This design comes from an exercise in tuning for small area on the open sky130 flow, not from production work. RTL that was checked went through simulation tests only; none was proved equivalent to the original. The series may have gaps, and a smaller design here may also do less where the tests do not look. Only the layout flow was run in runs 3 to 6 and 8 to 11; the RTL was not checked for function there.

===== constraint.sdc =====
create_clock -name core_clock -period 10.0 [get_ports {clk}]
set_input_delay 2.0000 -clock core_clock [delete_from_list [all_inputs] [get_ports {clk}]]
set_output_delay 2.0000 -clock core_clock [all_outputs]
set_load 0.01 [all_outputs]

===== config.mk =====
export PLATFORM = sky130hd
export DESIGN_NAME = finalproject
export DESIGN_NICKNAME = finalproject
export VERILOG_FILES = /design/flow/design.v
export SDC_FILE = /design/flow/constraint.sdc
export NUM_CORES = 4
export LEC_CHECK = 0
export CAP_MARGIN = 20
export CORE_MARGIN = 2
export CORE_UTILIZATION = 40
export PLACE_DENSITY = 0.6
export SLEW_MARGIN = 20

===== run.sh =====
#!/bin/bash
# synth_recipe.tcl (not shown) runs the flow's synth.tcl, then flattens the netlist and writes it again
# the make line also repeats each setting of config.mk as NAME=value (left out here)
make -C /OpenROAD-flow-scripts/flow DESIGN_CONFIG=/design/flow/config.mk WORK_HOME=/design/flow/orfs CLKGATE_MAP_FILE= SYNTH_SCRIPT=/design/flow/synth_recipe.tcl finish

===== design.v =====
module finalproject(clk,rst,keypad_row,keypad_col,dot_row,dot_col,seven_seg);
	input clk,rst;
	output [3:0] keypad_row;
	input [3:0] keypad_col;
	output reg [7:0] dot_row,dot_col;
	output reg [6:0] seven_seg;
	reg [31:0] cnt_div,cnt_dot;
	reg [7:0] dot_col_buf[0:7];
	reg [3:0] keypad_buf;
	reg [2:0] row_count;
	wire clk_div, clk_dot, clk_spn;  
	clk_divide div(.clk(clk), .rst(rst), .div_clk(clk_div), .frequency(32'd24));
	clk_divide dot(.clk(clk), .rst(rst), .div_clk(clk_dot), .frequency(32'd4));
	clk_divide spn(.clk(clk), .rst(rst), .div_clk(clk_spn), .frequency(32'd2499));
	assign keypad_row = 4'b0000;
	reg [7:0] rnd_seq;
	reg [7:0] rnd_num;
	always @(rnd_seq) begin
		rnd_num = (rnd_seq[6:3] * rnd_seq[4:1]);
		rnd_num[3:0] = {rnd_seq[7], rnd_num[3], rnd_num[5], rnd_seq[0]};
	end
	always @(posedge clk or negedge rst) begin		
	if (~rst)
		rnd_seq <= 8'd1; 
	else if (clk_spn)
		rnd_seq <= {rnd_seq[6:0], rnd_seq[7] ^ rnd_seq[5] ^ rnd_seq[4] ^ rnd_seq[3]};
	end
	integer it;
	always@ (posedge clk or negedge rst)
	begin
		if (~rst)
		begin
			dot_row <= 8'd0;
			dot_col <= 8'd0;
			row_count <= 3'd0;
		end
		else if (clk_dot)
		begin
		    row_count <= row_count + 1;
		    dot_col <= dot_col_buf[row_count];
		    case (row_count)
				3'd0: dot_row <= 8'b01111111;
				3'd1: dot_row <= 8'b10111111;
				3'd2: dot_row <= 8'b11011111;
				3'd3: dot_row <= 8'b11101111;
				3'd4: dot_row <= 8'b11110111;
				3'd5: dot_row <= 8'b11111011;
				3'd6: dot_row <= 8'b11111101;
				3'd7: dot_row <= 8'b11111110;
			endcase
		end
	end
	reg [15:0] signal;
	reg [31:0] count [15:0];
	always@(posedge clk or negedge rst)
	begin
		if (~rst)
		begin
			signal <= 16'd0;
			for(it=0;it<16;it=it+1)
				count[it] <= 32'd0;
			dot_col_buf[0] <= 8'd0;
			dot_col_buf[1] <= 8'd0;
			dot_col_buf[2] <= 8'd0;
			dot_col_buf[3] <= 8'd0;
			dot_col_buf[4] <= 8'd0;
			dot_col_buf[5] <= 8'd0;
			dot_col_buf[6] <= 8'd0;
			dot_col_buf[7] <= 8'd0;
		end
		else if (clk_div)
		begin
			case(rnd_num[5:2])
				4'hf:begin
					signal[0]<=1'b1;
					dot_col_buf[0]<=8'b11000000|dot_col_buf[0];
					dot_col_buf[1]<=8'b11000000|dot_col_buf[1];
				end
				4'he:begin
					signal[1]<=1'b1;
					dot_col_buf[0]<=8'b00110000|dot_col_buf[0];
					dot_col_buf[1]<=8'b00110000|dot_col_buf[1];
				end
				4'hd:begin
					signal[2]<=1'b1;
					dot_col_buf[0]<=8'b00001100|dot_col_buf[0];
					dot_col_buf[1]<=8'b00001100|dot_col_buf[1];
				end
				4'hc:begin
					signal[3]<=1'b1;
					dot_col_buf[0]<=8'b00000011|dot_col_buf[0];
					dot_col_buf[1]<=8'b00000011|dot_col_buf[1];
				end
				4'hb:begin
					signal[4]<=1'b1;
					dot_col_buf[2]<=8'b11000000|dot_col_buf[2];
					dot_col_buf[3]<=8'b11000000|dot_col_buf[3];
				end
				4'h3:begin
					signal[5]<=1'b1;
					dot_col_buf[2]<=8'b00110000|dot_col_buf[2];
					dot_col_buf[3]<=8'b00110000|dot_col_buf[3];
				end
				4'h6:begin
					signal[6]<=1'b1;
					dot_col_buf[2]<=8'b00001100|dot_col_buf[2];
					dot_col_buf[3]<=8'b00001100|dot_col_buf[3];
				end
				4'h9:begin
					signal[7]<=1'b1;
					dot_col_buf[2]<=8'b00000011|dot_col_buf[2];
					dot_col_buf[3]<=8'b00000011|dot_col_buf[3];
				end
				4'ha:begin
					signal[8]<=1'b1;
					dot_col_buf[4]<=8'b11000000|dot_col_buf[4];
					dot_col_buf[5]<=8'b11000000|dot_col_buf[5];
				end
				4'h2:begin
					signal[9]<=1'b1;
					dot_col_buf[4]<=8'b00110000|dot_col_buf[4];
					dot_col_buf[5]<=8'b00110000|dot_col_buf[5];
				end
				4'h5:begin
					signal[10]<=1'b1;
					dot_col_buf[4]<=8'b00001100|dot_col_buf[4];
					dot_col_buf[5]<=8'b00001100|dot_col_buf[5];
				end
				4'h8:begin
					signal[11]<=1'b1;
					dot_col_buf[4]<=8'b00000011|dot_col_buf[4];
					dot_col_buf[5]<=8'b00000011|dot_col_buf[5];
				end
				4'h0:begin
					signal[12]<=1'b1;
					dot_col_buf[6]<=8'b11000000|dot_col_buf[6];
					dot_col_buf[7]<=8'b11000000|dot_col_buf[7];
				end
				4'h1:begin
					signal[13]<=1'b1;
					dot_col_buf[6]<=8'b00110000|dot_col_buf[6];
					dot_col_buf[7]<=8'b00110000|dot_col_buf[7];
				end
				4'h4:begin
					signal[14]<=1'b1;
					dot_col_buf[6]<=8'b00001100|dot_col_buf[6];
					dot_col_buf[7]<=8'b00001100|dot_col_buf[7];
				end
				4'h7:begin
					signal[15]<=1'b1;
					dot_col_buf[6]<=8'b00000011|dot_col_buf[6];
					dot_col_buf[7]<=8'b00000011|dot_col_buf[7];
				end
			endcase
			for(it=0;it<16;it=it+1) begin
				if(signal[it]==1'b1) begin
					if(count[it]==32'd500) begin
						count[it]<=32'd0;
						case(it)
							0:begin
								signal[0]<=1'b0;
								dot_col_buf[0]<=8'b00111111&dot_col_buf[0];
								dot_col_buf[1]<=8'b00111111&dot_col_buf[1];
							end
							1:begin
								signal[1]<=1'b0;
								dot_col_buf[0]<=8'b11001111&dot_col_buf[0];
								dot_col_buf[1]<=8'b11001111&dot_col_buf[1];
							end
							2:begin
								signal[2]<=1'b0;
								dot_col_buf[0]<=8'b11110011&dot_col_buf[0];
								dot_col_buf[1]<=8'b11110011&dot_col_buf[1];
							end
							3:begin
								signal[3]<=1'b0;
								dot_col_buf[0]<=8'b11111100&dot_col_buf[0];
								dot_col_buf[1]<=8'b11111100&dot_col_buf[1];
							end
							4:begin
								signal[4]<=1'b0;
								dot_col_buf[2]<=8'b00111111&dot_col_buf[2];
								dot_col_buf[3]<=8'b00111111&dot_col_buf[3];
							end
							5:begin
								signal[5]<=1'b0;
								dot_col_buf[2]<=8'b11001111&dot_col_buf[2];
								dot_col_buf[3]<=8'b11001111&dot_col_buf[3];
							end
							6:begin
								signal[6]<=1'b0;
								dot_col_buf[2]<=8'b11110011&dot_col_buf[2];
								dot_col_buf[3]<=8'b11110011&dot_col_buf[3];
							end
							7:begin
								signal[7]<=1'b0;
								dot_col_buf[2]<=8'b11111100&dot_col_buf[2];
								dot_col_buf[3]<=8'b11111100&dot_col_buf[3];
							end
							8:begin
								signal[8]<=1'b0;
								dot_col_buf[4]<=8'b00111111&dot_col_buf[4];
								dot_col_buf[5]<=8'b00111111&dot_col_buf[5];
							end
							9:begin
								signal[9]<=1'b0;
								dot_col_buf[4]<=8'b11001111&dot_col_buf[4];
								dot_col_buf[5]<=8'b11001111&dot_col_buf[5];
							end
							10:begin
								signal[10]<=1'b0;
								dot_col_buf[4]<=8'b11110011&dot_col_buf[4];
								dot_col_buf[5]<=8'b11110011&dot_col_buf[5];
							end
							11:begin
								signal[11]<=1'b0;
								dot_col_buf[4]<=8'b11111100&dot_col_buf[4];
								dot_col_buf[5]<=8'b11111100&dot_col_buf[5];
							end
							12:begin
								signal[12]<=1'b0;
								dot_col_buf[6]<=8'b00111111&dot_col_buf[6];
								dot_col_buf[7]<=8'b00111111&dot_col_buf[7];
							end
							13:begin
								signal[13]<=1'b0;
								dot_col_buf[6]<=8'b11001111&dot_col_buf[6];
								dot_col_buf[7]<=8'b11001111&dot_col_buf[7];
							end
							14:begin
								signal[14]<=1'b0;
								dot_col_buf[6]<=8'b11110011&dot_col_buf[6];
								dot_col_buf[7]<=8'b11110011&dot_col_buf[7];
							end
							15:begin
								signal[15]<=1'b0;
								dot_col_buf[6]<=8'b11111100&dot_col_buf[6];
								dot_col_buf[7]<=8'b11111100&dot_col_buf[7];
							end
						endcase
					end	
					else begin
						count[it] <= count[it] + 32'd1;
					end
				end
				else begin end
			end
		end
	end
	always@(*)
	begin
		case(rnd_num[5:2])
		4'h0:seven_seg = 7'b1000000;
		4'h1:seven_seg = 7'b1111001;
		4'h2:seven_seg = 7'b0100100;
		4'h3:seven_seg = 7'b0110000;
		4'h4:seven_seg = 7'b0011001;
		4'h5:seven_seg = 7'b0010010;
		4'h6:seven_seg = 7'b0000010;
		4'h7:seven_seg = 7'b1111000;
		4'h8:seven_seg = 7'b0000000;
		4'h9:seven_seg = 7'b0010000;
		4'ha:seven_seg = 7'b0001000;
		4'hb:seven_seg = 7'b0000011;
		4'hc:seven_seg = 7'b1000110;
		4'hd:seven_seg = 7'b0100001;
		4'he:seven_seg = 7'b0000110;
		4'hf:seven_seg = 7'b0001110;
		endcase
	end
endmodule
module clk_divide(clk, rst, div_clk, frequency);
input clk, rst;
input [31:0] frequency;
output div_clk;
reg div_q;
reg [31:0] count;
assign div_clk = (count==frequency) & ~div_q;
always@(posedge clk)
begin
	if(!rst)
	begin
		count <= 32'd0;
		div_q <= 1'b0;
	end
	else
	begin
		if(count==frequency)
		begin
			count <= 32'd0;
			div_q <= ~div_q;
		end
		else
		begin
			count <= count + 32'd1;
		end
	end
end
endmodule

### Clock tree after CTS, run 1

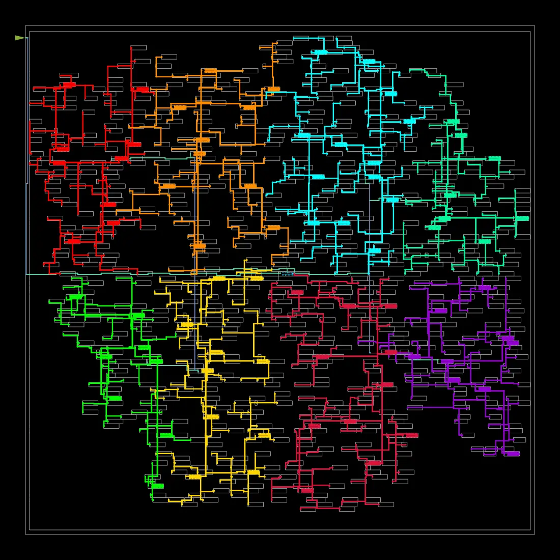
CTS sink cnt: 718
FF+latch count: 718
H-tree Lvls: 3
root buffer cell: clkbuf_16

### Register map, names as in the netlist, run 1

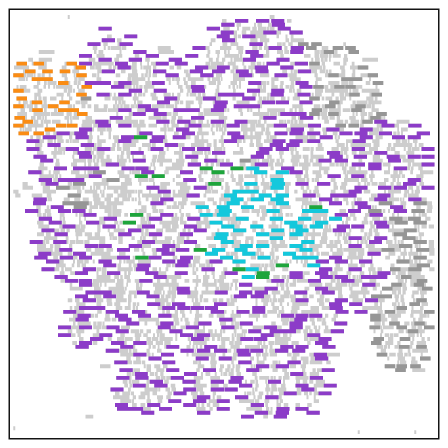
Orange is spn.count, placed flops 32, where north-west. Cyan is dot_col_buf, placed flops 64, where centre. Green is signal, placed flops 16, where centre. Purple is count, placed flops 512, where all over the die.
Another 94 sequential cells are not coloured.
Register Area: 17500 um2
Seq area share: 0.443

==> results.toml, run 1 <==
[run_status]
status = "complete, no violations"

[timing]
hold_slack_ns = 0.448
report.final.slew_viol_count = 0
relSlewSlack = 0.269
hold_viol = 0
setup_ws_ns = 2.96
min_period_over_period = 0.704
fin_tns_setup_ns = 0
tightest_slew_ns = 1.09
rsz0062_at_grt = "false"
timing.final.crit_period_ns = 7.04
setup_viol = 0
fmax_mhz = 142

[worst_setup_path]
cp_common_cell = "ha_1"
critPathSlowestCell = "clkdlybuf4s50_1"
crit_cells = 12
max_stage_delay_ns = 0.67
crit_arrival_ns = 5.04
required_ns = 8.00
cpLargestDelayFamily = "adder cells"
crit_end = "seven_seg[0]"
crit_type = "flip-flop to output port"
reg2reg_to = "dot_col_buf[4][0]$_DFFE_PN0P_"
reg2reg_from = "rnd_seq[3]$_DFFE_PN0P_"
path_max_fanout = 7
crit_buf_inv = 2
cp-end-kind = "output port"
path_cells = "nand2_1, fa_1, inv_1, ha_1, ha_1, a21o_1, a41o_1, xnor2_1, nor2_1, nor3_1, a221oi_1, clkdlybuf4s50_1"
startpoint_type = "flip-flop"
startpoint = "rnd_seq[3]$_DFFE_PN0P_"
worst_r2r_path_depth = 11
r2r_slack_ns = 5.82

[clocking]
clk_pin_slew_ns = 0.06
cts_hold_buf = 0
cts_max_path_buffers = 3
cts_setup_buffers = 0
cts_tree = "built"
numCtsBuffers = 79
cts_resized = 0
worstSkewPairLatency_ns = 0.65

[global_routing]
grt_pass1_vias = 24546
antenna_found_initial = 0
grt.met2_usage = 0.261
grt_use_met3 = 0.0262
overflow = 0
grt_pass1_wl_um = 129000
grt_usage = 0.173
grt_busiest_layer = "met2"
grt_max_degree = 130
use_met1 = 0.258

[final_layout]
fin_area_um2 = 39500
nClkBuffers = 102
fill_cells = 8283
diodes = 0
clk_share = 0.0726
final_common_cell = "dfrtp_1"
utilization = 0.455
largest_class = "registers"
multi_input_cells = 2611
n_all_inverters = 118
buf_share = 0.0122
multi_input_area_um2 = 16800
stdcell_count = 4803
largest_register_ff_count = 512
final_cell_mix = "dfrtp_1, nand2_1, xnor2_1, nor2_1, nand3_1"
top_regs = "count (512), dot_col_buf (64)"
signal_buffers = 54
top_register = "count"
final_layout_size_suffix_gt1_frac = 0.0691
syn_to_final_growth_pct = 12.6
fin_nets = 3644

[synth]
synth_mux_area_frac = 0.00539
synth_compound_area_frac = 0.0653
ys_warn_count = 4
synth_top_family_by_area = "simple AND/OR/NAND/NOR gates"
synthTopCellsByArea = "dfrtp_1, xnor2_1, dfxtp_1"
synthSimpleGateAreaFrac = 0.263
synth_top_area_share = 0.441
synthAdderAreaFrac = 0.0206
synth_top_area_cell = "dfrtp_1"
ys_ff_latch = 718
synth.distinct_cells = 77
ys_top_cells_by_count = "dfrtp_1, nand2_1, xnor2_1, nor2_1, nand3_1"
ys_async_sr_fraction = 0.862
syn-instance-count = 3542
synth_xor_area_frac = 0.123
synth.most_common_cell = "dfrtp_1"
avgSynthCellArea_um2 = 9.90
synth_edf_count = 0
seq_area_frac_synth = 0.498

[flow_run]
cap_violations = 0

[detailed_routing]
routed.top_layer = "met4"
ant_nets = 0
routed_wirelength_um = 77300
wirelength_met1_um = 38200
vias_per_cell = 5.40
wl_per_cell_um = 16.1
wl_met2_um = 33800
wl_met3_um = 3620
drtPass1Iterations = 6
vias = 25956
drt_iter0_markers = 1834

[min_path]
hold_class = "flip-flop to flip-flop"
min_from = "spn.count[0]$_SDFF_PP0_"
min_to = "spn.count[0]$_SDFF_PP0_"
holdPathStages = 1

[place]
dp_hpwl_um = 51800
gp_congestion = 0.828
dp_cells = 4656
place_area_um2 = 36600
dpl_worst_slack_ns = 3.78

[die]
fp.coreArea_um2 = 86800
fp.dieW_um = 300
row_count = 108
dieArea_um2 = 90000
num_tap_cells = 1155
die_h_um = 300
### I/O nets highlighted, run 1

Scale bar: 100 um.
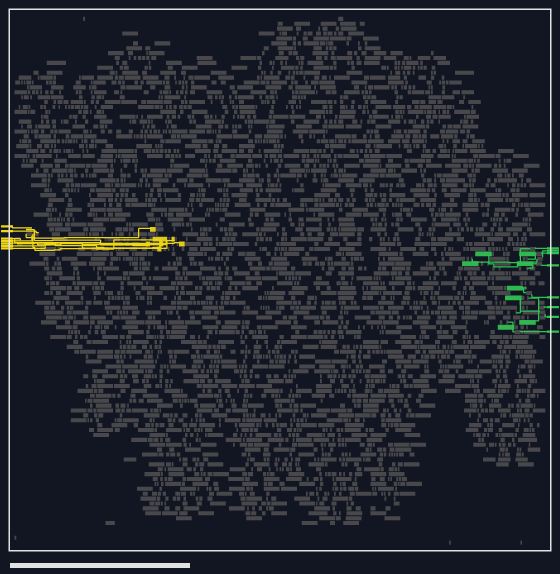
Green is dot_col, bits 8, direction output, edge east, end cells 8, buffers 8, wire 207 um. Yellow is seven_seg, bits 7, direction output, edge west, end cells 7, buffers 7, wire 676 um.
Boundary Pins: 33
I/O Buffers: 24

## Run 2: what changed since run 1
==> design.v (replaced) <==
module finalproject(clk,rst,keypad_row,keypad_col,dot_row,dot_col,seven_seg);
	input clk,rst;
	output [3:0] keypad_row;
	input [3:0] keypad_col;
	output [7:0] dot_row,dot_col;
	output [6:0] seven_seg;
	assign keypad_row = 4'b0000;
	function [3:0] dig(input [7:0] x);
		reg [7:0] p;
		begin
			p = x[6:3] * x[4:1];
			dig = {p[5], p[4], x[7], p[3]};
		end
	endfunction
	function [3:0] hole(input [3:0] d);
		case (d)
			4'hf: hole = 4'd0;  4'he: hole = 4'd1;  4'hd: hole = 4'd2;  4'hc: hole = 4'd3;
			4'hb: hole = 4'd4;  4'h3: hole = 4'd5;  4'h6: hole = 4'd6;  4'h9: hole = 4'd7;
			4'ha: hole = 4'd8;  4'h2: hole = 4'd9;  4'h5: hole = 4'd10; 4'h8: hole = 4'd11;
			4'h0: hole = 4'd12; 4'h1: hole = 4'd13; 4'h4: hole = 4'd14; default: hole = 4'd15;
		endcase
	endfunction
	function [7:0] back(input [7:0] x);
		back = {x[0] ^ x[6] ^ x[5] ^ x[4], x[7:1]};
	endfunction
	reg [3:0] c10;		 
	reg [2:0] c5;		 
	reg [6:0] ph;		 
	reg [2:0] q;		 
	reg started;
	reg [7:0] r;
	reg [15:0] f;
	reg [2:0] e0, e1, e2, e3, e4, e5;
	wire scan = (c10 == 4'd4);
	wire upd = scan & (c5 == 3'd3);
	wire step = (c10 == 4'd9) & (c5 == 3'd0) & (ph == 7'd0);
	wire [3:0] d = dig(r);
	wire [3:0] k = hole(d);
	wire [3:0] x = hole(dig(back(back(back(back(back(r)))))));
	wire clr = ~(e5[1] & e5[0]) & ph[0] & (ph[2:1] == e5[1:0]) & (ph[6:3] == {1'b0, e5[2], e5[2], 1'b0});
	wire setnow = ~f[k];
	always @(posedge clk or negedge rst) begin
		if (~rst) begin
			c10 <= 4'd0;
			c5 <= 3'd0;
			ph <= 7'd50;
			q <= 3'd7;
			started <= 1'b0;
			r <= 8'd1;
			f <= 16'd0;
			e0 <= 3'd3; e1 <= 3'd3; e2 <= 3'd3; e3 <= 3'd3; e4 <= 3'd3; e5 <= 3'd3;
		end else begin
			c10 <= (c10 == 4'd9) ? 4'd0 : c10 + 4'd1;
			if (scan) begin
				c5 <= (c5 == 3'd4) ? 3'd0 : c5 + 3'd1;
				q <= q + 3'd1;
				started <= 1'b1;
			end
			if (upd) begin
				ph <= (ph == 7'd99) ? 7'd0 : ph + 7'd1;
				if (setnow) e0 <= {ph[5], ph[2:1]};
			end
			if (step) begin
				r <= {r[6:0], r[7] ^ r[5] ^ r[4] ^ r[3]};
				e0 <= 3'd3; e1 <= e0; e2 <= e1; e3 <= e2; e4 <= e3; e5 <= e4;
			end
			if (upd) f <= (f & ~({15'd0, clr} << x)) | ({15'd0, setnow} << k);
		end
	end
	assign dot_row = started ? ~(8'h80 >> q) : 8'h00;
	wire [3:0] g = f >> {q[2:1], 2'b00};
	assign dot_col = {g[0], g[0], g[1], g[1], g[2], g[2], g[3], g[3]};
	reg [6:0] seg;
	always @(*) begin
		case (d)
		4'h0: seg = 7'b1000000;
		4'h1: seg = 7'b1111001;
		4'h2: seg = 7'b0100100;
		4'h3: seg = 7'b0110000;
		4'h4: seg = 7'b0011001;
		4'h5: seg = 7'b0010010;
		4'h6: seg = 7'b0000010;
		4'h7: seg = 7'b1111000;
		4'h8: seg = 7'b0000000;
		4'h9: seg = 7'b0010000;
		4'ha: seg = 7'b0001000;
		4'hb: seg = 7'b0000011;
		4'hc: seg = 7'b1000110;
		4'hd: seg = 7'b0100001;
		4'he: seg = 7'b0000110;
		default: seg = 7'b0001110;
		endcase
	end
	assign seven_seg = seg;
endmodule
### I/O nets highlighted, run 2

Scale bar: 20 um.
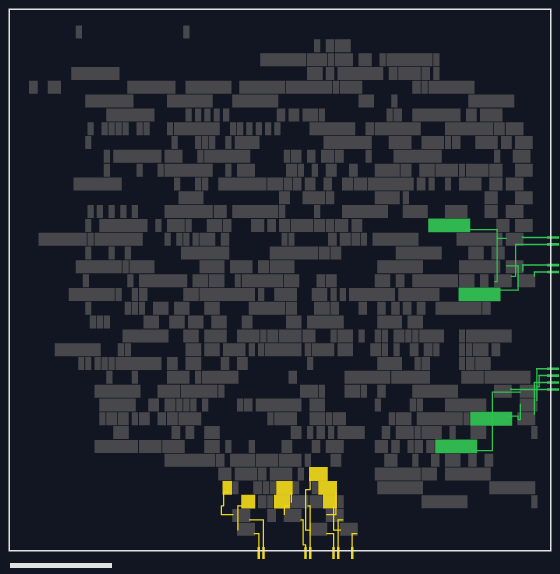

### Register map, names as in the netlist, run 2

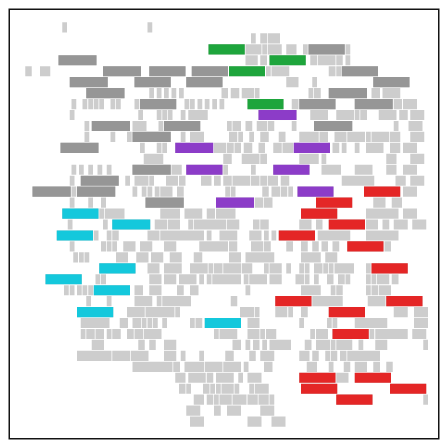
Red is f, placed flops 16. Cyan is r, placed flops 8, where west. Green is c10, placed flops 4, where north. Purple is ph, placed flops 7.
Seq area share: 0.326
Register Area: 1530 um2
Final Util: 0.457

==> run 2 against run 1 <==
Still clean. Clock skew decreased by 0.030 ns. Highest routed layer unchanged. Critical path type unchanged. Global-route usage down 1.2 points.
==> results.toml, run 2 <==
[synth]
synthTopCellsByArea = "dfrtp_1, dfstp_2, nand2_1"
synth.distinct_cells = 53
ys_top_cells_by_count = "nand2_1, dfrtp_1, o21ai_0, ha_1, inv_1"
avgSynthCellArea_um2 = 9.13
synthSimpleGateAreaFrac = 0.193
synth_top_area_share = 0.245
synth_compound_area_frac = 0.133
synth_xor_area_frac = 0.0741
ys_async_sr_fraction = 1.00
synthAdderAreaFrac = 0.112
ys.flop_type = "dfrtp_1"
ys_warn_count = 1
synth_edf_count = 0
synth_top_family_by_area = "simple AND/OR/NAND/NOR gates"
syn-instance-count = 459
synth_mux_area_frac = 0.0642
seq_area_frac_synth = 0.364
synth_area_um2 = 4190
ys_ff_latch = 60
synth.most_common_cell = "nand2_1"
synth_top_area_cell = "dfrtp_1"

[global_routing]
grt_use_met3 = 0.0349
grt.met2_usage = 0.268
grt_busiest_layer = "met2"
grt_usage = 0.161
grt_pass1_wl_um = 14800
grt_max_degree = 61
antenna_found_initial = 0
use_met1 = 0.212
grt_pass1_vias = 3125
overflow = 0

[clocking]
cts_setup_buffers = 0
cts_hold_buf = 0
cts_tree = "built"
clk_pin_slew_ns = 0.07
worstSkewPairLatency_ns = 0.33
clock-sinks = 60
cts_resized = 0
cts-root-buf = "clkbuf_8"
h-tree-depth = 3
numCtsBuffers = 9
cts_max_path_buffers = 2

[min_path]
hold_class = "flip-flop to flip-flop"
holdPathStages = 2
min_from = "e4[1]$_DFFE_PN1P_"
min_to = "e4[1]$_DFFE_PN1P_"

[run_status]
status = "complete, no violations"

[detailed_routing]
vias_per_cell = 5.09
routed.top_layer = "met4"
wl_met2_um = 3960
wirelength_met1_um = 3890
drtPass1Iterations = 4
drt_iter0_markers = 105
wl_per_cell_um = 13.5
wl_met3_um = 296
ant_nets = 0
remaining_drc_errors = 0

[timing]
timing.final.crit_period_ns = 6.07
hold_slack_ns = 0.452
relSlewSlack = 0.390
clock-skew-final_ns = 0.00386
fmax_mhz = 165
min_period_over_period = 0.607
setup_ws_ns = 3.93
hold_viol = 0
rsz0062_at_grt = "false"
report.final.slew_viol_count = 0
setup_viol = 0
tightest_slew_ns = 0.915
fin_tns_setup_ns = 0

[worst_setup_path]
max_stage_delay_ns = 0.50
crit_cells = 11
reg2reg_from = "r[4]$_DFFE_PN0P_"
startpoint = "r[3]$_DFFE_PN0P_"
crit_type = "flip-flop to output port"
crit_end = "seven_seg[0]"
path_cells = "and2_1, fa_1, ha_1, ha_1, nand4_1, o21ai_1, xor2_4, nor2_1, o21a_1, a221o_1, clkdlybuf4s50_1"
cpLargestDelayFamily = "adder cells"
reg2reg_to = "f[12]$_DFFE_PN0P_"
startpoint_type = "flip-flop"
crit_buf_inv = 1
worst_r2r_path_depth = 14
required_ns = 8.00
crit_arrival_ns = 4.07
cp-end-kind = "output port"
r2r_slack_ns = 4.86
cp_common_cell = "ha_1"
critPathSlowestCell = "dfrtp_1"
path_max_fanout = 16

[die]
fp.dieW_um = 106
fp.coreArea_um2 = 10200
num_tap_cells = 136
io_pins = 33
die_h_um = 106
initial_core_util = 0.409
row_count = 37
dieArea_um2 = 11300

[final_layout]
final_common_cell = "nand2_1"
n_all_inverters = 27
final_layout_size_suffix_gt1_frac = 0.130
multi_input_area_um2 = 2430
final_cell_mix = "nand2_1, dfrtp_1, o21ai_0, ha_1, inv_1"
buf_share = 0.0535
top_register = "f"
nClkBuffers = 14
seq_cell_count = 60
multi_input_cells = 348
diodes = 0
largest_class = "multi-input combinational cells"
top_regs = "f (16), r (8), ph (7)"
fill_cells = 1009
syn_to_final_growth_pct = 11.7
signal_buffers = 26
fin_area_um2 = 4680
multi_input_area_share = 0.520
largest_register_ff_count = 16
stdcell_count = 613
fin_nets = 512
clk_share = 0.0422

[place]
dpl_worst_slack_ns = 4.26
dp_hpwl_um = 5860
gp_congestion = 0.827
io_buffers = 24
place_area_um2 = 4480
dp_cells = 597

[flow_run]
cap_violations = 0
### Routed metal, one colour a layer, run 2

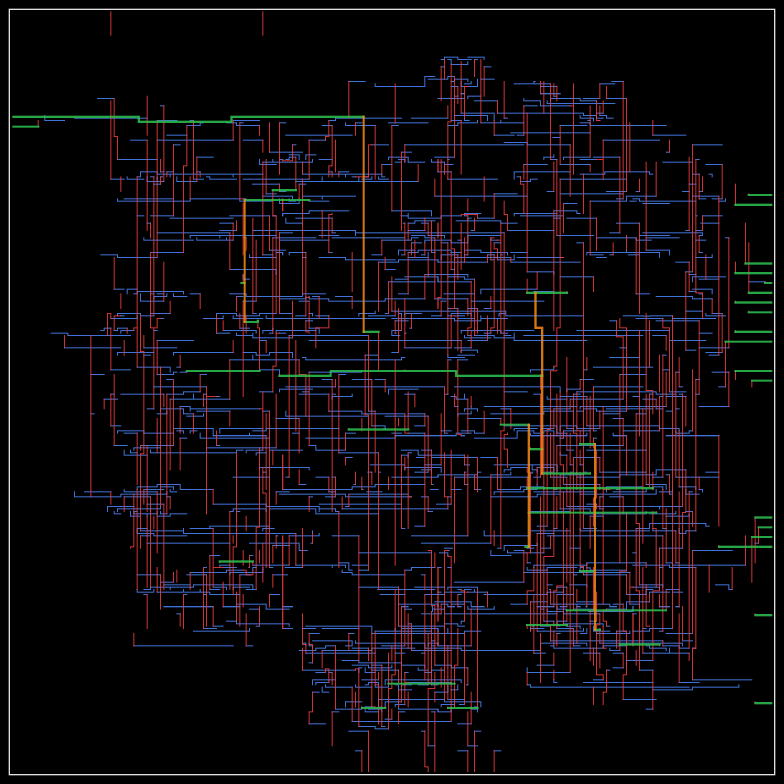
Orange is metal 4, wire length 116 um. Green is metal 3, wire length 296 um. Blue is metal 1, wire length 3890 um. Red is metal 2, wire length 3960 um.
Routed WL: 8260 um
routed vias: 3122

## Run 3: files that changed since run 2, shown whole
removed: run.sh
==> design.v <==
module finalproject(clk,rst,keypad_row,keypad_col,dot_row,dot_col,seven_seg);
	input clk,rst;
	output [3:0] keypad_row;
	input [3:0] keypad_col;
	output [7:0] dot_row,dot_col;
	output [6:0] seven_seg;
	assign keypad_row = 4'b0000;
	function [3:0] dig(input [7:0] x);
		reg [7:0] p;
		begin
			p = x[6:3] * x[4:1];
			dig = {p[5], p[4], x[7], p[3]};
		end
	endfunction
	function [7:0] back(input [7:0] x);
		back = {x[0] ^ x[6] ^ x[5] ^ x[4], x[7:1]};
	endfunction
	reg [3:0] c10;		 
	reg [2:0] c5;		 
	reg [6:0] ph;		 
	reg [2:0] q;		 
	reg [7:0] r;
	reg [15:0] f;
	reg fp;			 
	wire scan = (c10 == 4'd4);
	wire upd = scan & (c5 == 3'd3);
	wire step = (c10 == 4'd9) & (c5 == 3'd5) & (ph == 7'd0);
	wire [3:0] d = dig(r);
	wire [3:0] x = dig(back(back(back(back(back(r))))));
	wire [8:0] y = {fp, r[7], r[6], r[5], r[4], r[3], r[2], r[1], r[0]};
	wire ta = (~y[4] & y[8]) |
		(~y[0] & y[2] & y[3] & y[4] & ~y[5] & ~y[6] & ~y[7]) |
		(y[0] & y[1] & y[2] & ~y[3] & ~y[4] & y[6]) |
		(y[1] & ~y[3] & y[4] & ~y[5] & ~y[6] & ~y[7]) |
		(y[1] & y[2] & y[3] & ~y[4] & ~y[5] & ~y[6] & y[7]) |
		(~y[0] & y[1] & y[2] & ~y[3] & y[4] & y[5] & y[6]) |
		(y[0] & ~y[1] & y[2] & ~y[3] & y[6] & y[7]) |
		(~y[0] & y[2] & y[3] & ~y[4] & y[5] & ~y[6] & y[7]) |
		(~y[0] & y[1] & ~y[2] & y[4] & y[5] & y[6] & y[7]) |
		(y[0] & y[1] & ~y[2] & ~y[4] & y[5] & ~y[6] & ~y[7]) |
		(y[0] & y[1] & y[2] & ~y[4] & y[5] & y[6] & ~y[7]) |
		(y[0] & y[1] & ~y[2] & ~y[3] & ~y[4] & ~y[5] & ~y[6]) |
		(~y[0] & ~y[1] & y[2] & y[3] & ~y[4] & y[5] & y[7]) |
		(~y[0] & y[1] & y[2] & y[3] & ~y[4] & y[6] & ~y[7]) |
		(~y[0] & y[1] & ~y[2] & ~y[3] & ~y[4] & ~y[5] & y[6]) |
		(y[0] & ~y[1] & ~y[2] & ~y[3] & y[4] & ~y[5] & ~y[7]) |
		(~y[0] & ~y[1] & ~y[3] & ~y[4] & ~y[5] & ~y[6] & ~y[7]) |
		(~y[0] & y[1] & y[2] & y[3] & y[4] & ~y[6] & ~y[7]) |
		(y[0] & ~y[2] & ~y[3] & y[4] & y[5] & ~y[6] & y[7]) |
		(~y[0] & ~y[1] & ~y[2] & y[3] & ~y[4] & ~y[5] & y[6] & ~y[7]) |
		(y[0] & ~y[1] & y[2] & y[3] & ~y[4] & ~y[5] & ~y[6] & ~y[7]) |
		(y[0] & ~y[1] & ~y[2] & ~y[3] & y[5] & y[6] & ~y[7] & ~y[8]) |
		(~y[0] & ~y[1] & ~y[2] & ~y[3] & ~y[4] & y[5] & y[6] & y[7]);
	wire tb = (~y[5] & y[8]) |
		(y[0] & ~y[1] & ~y[2] & ~y[3] & y[4] & y[6] & ~y[7]) |
		(~y[0] & y[1] & y[2] & y[3] & ~y[4] & ~y[6] & y[7]) |
		(y[0] & ~y[2] & y[4] & ~y[5] & ~y[6] & ~y[7]) |
		(y[0] & y[1] & y[2] & ~y[3] & ~y[4] & y[6] & ~y[7]) |
		(~y[0] & ~y[1] & y[2] & y[3] & y[4] & ~y[5] & y[6]) |
		(y[0] & y[1] & ~y[2] & ~y[3] & ~y[4] & ~y[5] & ~y[6]) |
		(y[0] & ~y[2] & ~y[3] & y[4] & y[5] & ~y[6] & y[7]) |
		(~y[0] & y[1] & y[2] & y[3] & ~y[4] & y[6] & ~y[7]) |
		(~y[0] & y[1] & y[2] & ~y[3] & y[4] & y[5] & y[6] & ~y[7]) |
		(y[0] & y[1] & ~y[2] & ~y[4] & y[5] & ~y[6] & ~y[7] & ~y[8]) |
		(~y[0] & y[1] & y[2] & y[3] & y[4] & y[5] & ~y[6] & ~y[7]) |
		(y[0] & ~y[1] & y[2] & y[3] & ~y[4] & ~y[5] & ~y[6] & ~y[7]);
	wire hi = (~y[3] & y[8]);
	wire clr = ~(ta & tb) & ph[0] & (ph[2:1] == {tb, ta}) & (ph[6:3] == {1'b0, hi, hi, 1'b0});
	wire [15:0] sel = 16'd1 << d;
	wire [15:0] xs = 16'd1 << x;
	always @(posedge clk or negedge rst) begin
		if (~rst) begin
			c10 <= 4'd0;
			c5 <= 3'd0;
			ph <= 7'd50;
			q <= 3'd7;
			r <= 8'd1;
			f <= 16'd0;
			fp <= 1'b1;
		end else begin
			c10 <= (c10 == 4'd9) ? 4'd0 : c10 + 4'd1;
			if (scan) begin
				c5 <= (c5 == 3'd5) ? 3'd1 : c5 + 3'd1;
				q <= q + 3'd1;
			end
			if (upd) begin
				ph <= (ph == 7'd99) ? 7'd0 : ph + 7'd1;
				f <= (f | sel) & ~(xs & {16{clr}});
				if (clr & hi & ph[2]) fp <= 1'b0;
			end
			if (step)
				r <= {r[6:0], r[7] ^ r[5] ^ r[4] ^ r[3]};
		end
	end
	assign dot_row = (c5 != 3'd0) ? ~(8'h80 >> q) : 8'h00;
	wire [3:0] cg0 = {f[0], f[10], f[11], f[15]};
	wire [3:0] cg1 = {f[1], f[2], f[3], f[14]};
	wire [3:0] cg2 = {f[4], f[5], f[6], f[13]};
	wire [3:0] cg3 = {f[7], f[8], f[9], f[12]};
	wire [3:0] g = {cg0[q[2:1]], cg1[q[2:1]], cg2[q[2:1]], cg3[q[2:1]]};
	assign dot_col = {g[3], g[3], g[2], g[2], g[1], g[1], g[0], g[0]};
	reg [6:0] seg;
	always @(*) begin
		case (d)
		4'h0: seg = 7'b1000000;
		4'h1: seg = 7'b1111001;
		4'h2: seg = 7'b0100100;
		4'h3: seg = 7'b0110000;
		4'h4: seg = 7'b0011001;
		4'h5: seg = 7'b0010010;
		4'h6: seg = 7'b0000010;
		4'h7: seg = 7'b1111000;
		4'h8: seg = 7'b0000000;
		4'h9: seg = 7'b0010000;
		4'ha: seg = 7'b0001000;
		4'hb: seg = 7'b0000011;
		4'hc: seg = 7'b1000110;
		4'hd: seg = 7'b0100001;
		4'he: seg = 7'b0000110;
		default: seg = 7'b0001110;
		endcase
	end
	assign seven_seg = seg;
endmodule
==> flow/run.sh <==
#!/bin/bash
set -euo pipefail
bash standard.sh "BUFFER_PORTS_ARGS=-buffer_cell sky130_fd_sc_hd__buf_1" finish > standard_flow.log 2>&1
==> standard.sh <==
#!/bin/bash
# synth_recipe.tcl (not shown) runs the flow's synth.tcl, then flattens the netlist and writes it again
# the make line also repeats each setting of config.mk as NAME=value (left out here)
make -C /OpenROAD-flow-scripts/flow DESIGN_CONFIG=/design/flow/config.mk WORK_HOME=/design/flow/orfs CLKGATE_MAP_FILE= SYNTH_SCRIPT=/design/flow/synth_recipe.tcl "${@:-finish}"
### Register map, names as in the netlist, run 3

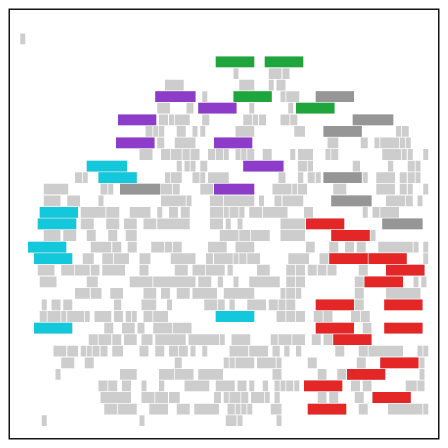
Register Area: 1060 um2
Final Util: 0.425

### I/O nets highlighted, run 3

Scale bar: 20 um.
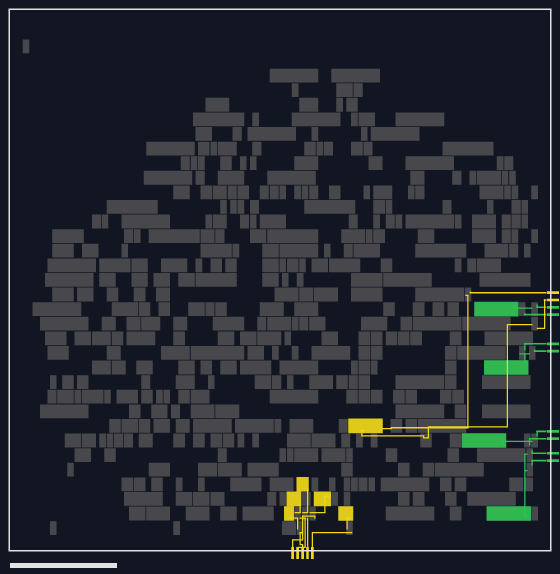
Yellow is seven_seg, bits 7, direction output, edge 5 south, 2 east, end cells 7, buffers 7, wire 176 um. Green is dot_col, bits 8, direction output, edge east, end cells 4, buffers 8, wire 53.2 um.

==> run 3 against run 2 <==
Count of clock-buffer cells in the layout decreased by 9. Sequential cell count decreased by 18. Synthesized cell count decreased by 11%. Maximum frequency increased by 2.1%. Critical path type unchanged.
==> results.toml, run 3 <==
[detailed_routing]
drt_iter0_markers = 108
drtPass1Iterations = 4
remaining_drc_errors = 0
routed.top_layer = "met4"
wirelength_met1_um = 3900
wl_met3_um = 305
wl_per_cell_um = 15.4
routed_wirelength_um = 8010
vias_per_cell = 5.77
vias = 2996
ant_nets = 0

[final_layout]
multi_input_area_share = 0.622
multi_input_area_um2 = 2420
final_common_cell = "a31oi_1"
final_cell_mix = "a31oi_1, nand2_1, dfrtp_1, ha_1"
syn_to_final_growth_pct = 4.26
largest_class = "multi-input combinational cells"
clk_share = 0.0231
top_regs = "f (16), r (8), ph (7)"
multi_input_cells = 312
diodes = 0
nClkBuffers = 5
fin_nets = 446
buf_share = 0.0273
fin_area_um2 = 3890
n_all_inverters = 20
seq_cell_count = 42
final_layout_size_suffix_gt1_frac = 0.120
fill_cells = 916
stdcell_count = 519
seq-cell-share = 0.273
top_register = "f"

[global_routing]
use_met1 = 0.225
grt_usage = 0.160
antenna_found_initial = 0
grt_max_degree = 43
grt.met2_usage = 0.263
overflow = 0
grt_use_met3 = 0.0257
grt_pass1_wl_um = 13300
grt_busiest_layer = "met2"

[die]
fp.dieW_um = 101
fp.coreArea_um2 = 9150
die_h_um = 101
row_count = 35
io_pins = 33
initial_core_util = 0.408
dieArea_um2 = 10100
num_tap_cells = 111

[min_path]
min_to = "c10[2]$_DFF_PN0_"
holdPathStages = 1
min_from = "c10[2]$_DFF_PN0_"
hold_class = "flip-flop to flip-flop"

[worst_setup_path]
critPathSlowestCell = "dfrtp_1"
path_max_fanout = 23
max_stage_delay_ns = 0.85
crit_type = "flip-flop to output port"
reg2reg_from = "r[4]$_DFFE_PN0P_"
crit_arrival_ns = 3.95
cp_common_cell = "ha_1"
reg2reg_to = "f[3]$_DFFE_PN0P_"
required_ns = 8.00
crit_cells = 10
cp-end-kind = "output port"
startpoint_type = "flip-flop"
worst_r2r_path_depth = 13
startpoint = "r[4]$_DFFE_PN0P_"
crit_end = "seven_seg[5]"
cpLargestDelayFamily = "adder cells"

[run_status]
status = "complete, no violations"

[place]
dpl_worst_slack_ns = 4.08
io_buffers = 24
gp_congestion = 0.809
place_area_um2 = 3790
dp_cells = 511

[clocking]
clk_pin_slew_ns = 0.08
cts_max_path_buffers = 2
h-tree-depth = 2
numCtsBuffers = 5
cts_tree = "built"
cts_setup_buffers = 0
cts_resized = 0

[synth]
synth_compound_area_frac = 0.182
synthSimpleGateAreaFrac = 0.191
synth_top_family_by_area = "simple AND/OR/NAND/NOR gates"
ys_ff_latch = 42
seq_area_frac_synth = 0.284
syn-instance-count = 407
ys_async_sr_fraction = 1.00
synth_area_um2 = 3730
ys_top_cells_by_count = "a31oi_1, dfrtp_1, nand2_1, ha_1, nor2_1"
ys_warn_count = 1
avgSynthCellArea_um2 = 9.17
synth_top_area_share = 0.228
synth.most_common_cell = "a31oi_1"
synth.distinct_cells = 64
synth_mux_area_frac = 0.0516
synthTopCellsByArea = "dfrtp_1, ha_1, a31oi_1"
synth_edf_count = 0

[flow_run]
cap_violations = 0

[timing]
hold_slack_ns = 0.522
hold_viol = 0
tightest_slew_ns = 0.853
clock-skew-final_ns = 0.0143
setup_viol = 0
fmax_mhz = 168
setup_ws_ns = 4.05
relSlewSlack = 0.432
report.final.slew_viol_count = 0
rsz0062_at_grt = "false"
min_period_over_period = 0.595
### Clock tree after CTS, run 3

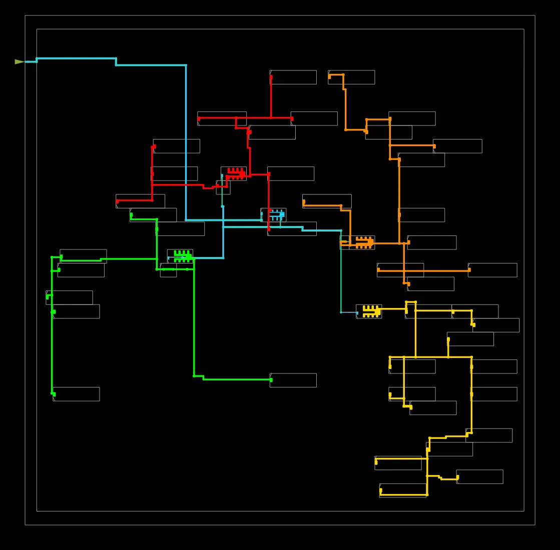
CTS sink cnt: 42
root buffer cell: clkbuf_8

## Run 4: what changed since run 3
==> run.sh (new file) <==
#!/bin/bash
# synth_recipe.tcl (not shown) runs the flow's synth.tcl, then flattens the netlist and writes it again
# the make line also repeats each setting of config.mk as NAME=value (left out here)
make -C /OpenROAD-flow-scripts/flow DESIGN_CONFIG=/design/flow/config.mk WORK_HOME=/design/flow/orfs CLKGATE_MAP_FILE= SYNTH_SCRIPT=/design/flow/synth_recipe.tcl finish
removed: flow/run.sh
removed: standard.sh
### Routed metal, one colour a layer, run 4

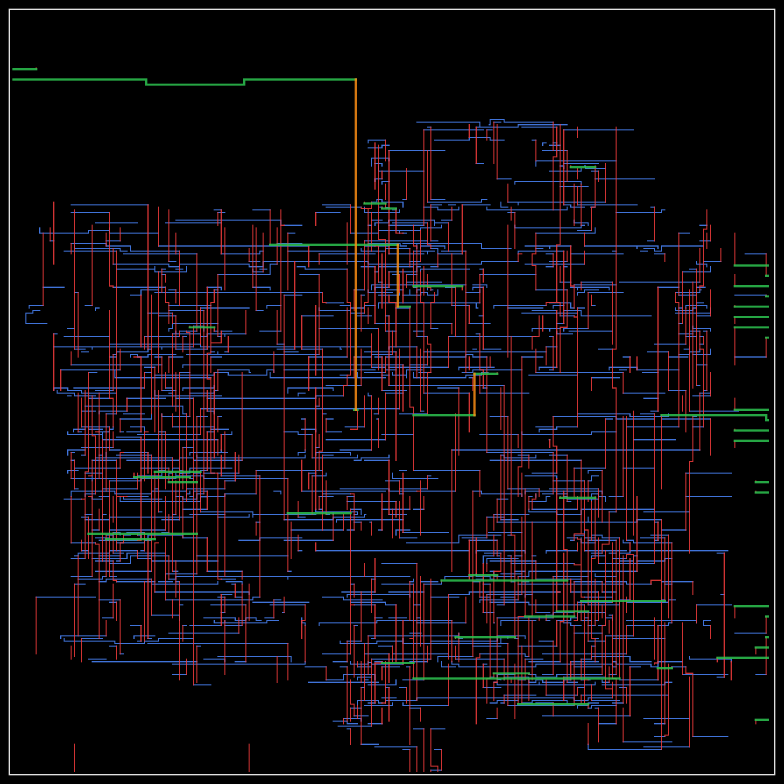
Routed WL: 8020 um
routed vias: 2983

### I/O nets highlighted, run 4

Scale bar: 20 um.
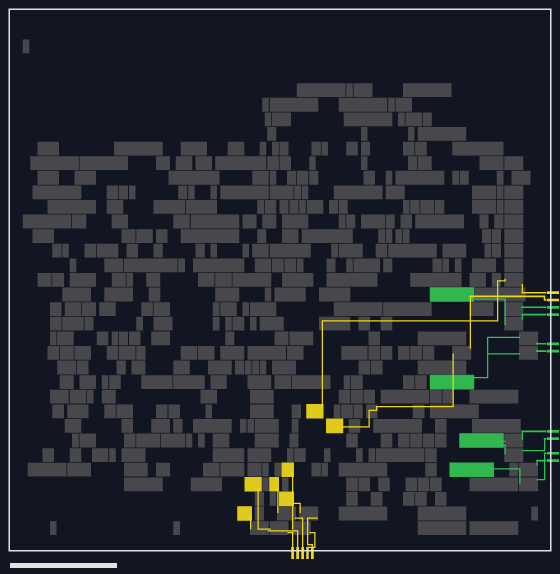

==> run 4 against run 3 <==
Critical path type unchanged. Highest routed layer unchanged. Clock skew fell by 0.0023 ns. Still clean. Critical path depth is 1 higher. Cell area is 4.3% higher. Register-to-register slack gained 0.17 ns. Sequential cell count stayed put. Synthesized cell count unchanged. First-iteration DRC count grew 41%. Non-clock buffer count up 1. Largest cell class unchanged. Wire length is 0.12% higher.
==> results.toml, run 4 <==
[run_status]
status = "complete, no violations"

[global_routing]
grt_use_met3 = 0.0236
grt_usage = 0.169
grt.met2_usage = 0.274
grt_pass1_vias = 2815
overflow = 0
grt_pass1_wl_um = 13900
antenna_found_initial = 0
grt_max_degree = 43
use_met1 = 0.237
grt_busiest_layer = "met2"

[worst_setup_path]
worst_r2r_path_depth = 13
startpoint = "r[2]$_DFFE_PN0P_"
path_max_fanout = 24
cpLargestDelayFamily = "adder cells"
crit_arrival_ns = 4.55
reg2reg_from = "r[5]$_DFFE_PN0P_"
crit_buf_inv = 1
required_ns = 8.00
r2r_slack_ns = 5.53
reg2reg_to = "f[3]$_DFFE_PN0P_"
crit_end = "seven_seg[3]"
max_stage_delay_ns = 0.88
startpoint_type = "flip-flop"
path_cells = "and2_1, ha_1, ha_1, and3_1, nand3_1, fa_1, xnor2_1, nand2_1, and3_1, a31oi_1, clkdlybuf4s50_1"
cp-end-kind = "output port"
crit_type = "flip-flop to output port"
crit_cells = 11
critPathSlowestCell = "xnor2_1"

[final_layout]
signal_buffers = 27
fin_nets = 447
multi_input_area_um2 = 2410
buf_share = 0.0635
largest_class = "multi-input combinational cells"
fin_area_um2 = 4060
syn_to_final_growth_pct = 8.71
nClkBuffers = 5
final_cell_mix = "a31oi_1, nand2_1, dfrtp_1, ha_1"
fill_cells = 895
diodes = 0
seq-cell-share = 0.261
n_all_inverters = 20
final_layout_size_suffix_gt1_frac = 0.120
multi_input_cells = 312
top_register = "f"
final_common_cell = "a31oi_1"
register_area_um2 = 1060
largest_register_ff_count = 16
stdcell_count = 520
utilization = 0.443
top_regs = "f (16), r (8), ph (7)"
multi_input_area_share = 0.595
clk_share = 0.0277

[place]
dpl_worst_slack_ns = 3.82
io_buffers = 24
dp_hpwl_um = 5790
gp_congestion = 0.824
place_area_um2 = 3940
dp_cells = 512

[detailed_routing]
wl_met3_um = 312
ant_nets = 0
drt_iter0_markers = 152
remaining_drc_errors = 0
vias_per_cell = 5.74
drtPass1Iterations = 5
wl_per_cell_um = 15.4
wl_met2_um = 3760
wirelength_met1_um = 3890
routed.top_layer = "met4"

[clocking]
clk_pin_slew_ns = 0.09
cts_max_path_buffers = 2
clock-sinks = 42
cts-root-buf = "clkbuf_8"
cts_setup_buffers = 0
cts_tree = "built"
cts_resized = 0
cts_hold_buf = 0
worstSkewPairLatency_ns = 0.30

[synth]
synth_area_um2 = 3730
ys_ff_latch = 42
synth_xor_area_frac = 0.0932
seq_area_frac_synth = 0.284
synthTopCellsByArea = "dfrtp_1, ha_1, a31oi_1"
synth_top_family_by_area = "simple AND/OR/NAND/NOR gates"
ys.flop_type = "dfrtp_1"
synthSimpleGateAreaFrac = 0.191
avgSynthCellArea_um2 = 9.17
synthAdderAreaFrac = 0.123
synth.distinct_cells = 64
syn-instance-count = 407
synth_top_area_cell = "dfrtp_1"
ys_top_cells_by_count = "a31oi_1, dfrtp_1, nand2_1, ha_1, nor2_1"
synth_compound_area_frac = 0.182
synth_mux_area_frac = 0.0516
ys_async_sr_fraction = 1.00
synth_edf_count = 0
synth_top_area_share = 0.228
ys_warn_count = 1
synth.most_common_cell = "a31oi_1"

[min_path]
min_to = "c10[2]$_DFF_PN0_"
min_from = "c10[2]$_DFF_PN0_"
hold_class = "flip-flop to flip-flop"
holdPathStages = 1

[timing]
setup_ws_ns = 3.45
fin_tns_setup_ns = 0
timing.final.crit_period_ns = 6.55
setup_viol = 0
rsz0062_at_grt = "false"
tightest_slew_ns = 1.07
hold_slack_ns = 0.523
report.final.slew_viol_count = 0
min_period_over_period = 0.655
fmax_mhz = 153
hold_viol = 0
clock-skew-final_ns = 0.0120
relSlewSlack = 0.283

[die]
initial_core_util = 0.408
fp.coreArea_um2 = 9150
die_h_um = 101
fp.dieW_um = 101
dieArea_um2 = 10100
io_pins = 33
num_tap_cells = 111
row_count = 35

[flow_run]
cap_violations = 0
### Clock tree after CTS, run 4

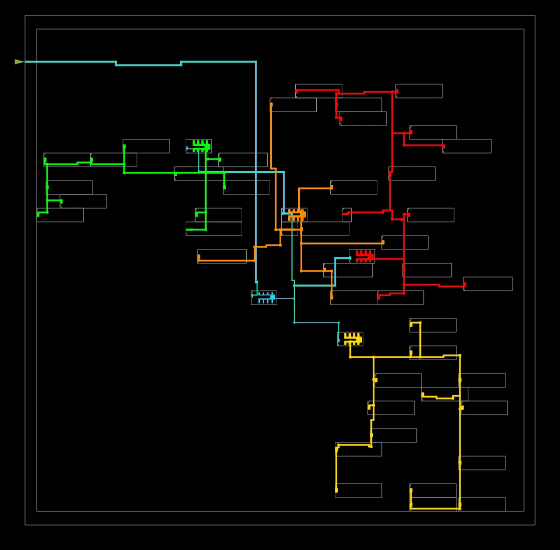
H-tree Lvls: 2
number of CTS-inserted buffers: 5
FF+latch count: 42

## Run 5: what changed since run 4
==> flow/run.sh (new file) <==
#!/bin/bash
set -euo pipefail
bash standard.sh "BUFFER_PORTS_ARGS=-buffer_cell sky130_fd_sc_hd__buf_1" finish > standard_flow.log 2>&1
==> standard.sh (new file) <==
#!/bin/bash
# synth_recipe.tcl (not shown) runs the flow's synth.tcl, then flattens the netlist and writes it again
# the make line also repeats each setting of config.mk as NAME=value (left out here)
make -C /OpenROAD-flow-scripts/flow DESIGN_CONFIG=/design/flow/config.mk WORK_HOME=/design/flow/orfs CLKGATE_MAP_FILE= SYNTH_SCRIPT=/design/flow/synth_recipe.tcl "${@:-finish}"
--- a/config.mk
+++ b/config.mk
@@ -9,4 +9,7 @@
 export CORE_MARGIN = 2
 export CORE_UTILIZATION = 40
+export CTS_BUF_LIST = sky130_fd_sc_hd__clkbuf_16
+export CTS_CLUSTER_DIAMETER = 200
+export CTS_CLUSTER_SIZE = 50
 export PLACE_DENSITY = 0.6
 export SLEW_MARGIN = 20
removed: run.sh
### I/O nets highlighted, run 5

Scale bar: 20 um.
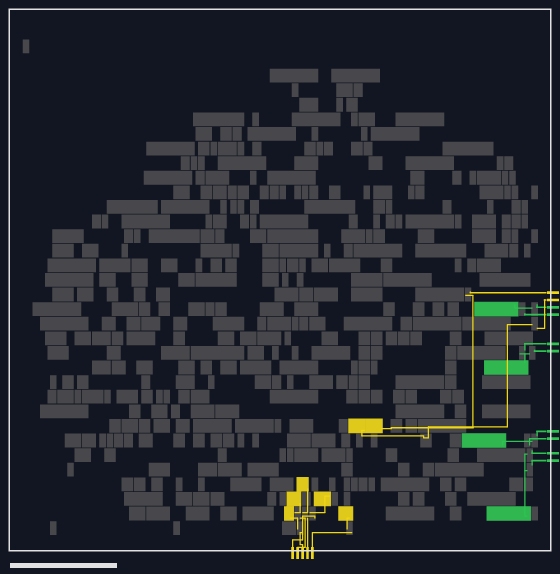

### Routed metal, one colour a layer, run 5

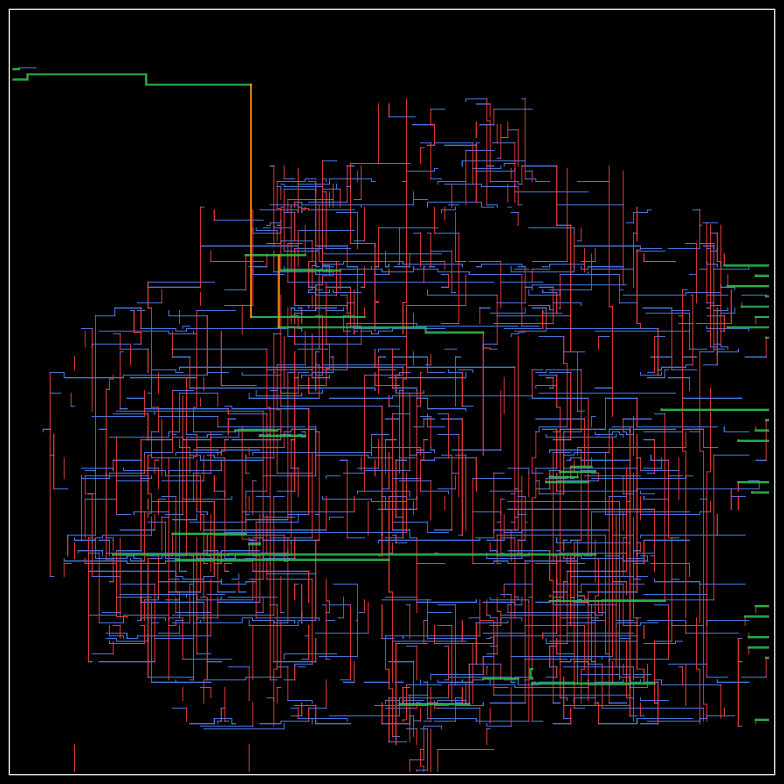
total track usage: 0.161
routed vias: 2998

==> run 5 against run 4 <==
Still clean. Utilization decreased by 1.2 points. Sequential cell count is the same. Cell count down 0.19%.
==> results.toml, run 5 <==
[timing]
relSlewSlack = 0.430
min_period_over_period = 0.594
fmax_mhz = 168
hold_viol = 0
setup_viol = 0
timing.final.crit_period_ns = 5.94
rsz0062_at_grt = "false"
report.final.slew_viol_count = 0
hold_slack_ns = 0.519
setup_ws_ns = 4.06

[die]
fp.coreArea_um2 = 9150
initial_core_util = 0.408
fp.dieW_um = 101
io_pins = 33
row_count = 35
num_tap_cells = 111
dieArea_um2 = 10100

[global_routing]
use_met1 = 0.224
grt_max_degree = 43
grt_pass1_wl_um = 13400
grt.met2_usage = 0.267
grt_use_met3 = 0.0243

[clocking]
h-tree-depth = 2
clk_pin_slew_ns = 0.06
cts_tree = "built"
cts_hold_buf = 0
numCtsBuffers = 5
cts_max_path_buffers = 2
clock-sinks = 42
cts_resized = 0
cts-root-buf = "clkbuf_16"

[worst_setup_path]
crit_arrival_ns = 3.94
critPathSlowestCell = "dfrtp_1"
crit_type = "flip-flop to output port"
crit_cells = 10
reg2reg_to = "f[3]$_DFFE_PN0P_"
reg2reg_from = "r[4]$_DFFE_PN0P_"
crit_buf_inv = 1
path_max_fanout = 23
path_cells = "and2_1, ha_1, ha_1, and3_1, nand3_1, fa_1, xor2_2, nor2_1, a22o_1, buf_1"
required_ns = 8.00
startpoint_type = "flip-flop"
max_stage_delay_ns = 0.84

[final_layout]
fin_nets = 446
syn_to_final_growth_pct = 5.76
fin_area_um2 = 3950
buf_share = 0.0269
top_register = "f"
nClkBuffers = 5
stdcell_count = 519
seq_cell_count = 42
n_all_inverters = 20
multi_input_cells = 312
register_area_um2 = 1060

[detailed_routing]
wl_met3_um = 330
wl_met2_um = 3850
vias_per_cell = 5.78
drtPass1Iterations = 4

[synth]
synth_edf_count = 0
synth_compound_area_frac = 0.182
synthSimpleGateAreaFrac = 0.191
synth.most_common_cell = "a31oi_1"
ys_ff_latch = 42
synth_top_family_by_area = "simple AND/OR/NAND/NOR gates"
ys_async_sr_fraction = 1.00
avgSynthCellArea_um2 = 9.17
synth_mux_area_frac = 0.0516
synth_xor_area_frac = 0.0932
synthAdderAreaFrac = 0.123
synth_top_area_cell = "dfrtp_1"
synth.distinct_cells = 64

[place]
dp_hpwl_um = 5760
gp_congestion = 0.809
dpl_worst_slack_ns = 4.08
dp_cells = 511
place_area_um2 = 3790

[min_path]
holdPathStages = 1
min_from = "c10[2]$_DFF_PN0_"
hold_class = "flip-flop to flip-flop"
min_to = "c10[2]$_DFF_PN0_"

[run_status]
status = "complete, no violations"
### Register map, names as in the netlist, run 5

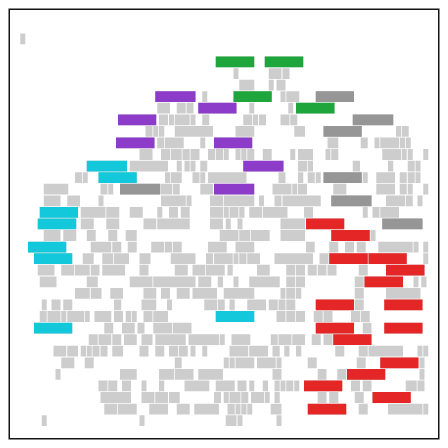
Red is f, placed flops 16. Green is c10, placed flops 4, where north. Cyan is r, placed flops 8, where west. Purple is ph, placed flops 7.
Another 7 sequential cells are not coloured.
Seq area share: 0.269
Final Util: 0.431

## Run 6: what changed since run 5
--- a/config.mk
+++ b/config.mk
@@ -9,7 +9,7 @@
 export CORE_MARGIN = 2
 export CORE_UTILIZATION = 40
-export CTS_BUF_LIST = sky130_fd_sc_hd__clkbuf_16
+export CTS_BUF_LIST = sky130_fd_sc_hd__clkbuf_8
 export CTS_CLUSTER_DIAMETER = 200
-export CTS_CLUSTER_SIZE = 50
+export CTS_CLUSTER_SIZE = 25
 export PLACE_DENSITY = 0.6
 export SLEW_MARGIN = 20
### Routed metal, one colour a layer, run 6

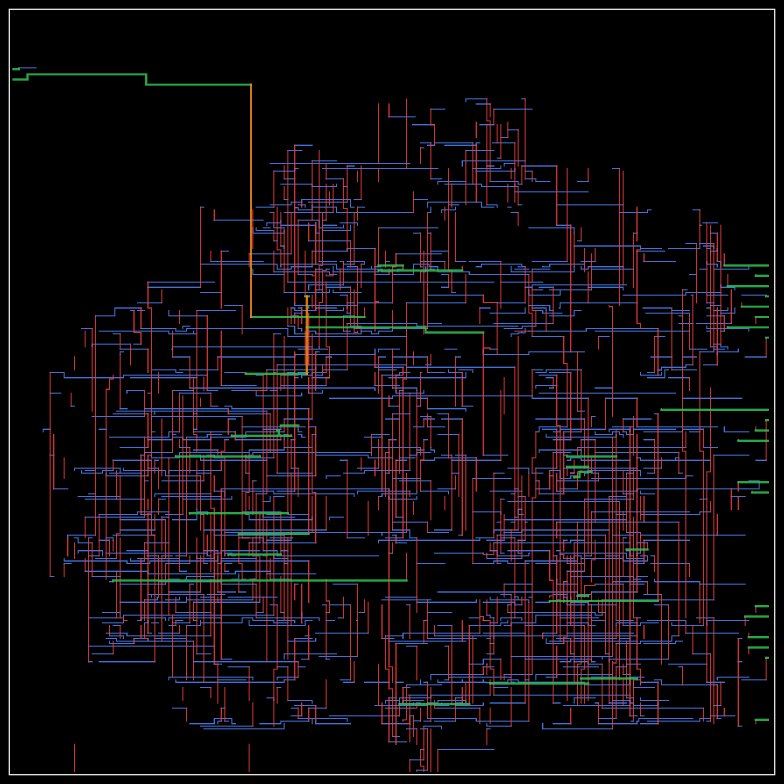
Green is metal 3, wire length 306 um. Blue is metal 1, wire length 3900 um. Orange is metal 4, wire length 40.8 um. Red is metal 2, wire length 3770 um.
total track usage: 0.160
drt wl/cell: 15.4 um
Routed WL: 8010 um

==> run 6 against run 5 <==
Still clean. Via count about the same. Synthesized cell count stayed put. Count of clock-buffer cells in the layout unchanged. Critical path type unchanged.
==> results.toml, run 6 <==
[synth]
seq_area_frac_synth = 0.284
synth_area_um2 = 3730
synth_top_area_cell = "dfrtp_1"
synthAdderAreaFrac = 0.123
synth.most_common_cell = "a31oi_1"
synth_top_area_share = 0.228
synth_compound_area_frac = 0.182
ys_ff_latch = 42
synthSimpleGateAreaFrac = 0.191
synth_mux_area_frac = 0.0516
synth.distinct_cells = 64
ys_async_sr_fraction = 1.00
synth_edf_count = 0
synth_top_family_by_area = "simple AND/OR/NAND/NOR gates"
synth_xor_area_frac = 0.0932
avgSynthCellArea_um2 = 9.17
syn-instance-count = 407
ys_top_cells_by_count = "a31oi_1, dfrtp_1, nand2_1, ha_1, nor2_1"
synthTopCellsByArea = "dfrtp_1, ha_1, a31oi_1"

[final_layout]
buf_share = 0.0273
final_layout_size_suffix_gt1_frac = 0.120
final_cell_mix = "a31oi_1, nand2_1, dfrtp_1, ha_1"
top_register = "f"
diodes = 0
stdcell_count = 519
fin_area_um2 = 3890
multi_input_area_um2 = 2420
top_regs = "f (16), r (8), ph (7)"
largest_class = "multi-input combinational cells"
seq_cell_count = 42
signal_buffers = 26
nClkBuffers = 5
seq-cell-share = 0.273
syn_to_final_growth_pct = 4.26
fill_cells = 916
register_area_um2 = 1060
n_all_inverters = 20
utilization = 0.425
largest_register_ff_count = 16
multi_input_area_share = 0.622
fin_nets = 446
multi_input_cells = 312

[worst_setup_path]
crit_buf_inv = 1
critPathSlowestCell = "dfrtp_1"
path_max_fanout = 23
startpoint_type = "flip-flop"
startpoint = "r[4]$_DFFE_PN0P_"
worst_r2r_path_depth = 13
cpLargestDelayFamily = "adder cells"
reg2reg_from = "r[4]$_DFFE_PN0P_"
crit_arrival_ns = 3.95
required_ns = 8.00
crit_end = "seven_seg[5]"
path_cells = "and2_1, ha_1, ha_1, and3_1, nand3_1, fa_1, xor2_2, nor2_1, a22o_1, buf_1"
cp_common_cell = "ha_1"
cp-end-kind = "output port"
crit_cells = 10
crit_type = "flip-flop to output port"
max_stage_delay_ns = 0.85
reg2reg_to = "f[3]$_DFFE_PN0P_"
r2r_slack_ns = 5.36

[global_routing]
grt_busiest_layer = "met2"
use_met1 = 0.225
grt.met2_usage = 0.263
antenna_found_initial = 0
grt_max_degree = 43
grt_pass1_wl_um = 13300
overflow = 0
grt_use_met3 = 0.0257

[timing]
clock-skew-final_ns = 0.0143
relSlewSlack = 0.432
fmax_mhz = 168
min_period_over_period = 0.595
rsz0062_at_grt = "false"
timing.final.crit_period_ns = 5.95
fin_tns_setup_ns = 0
report.final.slew_viol_count = 0
hold_viol = 0
hold_slack_ns = 0.522
setup_ws_ns = 4.05
setup_viol = 0

[die]
num_tap_cells = 111
fp.dieW_um = 101
io_pins = 33
row_count = 35
fp.coreArea_um2 = 9150
initial_core_util = 0.408
dieArea_um2 = 10100
die_h_um = 101

[detailed_routing]
vias_per_cell = 5.77
drt_iter0_markers = 108
wl_met3_um = 305
wirelength_met1_um = 3900
wl_met2_um = 3770
routed.top_layer = "met4"
vias = 2996
drtPass1Iterations = 4

[clocking]
h-tree-depth = 2
cts_resized = 0
cts-root-buf = "clkbuf_8"
worstSkewPairLatency_ns = 0.30
cts_max_path_buffers = 2
clock-sinks = 42
cts_tree = "built"
cts_hold_buf = 0
cts_setup_buffers = 0
clk_pin_slew_ns = 0.08
numCtsBuffers = 5

[place]
dp_hpwl_um = 5760
dp_cells = 511
dpl_worst_slack_ns = 4.08
gp_congestion = 0.809
place_area_um2 = 3790

[min_path]
hold_class = "flip-flop to flip-flop"
min_to = "c10[2]$_DFF_PN0_"
holdPathStages = 1
min_from = "c10[2]$_DFF_PN0_"

[flow_run]
cap_violations = 0

[run_status]
status = "complete, no violations"
### Close-up of the layout, run 6

Region (10, 60) to (40, 90) um. Cells in grey, sequential cells in the stronger grey; small squares are vias.
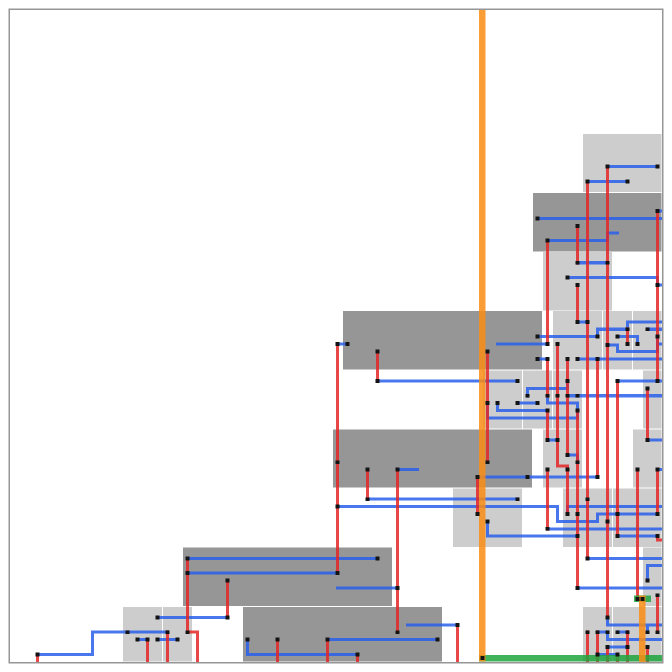
Blue is metal 1. Red is metal 2. Orange is metal 4. Green is metal 3.
21 logic cells have their middle in the window. Netlist names of flops here include ph (3), r (2). Most frequent: nand2_1 (5), dfrtp_1 (3). Sequential cells in the window: 5.

==> run 7: a larger rewrite; changed files in full <==
removed: flow/run.sh
removed: standard.sh
==> design.v <==
module finalproject(clk,rst,keypad_row,keypad_col,dot_row,dot_col,seven_seg);
	input clk,rst;
	output [3:0] keypad_row;
	input [3:0] keypad_col;
	output [7:0] dot_row,dot_col;
	output [6:0] seven_seg;
	assign keypad_row = 4'b0000;
	function [3:0] dig(input [7:0] x);
		reg [7:0] p;
		begin
			p = x[6:3] * x[4:1];
			dig = {p[5], p[4], x[7], p[3]};
		end
	endfunction
	function [7:0] back(input [7:0] x);
		back = {x[0] ^ x[6] ^ x[5] ^ x[4], x[7:1]};
	endfunction
	reg [3:0] c10;		 
	reg [2:0] c5;		 
	reg [6:0] ph;		 
	reg [2:0] q;		 
	reg [7:0] r;
	reg [15:0] f;
	reg fp;			 
	wire scan = (c10 == 4'd4);
	wire upd = scan & (c5 == 3'd3);
	wire step = (c10 == 4'd9) & (c5 == 3'd5) & (ph == 7'd0);
	wire [3:0] d = dig(r);
	wire [3:0] x = dig(back(back(back(back(back(r))))));
	wire [7:0] y = {r[7], r[6], r[5], r[4], r[3], r[2], r[1], r[0]};
	wire ta = (y[0] & y[2] & ~y[3] & ~y[4] & y[6] & y[7]) | (y[1] & ~y[3] & y[4] & ~y[5] & ~y[6] & ~y[7]) | (~y[0] & y[1] & y[2] & ~y[3] & y[4] & y[5] & y[6]) | (~y[0] & y[2] & y[3] & y[4] & ~y[5] & ~y[6] & ~y[7]) | (y[1] & y[2] & y[3] & ~y[4] & ~y[5] & ~y[6] & y[7]) | (y[0] & y[1] & y[2] & ~y[3] & ~y[4] & y[6]) | (y[0] & ~y[1] & ~y[2] & ~y[3] & y[4] & ~y[5] & ~y[7]) | (~y[0] & y[1] & ~y[2] & y[4] & y[5] & y[6] & y[7]) | (y[0] & y[1] & ~y[2] & ~y[4] & y[5] & ~y[6] & ~y[7]) | (y[0] & y[1] & y[2] & ~y[4] & y[5] & y[6] & ~y[7]) | (y[0] & ~y[1] & ~y[2] & ~y[3] & y[5] & y[6] & ~y[7]) | (y[0] & y[1] & ~y[2] & ~y[3] & ~y[4] & ~y[5] & ~y[6]) | (~y[0] & ~y[1] & ~y[3] & ~y[4] & ~y[5] & ~y[6] & ~y[7]) | (~y[0] & ~y[1] & y[2] & y[3] & ~y[4] & y[5] & y[7]) | (~y[0] & y[1] & y[2] & y[3] & y[4] & ~y[6] & ~y[7]) | (y[0] & ~y[2] & ~y[3] & y[4] & y[5] & ~y[6] & y[7]) | (~y[0] & y[1] & y[2] & y[3] & ~y[4] & ~y[6] & y[7]) | (~y[0] & y[1] & y[2] & y[3] & ~y[4] & y[6] & ~y[7]) | (~y[0] & y[1] & ~y[2] & ~y[3] & ~y[4] & ~y[5] & y[6]) | (~y[0] & ~y[1] & ~y[2] & ~y[3] & ~y[4] & y[5] & y[6] & y[7]) | (y[0] & ~y[1] & y[2] & y[3] & ~y[4] & ~y[5] & ~y[6] & ~y[7]) | (~y[0] & ~y[1] & ~y[2] & y[3] & ~y[4] & ~y[5] & y[6] & ~y[7]);
	wire tb = (~y[0] & y[1] & y[2] & y[3] & ~y[4] & ~y[6] & y[7]) | (y[0] & ~y[2] & y[4] & ~y[5] & ~y[6] & ~y[7]) | (y[0] & y[1] & y[2] & ~y[3] & ~y[4] & y[6] & ~y[7]) | (~y[0] & ~y[1] & y[2] & y[3] & y[4] & ~y[5] & y[6]) | (y[0] & ~y[1] & ~y[2] & ~y[3] & y[4] & ~y[5] & ~y[7]) | (y[0] & y[1] & ~y[2] & ~y[4] & y[5] & ~y[6] & ~y[7]) | (y[0] & y[1] & ~y[2] & ~y[3] & ~y[4] & ~y[5] & ~y[6]) | (y[0] & ~y[2] & ~y[3] & y[4] & y[5] & ~y[6] & y[7]) | (~y[0] & y[1] & y[2] & y[3] & ~y[4] & y[6] & ~y[7]) | (~y[0] & y[1] & y[2] & ~y[3] & y[4] & y[5] & y[6] & ~y[7]) | (~y[0] & y[1] & y[2] & y[3] & y[4] & y[5] & ~y[6] & ~y[7]) | (y[0] & ~y[1] & y[2] & y[3] & ~y[4] & ~y[5] & ~y[6] & ~y[7]);
	wire ov_n = fp & ((r == 8'd8) | (r == 8'd28));
	wire ov_51 = fp & (r == 8'd35);
	wire ov_53 = fp & (r == 8'd113);
	wire hi = ov_51 | ov_53;
	wire t1 = ov_n | ov_51 | (~ov_53 & ta);
	wire t2 = ov_n | ov_53 | (~ov_51 & tb);
	wire clr = ~(t1 & t2) & ph[0] & (ph[2:1] == {t2, t1}) & (ph[6:3] == {1'b0, hi, hi, 1'b0});
	wire [15:0] sel = 16'd1 << d;
	wire [15:0] xs = 16'd1 << x;
	always @(posedge clk or negedge rst) begin
		if (~rst) begin
			c10 <= 4'd0;
			c5 <= 3'd0;
			ph <= 7'd50;
			q <= 3'd7;
			r <= 8'd1;
			f <= 16'd0;
			fp <= 1'b1;
		end else begin
			c10 <= (c10 == 4'd9) ? 4'd0 : c10 + 4'd1;
			if (scan) begin
				c5 <= (c5 == 3'd5) ? 3'd1 : c5 + 3'd1;
				q <= q + 3'd1;
			end
			if (upd) begin
				ph <= (ph == 7'd99) ? 7'd0 : ph + 7'd1;
				f <= (f & ~(xs & {16{clr}})) | (sel & ~f);
			end
			if (step) begin
				r <= {r[6:0], r[7] ^ r[5] ^ r[4] ^ r[3]};
				if (ov_53) fp <= 1'b0;
			end
		end
	end
	assign dot_row = (c5 != 3'd0) ? ~(8'h80 >> q) : 8'h00;
	wire [3:0] cg0 = {f[0], f[10], f[11], f[15]};
	wire [3:0] cg1 = {f[1], f[2], f[3], f[14]};
	wire [3:0] cg2 = {f[4], f[5], f[6], f[13]};
	wire [3:0] cg3 = {f[7], f[8], f[9], f[12]};
	wire [3:0] g = {cg0[q[2:1]], cg1[q[2:1]], cg2[q[2:1]], cg3[q[2:1]]};
	assign dot_col = {g[3], g[3], g[2], g[2], g[1], g[1], g[0], g[0]};
	reg [6:0] seg;
	always @(*) begin
		case (d)
		4'h0: seg = 7'b1000000;
		4'h1: seg = 7'b1111001;
		4'h2: seg = 7'b0100100;
		4'h3: seg = 7'b0110000;
		4'h4: seg = 7'b0011001;
		4'h5: seg = 7'b0010010;
		4'h6: seg = 7'b0000010;
		4'h7: seg = 7'b1111000;
		4'h8: seg = 7'b0000000;
		4'h9: seg = 7'b0010000;
		4'ha: seg = 7'b0001000;
		4'hb: seg = 7'b0000011;
		4'hc: seg = 7'b1000110;
		4'hd: seg = 7'b0100001;
		4'he: seg = 7'b0000110;
		default: seg = 7'b0001110;
		endcase
	end
	assign seven_seg = seg;
endmodule
==> run.sh <==
#!/bin/bash
# synth_recipe.tcl (not shown) runs the flow's synth.tcl, then flattens the netlist and writes it again
# the make line also repeats each setting of config.mk as NAME=value (left out here)
make -C /OpenROAD-flow-scripts/flow DESIGN_CONFIG=/design/flow/config.mk WORK_HOME=/design/flow/orfs CLKGATE_MAP_FILE= SYNTH_SCRIPT=/design/flow/synth_recipe.tcl finish
==> config.mk <==
export PLATFORM = sky130hd
export DESIGN_NAME = finalproject
export DESIGN_NICKNAME = finalproject
export VERILOG_FILES = /design/flow/design.v
export SDC_FILE = /design/flow/constraint.sdc
export NUM_CORES = 4
export LEC_CHECK = 0
export CAP_MARGIN = 20
export CORE_MARGIN = 2
export CORE_UTILIZATION = 40
export PLACE_DENSITY = 0.6
export SLEW_MARGIN = 20
### Close-up of the layout, run 7

Region (10, 61) to (40, 91) um. Cells in grey, sequential cells in the stronger grey; small squares are vias.
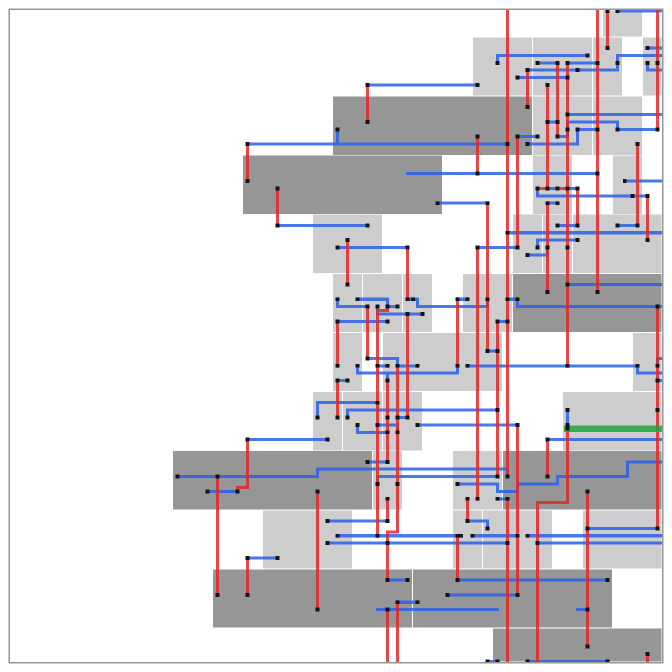

### Register map, names as in the netlist, run 7

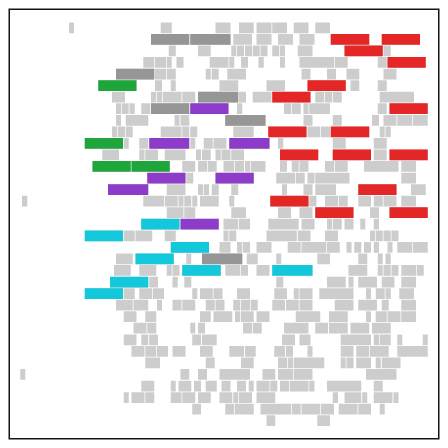
Seq area share: 0.260
Final Util: 0.446

==> run 7 against run 6 <==
Maximum frequency shrank 3.4%. Utilization is 2.1 points higher. Cell area grew 4.9%. Setup slack got worse by 0.21 ns. Synthesized cell count is 0.25% lower. Largest cell class unchanged.
==> results.toml, run 7 <==
[run_status]
status = "complete, no violations"

[timing]
min_period_over_period = 0.616
rsz0062_at_grt = "false"
setup_ws_ns = 3.84
report.final.slew_viol_count = 0
fmax_mhz = 162
relSlewSlack = 0.353
timing.final.crit_period_ns = 6.16
setup_viol = 0

[final_layout]
largest_register_ff_count = 16
largest_class = "multi-input combinational cells"
top_register = "f"
syn_to_final_growth_pct = 8.99
signal_buffers = 29
diodes = 0
final_cell_mix = "dfrtp_1, nor2_1, ha_1, clkdlybuf4s50_1"
fin_area_um2 = 4080
final_layout_size_suffix_gt1_frac = 0.112
n_all_inverters = 20
fill_cells = 884
top_regs = "f (16), r (8), ph (7)"
multi_input_cells = 311
buf_share = 0.0668
stdcell_count = 521
seq_cell_count = 42

[detailed_routing]
wirelength_met1_um = 3950
drt_iter0_markers = 146
vias_per_cell = 5.74
drtPass1Iterations = 4
routed.top_layer = "met4"
wl_met2_um = 3890

[synth]
synth_edf_count = 0
synth_top_family_by_area = "simple AND/OR/NAND/NOR gates"
ys_async_sr_fraction = 1.00
synth_area_um2 = 3740
ys_ff_latch = 42
synth_mux_area_frac = 0.0591
synth_top_area_cell = "dfrtp_1"
synth_xor_area_frac = 0.0849
synthTopCellsByArea = "dfrtp_1, ha_1, dfstp_2"
synth.distinct_cells = 60
syn-instance-count = 406
synthAdderAreaFrac = 0.122

[die]
io_pins = 33
fp.dieW_um = 101
num_tap_cells = 111

[worst_setup_path]
startpoint_type = "flip-flop"
critPathSlowestCell = "dfrtp_1"
r2r_slack_ns = 4.96
crit_type = "flip-flop to output port"
crit_cells = 11
max_stage_delay_ns = 0.83
startpoint = "r[2]$_DFFE_PN0P_"
required_ns = 8.00
reg2reg_to = "f[3]$_DFFE_PN0P_"

[clocking]
cts_setup_buffers = 0
cts_tree = "built"
numCtsBuffers = 5
cts_hold_buf = 0
cts_resized = 0
worstSkewPairLatency_ns = 0.30
clock-sinks = 42
cts-root-buf = "clkbuf_8"

[place]
place_area_um2 = 3980
dp_cells = 513
dpl_worst_slack_ns = 3.99
dp_hpwl_um = 5640
gp_congestion = 0.807

[flow_run]
cap_violations = 0

[global_routing]
grt_max_degree = 43
use_met1 = 0.241
grt_busiest_layer = "met2"

[min_path]
hold_class = "flip-flop to flip-flop"
min_to = "fp$_DFFE_PN1P_"
### Routed metal, one colour a layer, run 7

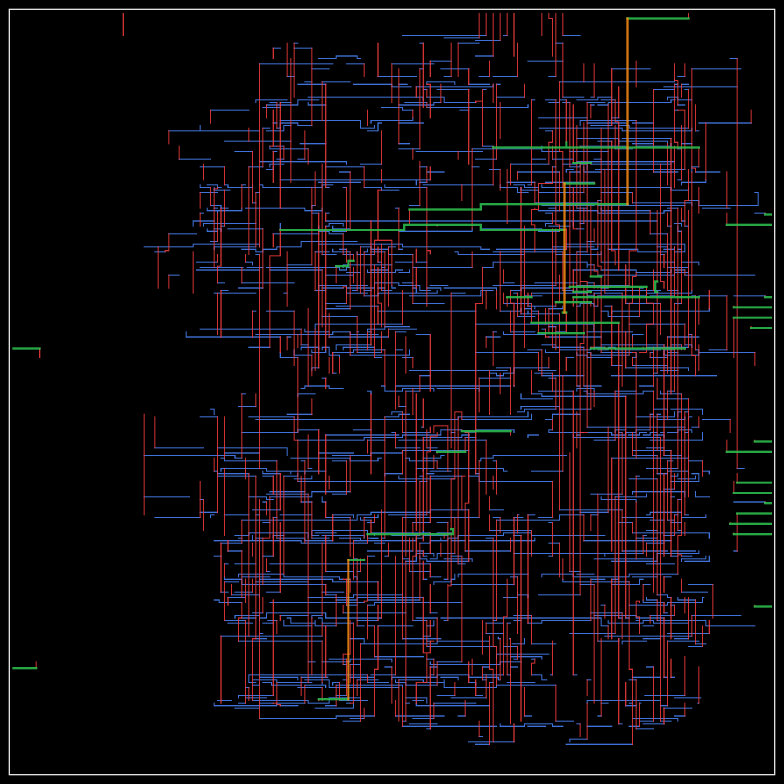
Orange is metal 4, wire length 59.8 um. Green is metal 3, wire length 273 um. Blue is metal 1, wire length 3950 um. Red is metal 2, wire length 3890 um.
drt wl/cell: 15.7 um
total track usage: 0.169
Routed WL: 8180 um
routed vias: 2989

## Run 8: large edit since run 7, in outline
design.v: 96 -> 574 lines; modules unchanged: 0
  finalproject: edited, 96 -> 44 lines
  fp_next: new, 530 lines
==> module finalproject as of run 8 <==
module finalproject(clk,rst,keypad_row,keypad_col,dot_row,dot_col,seven_seg);
	input clk,rst;
	output [3:0] keypad_row;
	input [3:0] keypad_col;
	output [7:0] dot_row,dot_col;
	output [6:0] seven_seg;
	assign keypad_row = 4'b0000;
	reg [3:0] c10;		 
	reg [2:0] c5;		 
	reg [6:0] ph;		 
	reg [2:0] q;		 
	reg [7:0] r;		 
	reg [15:0] f;		 
	reg fp;			 
	wire [3:0] n_c10;
	wire [2:0] n_c5;
	wire [6:0] n_ph;
	wire [2:0] n_q;
	wire [7:0] n_r;
	wire [15:0] n_f;
	wire n_fp;
	fp_next nx(.c10(c10), .c5(c5), .ph(ph), .q(q), .r(r), .f(f), .fp(fp),
		.n_c10(n_c10), .n_c5(n_c5), .n_ph(n_ph), .n_q(n_q), .n_r(n_r), .n_f(n_f), .n_fp(n_fp),
		.dot_row(dot_row), .dot_col(dot_col), .seven_seg(seven_seg));
	always @(posedge clk or negedge rst) begin
		if (~rst) begin
			c10 <= 4'd0;
			c5 <= 3'd0;
			ph <= 7'd50;
			q <= 3'd7;
			r <= 8'd1;
			f <= 16'd0;
			fp <= 1'b1;
		end else begin
			c10 <= n_c10;
			c5 <= n_c5;
			ph <= n_ph;
			q <= n_q;
			r <= n_r;
			f <= n_f;
			fp <= n_fp;
		end
	end
endmodule
==> flow/run.sh (new file) <==
#!/bin/bash
# The standard layout (standard.sh), with three changes:
#  - synthesis maps the logic with an area-oriented ABC script (flow/abc_map.script) in place of
#    ORFS's speed script; everything else in synthesis is the standard flow's own script (synth_recipe.tcl),
#  - port buffers are the smallest buffer cell,
#  - CTS inserts no dummy loads.
set -euo pipefail
W=$PWD
cat > $W/flow_synth.tcl <<EOT
proc abc {args} {
  set i [lsearch -exact \$args -script]
  if {\$i >= 0} { set args [lreplace \$args [expr {\$i+1}] [expr {\$i+1}] $W/flow/abc_map.script] }
  yosys abc {*}\$args
}
source $W/synth_recipe.tcl
EOT
bash standard.sh "SYNTH_SCRIPT=$W/flow_synth.tcl" \
  "BUFFER_PORTS_ARGS=-buffer_cell sky130_fd_sc_hd__buf_1" \
  "CTS_ARGS=-sink_clustering_enable -repair_clock_nets -dont_use_dummy_load" \
  finish > standard_flow.log 2>&1
==> flow/abc_map.script (new file) <==
strash
dch -f
amap
topo
==> standard.sh (new file) <==
#!/bin/bash
# synth_recipe.tcl (not shown) runs the flow's synth.tcl, then flattens the netlist and writes it again
# the make line also repeats each setting of config.mk as NAME=value (left out here)
make -C /OpenROAD-flow-scripts/flow DESIGN_CONFIG=/design/flow/config.mk WORK_HOME=/design/flow/orfs CLKGATE_MAP_FILE= SYNTH_SCRIPT=/design/flow/synth_recipe.tcl "${@:-finish}"
removed: run.sh
### Register map, names as in the netlist, run 8

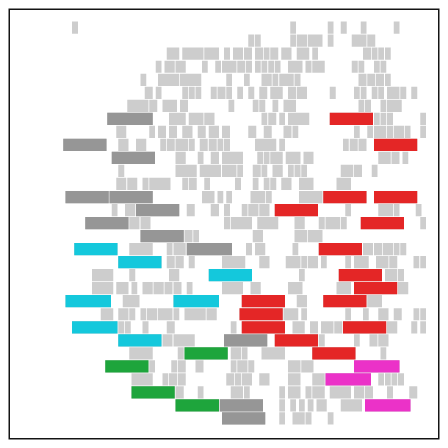
Cyan is ph, placed flops 7. Red is f, placed flops 16. Magenta is q, placed flops 3. Green is c10, placed flops 4, where south.
Another 12 sequential cells are not coloured.
Seq area share: 0.336
Final Util: 0.442

### Routed metal, one colour a layer, run 8

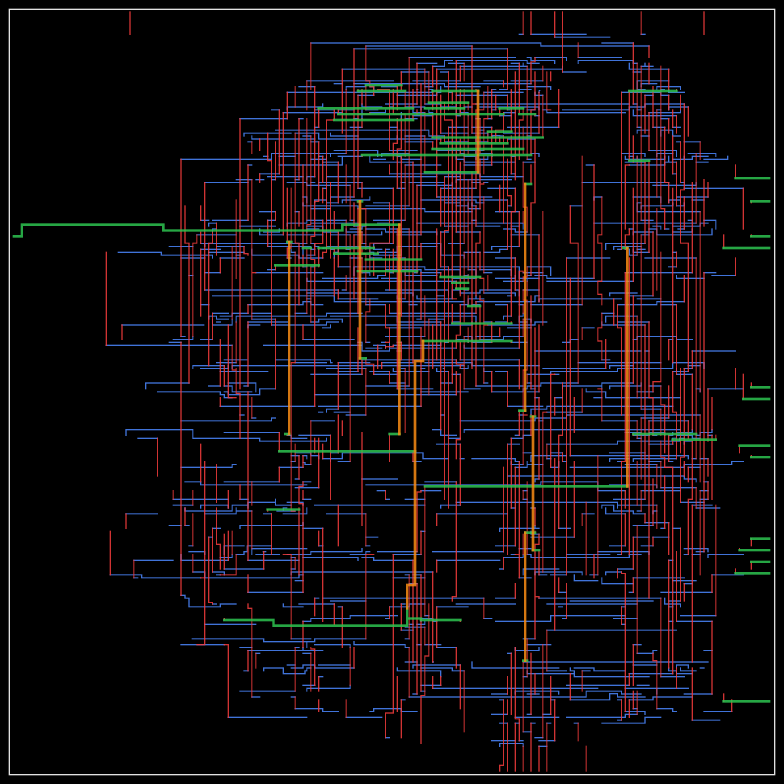
Red is metal 2, wire length 3700 um. Green is metal 3, wire length 375 um. Blue is metal 1, wire length 3440 um. Orange is metal 4, wire length 193 um.
routed vias: 2801
drt wl/cell: 15.7 um
total track usage: 0.203
Routed WL: 7710 um

==> run 8 against run 7 <==
Cell count is 5.8% lower. Hold slack gained 0.012 ns. Critical path type unchanged.
==> results.toml, run 8 <==
[run_status]
status = "complete, no violations"

[final_layout]
buf_share = 0.0313
largest_class = "multi-input combinational cells"
final_cell_mix = "nor2_1, clkinv_1, dfrtp_1, o21ai_0, buf_1"
diodes = 0
signal_buffers = 25
fin_area_um2 = 3160
syn_to_final_growth_pct = 8.33
n_all_inverters = 48
fill_cells = 754
stdcell_count = 491
final_layout_size_suffix_gt1_frac = 0.0383
multi_input_cells = 272

[synth]
synth_edf_count = 0
synthTopCellsByArea = "dfrtp_1, nor2_1, ha_1"
synth_compound_area_frac = 0.268
synth_top_area_cell = "dfrtp_1"
synthAdderAreaFrac = 0.0858
synth_mux_area_frac = 0
synth.distinct_cells = 39
ys_async_sr_fraction = 1.00
synth_top_family_by_area = "compound AO/OA/AOI/OAI gates"
ys.flop_type = "dfrtp_1"
ys_ff_latch = 42
synth_xor_area_frac = 0
synth_area_um2 = 2920

[die]
num_tap_cells = 99
fp.dieW_um = 89.4
io_pins = 33

[global_routing]
use_met1 = 0.263
grt_max_degree = 43
grt_busiest_layer = "met2"
antenna_found_initial = 0
grt_use_met3 = 0.0360
grt_pass1_wl_um = 12500

[worst_setup_path]
required_ns = 8.00
max_stage_delay_ns = 0.69
r2r_slack_ns = 4.46
startpoint_type = "flip-flop"
crit_cells = 16
critPathSlowestCell = "dfrtp_1"
crit_type = "flip-flop to output port"
reg2reg_to = "f[7]$_DFF_PN0_"

[clocking]
cts_tree = "built"
worstSkewPairLatency_ns = 0.30
numCtsBuffers = 5
cts_hold_buf = 0
clock-sinks = 42
cts-root-buf = "clkbuf_8"
cts_setup_buffers = 0
h-tree-depth = 2
cts_resized = 0

[detailed_routing]
vias_per_cell = 5.70
wl_met2_um = 3700
drt_iter0_markers = 255
drtPass1Iterations = 5
wirelength_met1_um = 3440
routed.top_layer = "met4"

[place]
dpl_worst_slack_ns = 3.70
dp_hpwl_um = 5840
gp_congestion = 0.899
dp_cells = 486
place_area_um2 = 3090

[flow_run]
cap_violations = 0

[timing]
report.final.slew_viol_count = 0
timing.final.crit_period_ns = 6.70
min_period_over_period = 0.670
setup_ws_ns = 3.30
hold_slack_ns = 0.506
fmax_mhz = 149
setup_viol = 0
rsz0062_at_grt = "false"
relSlewSlack = 0.372
clock-skew-final_ns = 0.0257

[min_path]
min_to = "fp$_DFF_PN1_"
hold_class = "flip-flop to flip-flop"
holdPathStages = 2
### Close-up of the layout, run 8

Region (7, 52) to (37, 82) um. Cells in grey, sequential cells in the stronger grey; small squares are vias.
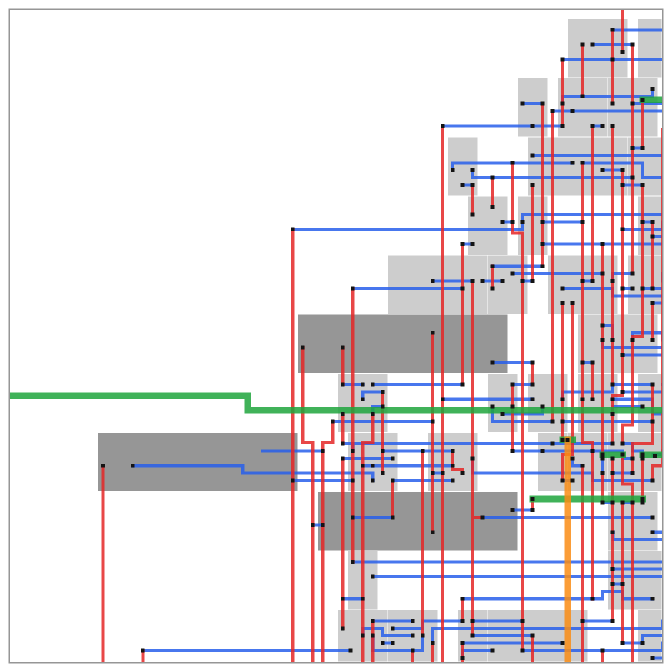

## Run 9: what changed since run 8
==> flow/abc_map.script (replaced) <==
strash
&get -n
&dch -f
&nf -R 1000
&put
topo
### Close-up of the layout, run 9

Region (7, 52) to (37, 82) um. Cells in grey, sequential cells in the stronger grey; small squares are vias.
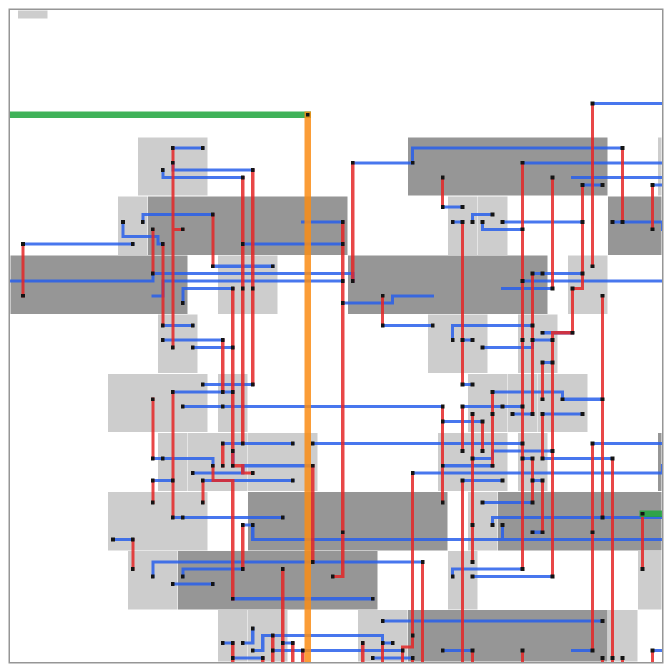
Orange is metal 4. Blue is metal 1. Red is metal 2. Green is metal 3.
35 logic cells have their middle in the window. Sequential cells in the window: 8. Netlist names of flops here include c10 (4), c5 (3). Most frequent: dfrtp_1 (8), clkinv_1 (4), nand2_1 (4).

### Register map, names as in the netlist, run 9

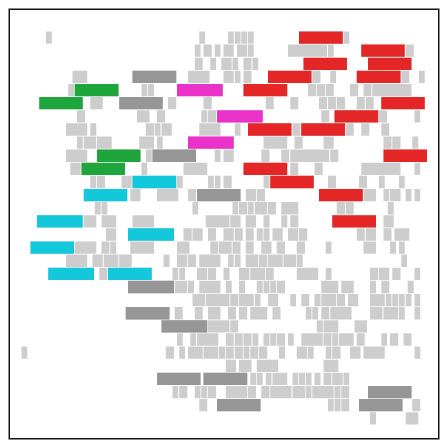
Green is c10, placed flops 4, where north-west. Magenta is q, placed flops 3. Cyan is ph, placed flops 7, where west. Red is f, placed flops 16, where north-east.
Another 12 sequential cells are not coloured.
Final Util: 0.453
Seq area share: 0.341

==> run 9 against run 8 <==
Synthesized area decreased by 1.6%. Clock skew decreased by 0.0057 ns. Sequential cell count unchanged. Count of clock-buffer cells in the layout unchanged. Critical path type unchanged.
==> results.toml, run 9 <==
[run_status]
status = "complete, no violations"

[worst_setup_path]
crit_buf_inv = 3
crit_arrival_ns = 4.19
max_stage_delay_ns = 0.62
path_max_fanout = 11
critPathSlowestCell = "dfrtp_1"
path_cells = "clkinv_1, ha_1, clkinv_1, a211oi_1, nor2_1, a2bb2oi_1, a31oi_1, nand2_1, xor2_1, o21ai_0, nor2_1, o22a_1, buf_1"
startpoint_type = "flip-flop"
cpLargestDelayFamily = "compound AO/OA/AOI/OAI gates"
crit_end = "seven_seg[2]"
crit_type = "flip-flop to output port"
worst_r2r_path_depth = 18
cp-end-kind = "output port"
crit_cells = 13
reg2reg_to = "f[10]$_DFF_PN0_"
required_ns = 8.00
r2r_slack_ns = 4.90

[synth]
synth_edf_count = 0
synth_top_area_share = 0.297
synth_compound_area_frac = 0.268
synth.most_common_cell = "a21oi_1"
ys_warn_count = 1
ys_ff_latch = 42
ys.flop_type = "dfrtp_1"
synth_xor_area_frac = 0.0153
ys_async_sr_fraction = 1.00
avgSynthCellArea_um2 = 8.34
synthSimpleGateAreaFrac = 0.178
synth_area_um2 = 2870
synthTopCellsByArea = "dfrtp_1, a21oi_1, ha_1"
synthAdderAreaFrac = 0.0873
syn-instance-count = 344
ys_top_cells_by_count = "a21oi_1, nor2_1, dfrtp_1, nand2_1, o21ai_0"
seq_area_frac_synth = 0.370
synth_mux_area_frac = 0.0314
synth_top_area_cell = "dfrtp_1"
synth.distinct_cells = 45
synth_top_family_by_area = "compound AO/OA/AOI/OAI gates"

[clocking]
numCtsBuffers = 5
worstSkewPairLatency_ns = 0.30
cts_tree = "built"
cts_resized = 0
cts-root-buf = "clkbuf_8"
cts_setup_buffers = 0
clock-sinks = 42
h-tree-depth = 2
clk_pin_slew_ns = 0.07
cts_max_path_buffers = 2
cts_hold_buf = 0

[timing]
min_period_over_period = 0.619
clock-skew-final_ns = 0.0200
setup_viol = 0
hold_viol = 0
relSlewSlack = 0.482
rsz0062_at_grt = "false"
hold_slack_ns = 0.498
setup_ws_ns = 3.81
fmax_mhz = 161
timing.final.crit_period_ns = 6.19
tightest_slew_ns = 0.777
report.final.slew_viol_count = 0

[final_layout]
nClkBuffers = 5
fin_nets = 398
multi_input_cells = 276
buf_share = 0.0342
clk_share = 0.0221
syn_to_final_growth_pct = 8.60
stdcell_count = 466
final_common_cell = "a21oi_1"
multi_input_area_share = 0.539
multi_input_area_um2 = 1680
final_cell_mix = "a21oi_1, nor2_1, dfrtp_1, nand2_1, o21ai_0"
final_layout_size_suffix_gt1_frac = 0.0541
largest_class = "multi-input combinational cells"
fin_area_um2 = 3110
fill_cells = 697
register_area_um2 = 1060
diodes = 0
signal_buffers = 26
n_all_inverters = 21
seq_cell_count = 42

[place]
dp_hpwl_um = 5290
gp_congestion = 0.909
dpl_worst_slack_ns = 4.22
dp_cells = 461
place_area_um2 = 3050
io_buffers = 24

[global_routing]
overflow = 0
grt.met2_usage = 0.307
antenna_found_initial = 0
grt_pass1_vias = 2507
use_met1 = 0.277
grt_use_met3 = 0.0373
grt_pass1_wl_um = 12200
grt_max_degree = 43
grt_busiest_layer = "met2"

[die]
die_h_um = 88.7
initial_core_util = 0.417
row_count = 30
fp.coreArea_um2 = 6870
num_tap_cells = 96
io_pins = 33
fp.dieW_um = 88.7
dieArea_um2 = 7860

[min_path]
hold_class = "flip-flop to flip-flop"
holdPathStages = 1
min_from = "fp$_DFF_PN1_"
min_to = "fp$_DFF_PN1_"

[detailed_routing]
routed.top_layer = "met4"
wirelength_met1_um = 3380
drtPass1Iterations = 7
drt_iter0_markers = 315
remaining_drc_errors = 0
vias_per_cell = 5.98
wl_met2_um = 3400
wl_met3_um = 380
ant_nets = 0

[flow_run]
cap_violations = 0
### Routed metal, one colour a layer, run 9

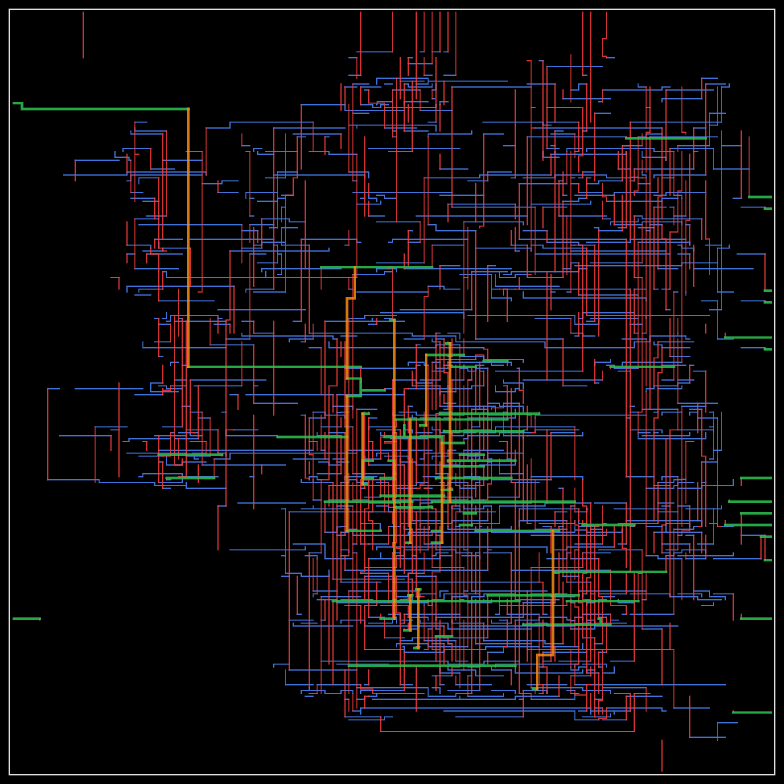
Blue is metal 1, wire length 3380 um. Red is metal 2, wire length 3400 um. Orange is metal 4, wire length 186 um. Green is metal 3, wire length 381 um.
drt wl/cell: 15.8 um
Routed WL: 7350 um
total track usage: 0.197
routed vias: 2786

## Run 10: what changed since run 9
--- a/flow/run.sh
+++ b/flow/run.sh
@@ -17,4 +17,4 @@
 bash standard.sh "SYNTH_SCRIPT=$W/flow_synth.tcl" \
   "BUFFER_PORTS_ARGS=-buffer_cell sky130_fd_sc_hd__buf_1" \
-  "CTS_ARGS=-sink_clustering_enable -repair_clock_nets -dont_use_dummy_load" \
+  "CTS_ARGS=-buf_list sky130_fd_sc_hd__clkbuf_16 -root_buf sky130_fd_sc_hd__clkbuf_16 -repair_clock_nets -dont_use_dummy_load" \
   finish > standard_flow.log 2>&1
### Routed metal, one colour a layer, run 10

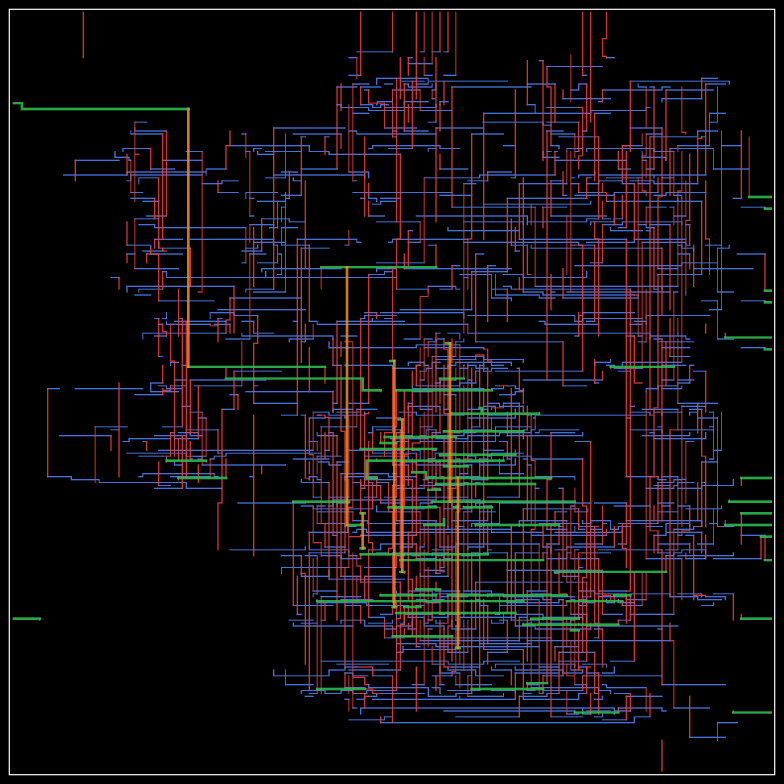
Orange is metal 4, wire length 148 um. Red is metal 2, wire length 3450 um. Green is metal 3, wire length 448 um. Blue is metal 1, wire length 3330 um.
total track usage: 0.196
drt wl/cell: 15.8 um
routed vias: 2763
Routed WL: 7370 um

### Register map, names as in the netlist, run 10

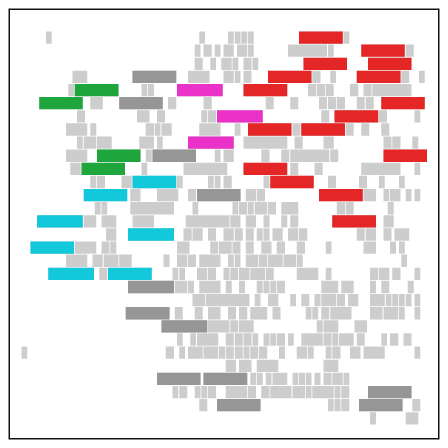
Magenta is q, placed flops 3. Green is c10, placed flops 4, where north-west. Red is f, placed flops 16, where north-east. Cyan is ph, placed flops 7, where west.
Another 12 sequential cells are not coloured.
Seq area share: 0.335
Final Util: 0.462

==> run 10 against run 9 <==
Still clean on timing, DRC and antenna. Non-clock buffer count did not move. Maximum frequency rose by 0.11%. Critical path type unchanged. Count of clock-buffer cells in the layout did not move. Cell count did not move. Critical path depth did not move. Utilization rose by 0.82 points. First-iteration DRC count rose by 8.9%.
==> results.toml, run 10 <==
[place]
gp_congestion = 0.909
io_buffers = 24
dp_hpwl_um = 5290
place_area_um2 = 3050
dpl_worst_slack_ns = 4.22

[timing]
tightest_slew_ns = 0.763
report.final.slew_viol_count = 0
setup_ws_ns = 3.81
hold_viol = 0

[final_layout]
largest_class = "multi-input combinational cells"
fin_area_um2 = 3170
final_common_cell = "a21oi_1"
register_area_um2 = 1060
multi_input_cells = 276
final_layout_size_suffix_gt1_frac = 0.0541
diodes = 0
signal_buffers = 26

[worst_setup_path]
crit_buf_inv = 3
max_stage_delay_ns = 0.61
path_cells = "clkinv_1, ha_1, clkinv_1, a211oi_1, nor2_1, a2bb2oi_1, a31oi_1, nand2_1, xor2_1, o21ai_0, nor2_1, o22a_1, buf_1"
r2r_slack_ns = 4.92
reg2reg_to = "f[11]$_DFF_PN0_"
path_max_fanout = 11
critPathSlowestCell = "dfrtp_1"
cpLargestDelayFamily = "compound AO/OA/AOI/OAI gates"

[detailed_routing]
drt_iter0_markers = 343
wirelength_met1_um = 3330
routed.top_layer = "met4"
vias_per_cell = 5.93
wl_met3_um = 448
ant_nets = 0
remaining_drc_errors = 0

[synth]
synth_edf_count = 0
ys_warn_count = 1
synth_top_area_share = 0.297
ys_top_cells_by_count = "a21oi_1, nor2_1, dfrtp_1, nand2_1, o21ai_0"
synth_compound_area_frac = 0.268
synth_area_um2 = 2870
synthAdderAreaFrac = 0.0873
synthSimpleGateAreaFrac = 0.178
synth.distinct_cells = 45
synth_top_area_cell = "dfrtp_1"
synthTopCellsByArea = "dfrtp_1, a21oi_1, ha_1"
syn-instance-count = 344
synth_mux_area_frac = 0.0314
seq_area_frac_synth = 0.370

[min_path]
min_to = "fp$_DFF_PN1_"
min_from = "fp$_DFF_PN1_"

[run_status]
status = "complete, no violations"

[global_routing]
antenna_found_initial = 0
grt_busiest_layer = "met2"
overflow = 0

[clocking]
cts_resized = 0
worstSkewPairLatency_ns = 0.28
h-tree-depth = 2

[die]
dieArea_um2 = 7860
die_h_um = 88.7
fp.coreArea_um2 = 6870
### Close-up of the layout, run 10

Region (7, 52) to (37, 82) um. Cells in grey, sequential cells in the stronger grey; small squares are vias.
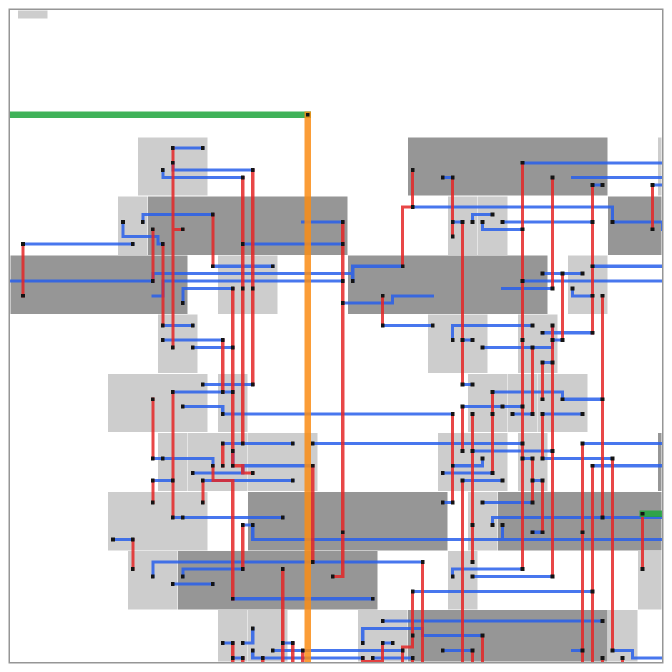
Green is metal 3. Orange is metal 4. Red is metal 2. Blue is metal 1.
Netlist names of flops here include c10 (4), c5 (3). 35 logic cells have their middle in the window. Sequential cells in the window: 8. Most frequent: dfrtp_1 (8), clkinv_1 (4), nand2_1 (4).

## Run 11: what changed since run 10
--- a/flow/run.sh
+++ b/flow/run.sh
@@ -17,4 +17,4 @@
 bash standard.sh "SYNTH_SCRIPT=$W/flow_synth.tcl" \
   "BUFFER_PORTS_ARGS=-buffer_cell sky130_fd_sc_hd__buf_1" \
-  "CTS_ARGS=-buf_list sky130_fd_sc_hd__clkbuf_16 -root_buf sky130_fd_sc_hd__clkbuf_16 -repair_clock_nets -dont_use_dummy_load" \
+  "CTS_ARGS=-sink_clustering_enable -sink_clustering_size 50 -sink_clustering_max_diameter 400 -sink_clustering_levels 1 -buf_list sky130_fd_sc_hd__clkbuf_16 -root_buf sky130_fd_sc_hd__clkbuf_16 -repair_clock_nets -dont_use_dummy_load" \
   finish > standard_flow.log 2>&1
### Clock tree after CTS, run 11

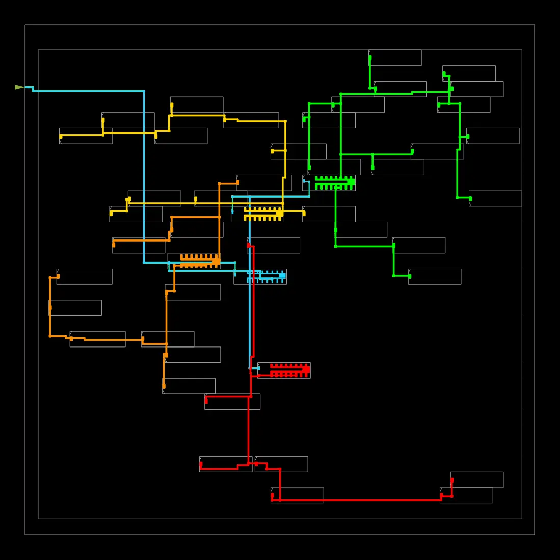
root buffer cell: clkbuf_16

==> run 11 against run 10 <==
Still clean. Via count unchanged. Non-clock buffer count unchanged. Count of clock-buffer cells in the layout unchanged. Cell count unchanged. Critical path depth unchanged. Setup slack stayed put. Synthesized area unchanged. Register-to-register slack hardly changed. Die area unchanged. Hold slack stayed put.
==> results.toml, run 11 <==
[min_path]
min_from = "fp$_DFF_PN1_"
min_to = "fp$_DFF_PN1_"

[final_layout]
diodes = 0
signal_buffers = 26
utilization = 0.462
largest_class = "multi-input combinational cells"
seq-cell-share = 0.335
seq_cell_count = 42
multi_input_area_share = 0.530
fin_area_um2 = 3170
n_all_inverters = 21
final_layout_size_suffix_gt1_frac = 0.0541
multi_input_cells = 276
final_common_cell = "a21oi_1"
register_area_um2 = 1060

[worst_setup_path]
crit_type = "flip-flop to output port"
reg2reg_to = "f[11]$_DFF_PN0_"
cpLargestDelayFamily = "compound AO/OA/AOI/OAI gates"
crit_arrival_ns = 4.19
r2r_slack_ns = 4.92
max_stage_delay_ns = 0.61
path_max_fanout = 11
startpoint_type = "flip-flop"
critPathSlowestCell = "dfrtp_1"
path_cells = "clkinv_1, ha_1, clkinv_1, a211oi_1, nor2_1, a2bb2oi_1, a31oi_1, nand2_1, xor2_1, o21ai_0, nor2_1, o22a_1, buf_1"
crit_buf_inv = 3

[clocking]
cts_resized = 0
h-tree-depth = 2
clock-sinks = 42
worstSkewPairLatency_ns = 0.28

[timing]
setup_ws_ns = 3.81
hold_viol = 0
tightest_slew_ns = 0.763
report.final.slew_viol_count = 0
rsz0062_at_grt = "false"

[synth]
synth_compound_area_frac = 0.268
synth_mux_area_frac = 0.0314
ys_async_sr_fraction = 1.00
synthSimpleGateAreaFrac = 0.178
ys_ff_latch = 42
ys.flop_type = "dfrtp_1"
synth_top_area_share = 0.297
seq_area_frac_synth = 0.370
synthAdderAreaFrac = 0.0873
synth.distinct_cells = 45
ys_warn_count = 1
syn-instance-count = 344
synth_top_area_cell = "dfrtp_1"
synth_edf_count = 0
ys_top_cells_by_count = "a21oi_1, nor2_1, dfrtp_1, nand2_1, o21ai_0"
synth_area_um2 = 2870
synthTopCellsByArea = "dfrtp_1, a21oi_1, ha_1"
avgSynthCellArea_um2 = 8.34
synth_top_family_by_area = "compound AO/OA/AOI/OAI gates"

[global_routing]
overflow = 0
use_met1 = 0.274
grt_busiest_layer = "met2"
grt_usage = 0.196
grt_pass1_vias = 2500
antenna_found_initial = 0
grt_pass1_wl_um = 12200

[place]
gp_congestion = 0.909
place_area_um2 = 3050
dpl_worst_slack_ns = 4.22
dp_hpwl_um = 5290
io_buffers = 24

[detailed_routing]
vias = 2763
ant_nets = 0
vias_per_cell = 5.93
routed.top_layer = "met4"
wl_met3_um = 448
remaining_drc_errors = 0
routed_wirelength_um = 7370
drt_iter0_markers = 343
wl_per_cell_um = 15.8
wirelength_met1_um = 3330

[die]
die_h_um = 88.7
fp.dieW_um = 88.7
dieArea_um2 = 7860
fp.coreArea_um2 = 6870

[run_status]
status = "complete, no violations"
### I/O nets highlighted, run 11

Scale bar: 20 um.
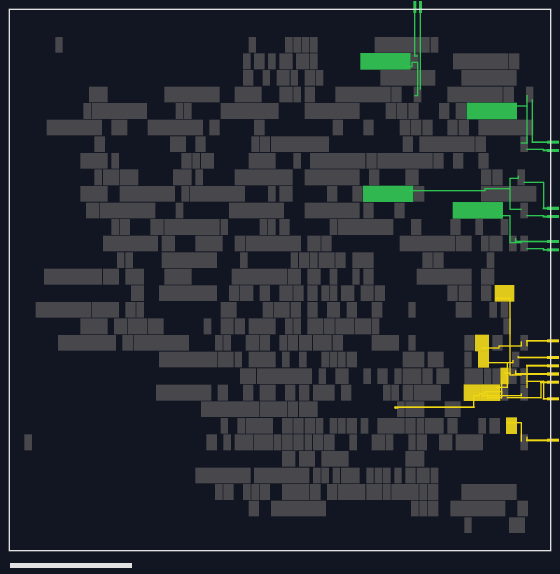
Yellow is seven_seg, bits 7, direction output, edge east, end cells 7, buffers 7, wire 116 um. Green is dot_col, bits 8, direction output, edge 6 east, 2 north, end cells 4, buffers 8, wire 108 um.

## Run 12: large edit since run 11, in outline
design.v: 574 -> 593 lines; modules unchanged: 1
  fp_next: edited, 530 -> 549 lines
==> flow/run.sh (replaced) <==
#!/bin/bash
set -euo pipefail
bash standard.sh "BUFFER_PORTS_ARGS=-buffer_cell sky130_fd_sc_hd__buf_1" "CTS_ARGS=-sink_clustering_enable -repair_clock_nets -dont_use_dummy_load" finish > standard_flow.log 2>&1
removed: flow/abc_map.script
### Close-up of the layout, run 12

Region (10, 60) to (40, 90) um. Cells in grey, sequential cells in the stronger grey; small squares are vias.
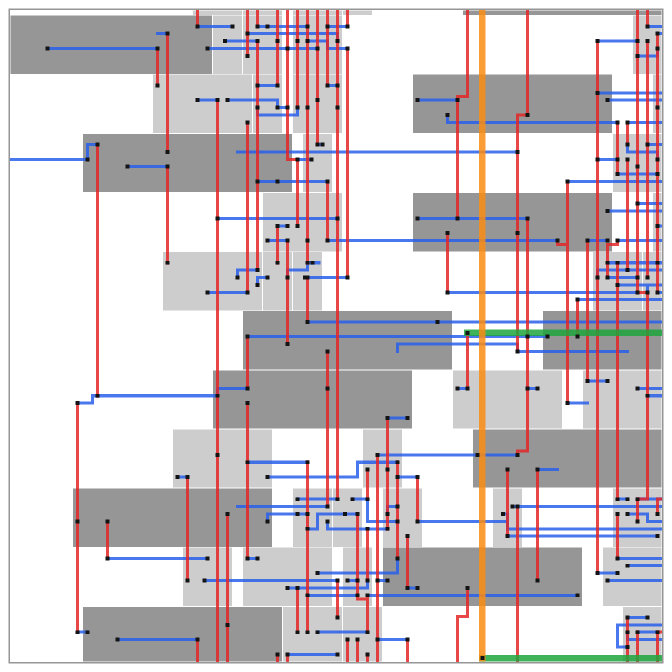
Orange is metal 4. Green is metal 3. Blue is metal 1. Red is metal 2.
Netlist names of flops here include f (4), q (3). Sequential cells in the window: 11. Most frequent: dfrtp_1 (8), a31oi_1 (6), inv_1 (5). 40 logic cells have their middle in the window.

### I/O nets highlighted, run 12

Scale bar: 20 um.
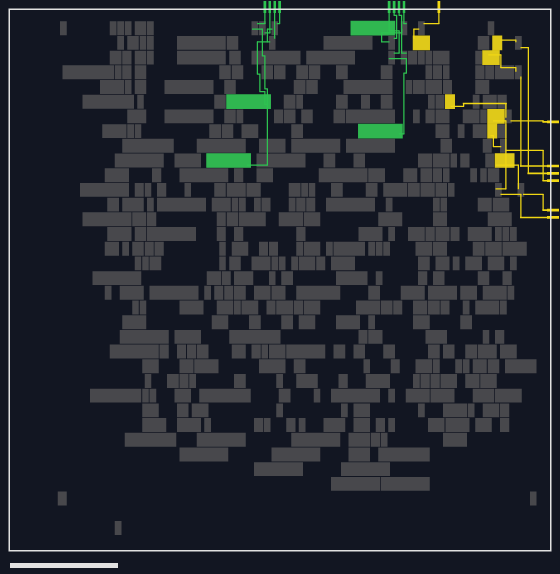

==> run 12 against run 11 <==
Still clean. Hold slack better by 0.0070 ns. Register-to-register slack better by 0.91 ns. Clock skew grew 0.0040 ns. Cell count grew 15%. Maximum frequency is 3.3% higher. Sequential share of layout area is 5.4 points lower. Critical path depth did not move. Critical endpoint is now seven_seg[3]. Highest routed layer unchanged.
==> results.toml, run 12 <==
[timing]
timing.final.crit_period_ns = 5.99
setup_ws_ns = 4.01
hold_slack_ns = 0.504
clock-skew-final_ns = 0.0162
fin_tns_setup_ns = 0
tightest_slew_ns = 0.959
fmax_mhz = 167
relSlewSlack = 0.360
hold_viol = 0
report.final.slew_viol_count = 0
setup_viol = 0
min_period_over_period = 0.599
rsz0062_at_grt = "false"

[worst_setup_path]
required_ns = 8.00
crit_arrival_ns = 3.99
r2r_slack_ns = 5.83
cpLargestDelayFamily = "adder cells"
crit_buf_inv = 4
worst_r2r_path_depth = 12
reg2reg_to = "f[7]$_DFF_PN0_"
cp_common_cell = "inv_1"
startpoint_type = "flip-flop"
cp-end-kind = "output port"
path_max_fanout = 27
critPathSlowestCell = "dfrtp_1"
path_cells = "nand2_1, inv_1, xnor2_1, and2_1, ha_1, inv_1, ha_1, inv_1, nor2_1, a41oi_1, a21oi_1, a211o_1, buf_1"
crit_cells = 13
crit_end = "seven_seg[3]"
max_stage_delay_ns = 0.89
crit_type = "flip-flop to output port"

[final_layout]
final_cell_mix = "a31oi_1, dfrtp_1, nand2_1, nor2_1, ha_1"
register_area_um2 = 1060
multi_input_cells = 326
final_layout_size_suffix_gt1_frac = 0.0873
buf_share = 0.0241
seq_cell_count = 42
diodes = 0
signal_buffers = 24
multi_input_area_um2 = 2320
largest_class = "multi-input combinational cells"
fin_area_um2 = 3780
fin_nets = 460
final_common_cell = "a31oi_1"
clk_share = 0.0182
multi_input_area_share = 0.614
n_all_inverters = 27
fill_cells = 927
stdcell_count = 535
syn_to_final_growth_pct = 2.75
nClkBuffers = 5

[synth]
synth.distinct_cells = 75
syn-instance-count = 424
synth_top_area_cell = "dfrtp_1"
synthSimpleGateAreaFrac = 0.199
synth_mux_area_frac = 0.0449
synth_compound_area_frac = 0.235
synth_xor_area_frac = 0.0527
synth_top_area_share = 0.231
ys.flop_type = "dfrtp_1"
synth.most_common_cell = "a31oi_1"
synth_area_um2 = 3680
ys_warn_count = 1
ys_top_cells_by_count = "a31oi_1, dfrtp_1, nand2_1, nor2_1, ha_1"
synthAdderAreaFrac = 0.0952
synth_top_family_by_area = "compound AO/OA/AOI/OAI gates"
synthTopCellsByArea = "dfrtp_1, ha_1, a31oi_1"
ys_async_sr_fraction = 1.00
synth_edf_count = 0
seq_area_frac_synth = 0.288
ys_ff_latch = 42
avgSynthCellArea_um2 = 8.68

[detailed_routing]
wl_met2_um = 4310
remaining_drc_errors = 0
drt_iter0_markers = 238
wl_per_cell_um = 16.9
routed.top_layer = "met4"
wl_met3_um = 481
ant_nets = 0
routed_wirelength_um = 9020
wirelength_met1_um = 4140
vias = 3267
drtPass1Iterations = 5
vias_per_cell = 6.11

[clocking]
h-tree-depth = 2
numCtsBuffers = 5
cts_setup_buffers = 0
cts_hold_buf = 0
cts_resized = 0
cts-root-buf = "clkbuf_8"
cts_max_path_buffers = 2
clock-sinks = 42
clk_pin_slew_ns = 0.07
cts_tree = "built"
worstSkewPairLatency_ns = 0.30

[global_routing]
grt_usage = 0.186
grt_pass1_wl_um = 15000
use_met1 = 0.265
grt_max_degree = 43
grt_use_met3 = 0.0251
overflow = 0
grt_pass1_vias = 2987
grt.met2_usage = 0.302
grt_busiest_layer = "met2"
antenna_found_initial = 0

[die]
die_h_um = 99.9
row_count = 35
fp.coreArea_um2 = 9060
fp.dieW_um = 99.9
num_tap_cells = 111
dieArea_um2 = 9990
initial_core_util = 0.406
io_pins = 33

[min_path]
hold_class = "flip-flop to flip-flop"
holdPathStages = 1
min_to = "ph[0]$_DFF_PN0_"
min_from = "ph[0]$_DFF_PN0_"

[flow_run]
cap_violations = 0

[place]
gp_congestion = 0.891
dp_hpwl_um = 6470
dp_cells = 530
place_area_um2 = 3710
io_buffers = 24
dpl_worst_slack_ns = 4.35

[run_status]
status = "complete, no violations"
### Register map, names as in the netlist, run 12

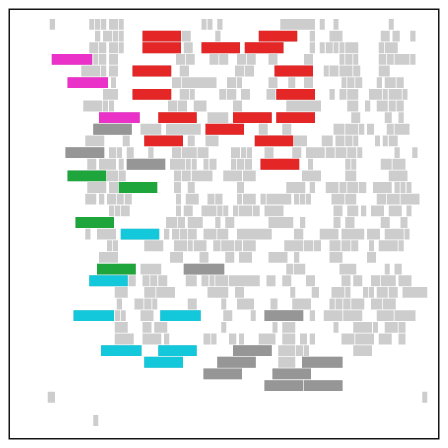
Green is c10, placed flops 4, where west. Cyan is ph, placed flops 7. Magenta is q, placed flops 3. Red is f, placed flops 16, where north.
Another 12 sequential cells are not coloured.
Final Util: 0.417
Seq area share: 0.281


==> notes/layouts.md <==
Pictures saved along the way, in no particular order.

Clock tree after CTS.
image #1
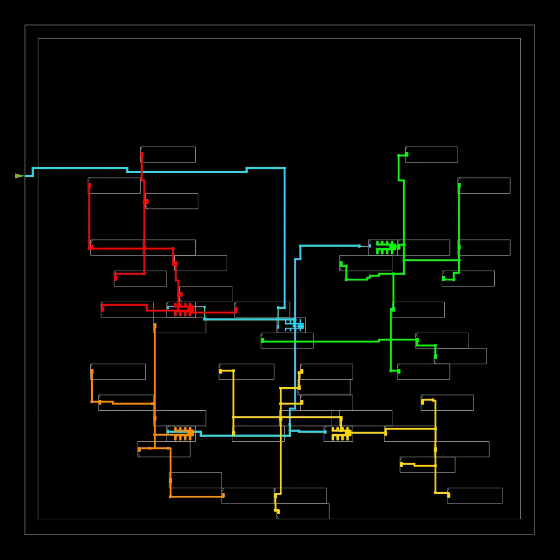
image #2
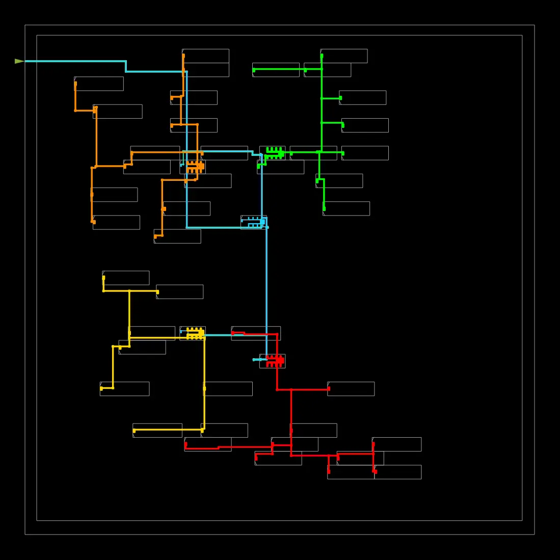
image #3
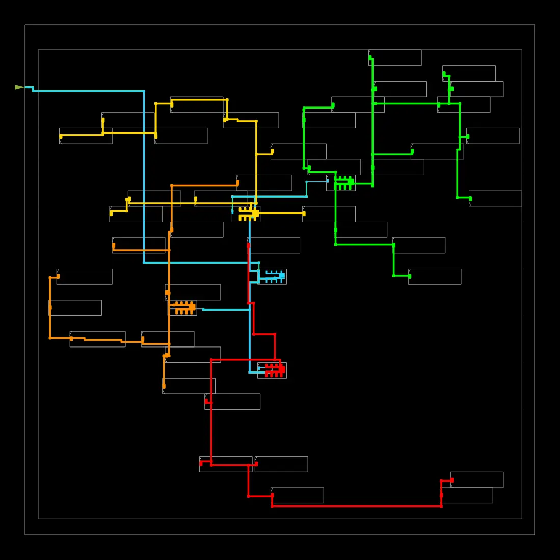
image #4
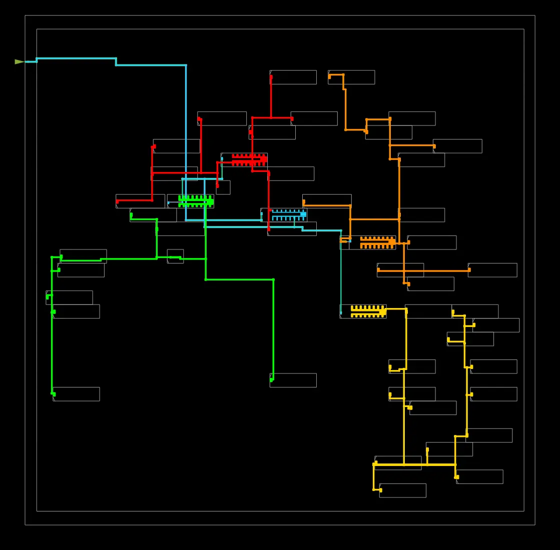
image #5
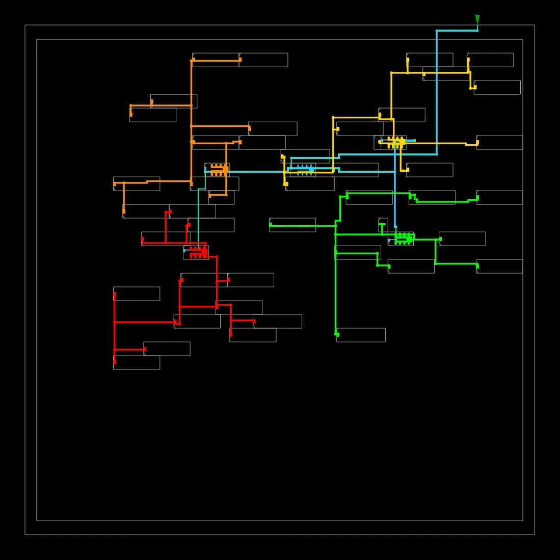
image #6
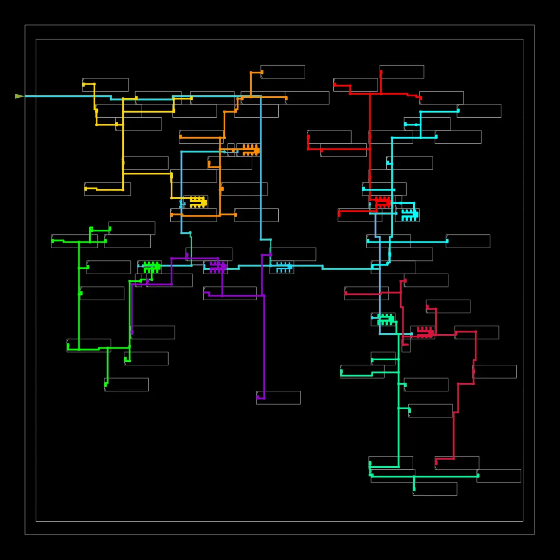
- run 2 = image #6
- run 8 = image #1
- run 9 = image #3
- run 5 = image #4
- run 7 = image #5
- run 12 = image #2
- most sequential cells: image #6

==> separate check: timing with driven ports <==
No port has a modelled driver above. Below, the same layouts with a new extraction and two added sets of constraints. Step 1, drivers: a clkbuf_16 drives clk and a buf_2 each remaining input, both assumed. Step 2 times the ports against the registers' clock, not the clock port: input delays grow and output delays shrink by t, the midpoint of the rising clock arrivals with the driver on. a / b / c = no drivers / after step 1 / after step 2; a / b = the first two.
run	shift t [ns]	slack for setup (ns)	latest minus earliest clock arrival (ns)
run 1	0.699	2.957 / 2.893 / 3.592	0.034 / 0.034
run 2	0.355	3.928 / 3.898 / 4.254	0.004 / 0.003
run 3	0.326	4.051 / 4.022 / 4.347	0.014 / 0.015
run 4	0.327	3.455 / 3.423 / 3.750	0.012 / 0.012
run 5	0.314	4.061 / 4.027 / 4.341	0.006 / 0.007
run 6	0.326	4.051 / 4.022 / 4.347	0.014 / 0.015
run 7	0.322	3.843 / 3.815 / 4.137	0.007 / 0.008
run 8	0.319	3.295 / 3.265 / 3.584	0.026 / 0.026
run 9	0.321	3.807 / 3.779 / 4.100	0.020 / 0.020
run 10	0.310	3.813 / 3.782 / 4.092	0.013 / 0.012
run 11	0.310	3.813 / 3.782 / 4.092	0.013 / 0.012
run 12	0.320	4.013 / 3.982 / 4.301	0.016 / 0.017
After both steps every run listed still meets setup and hold.
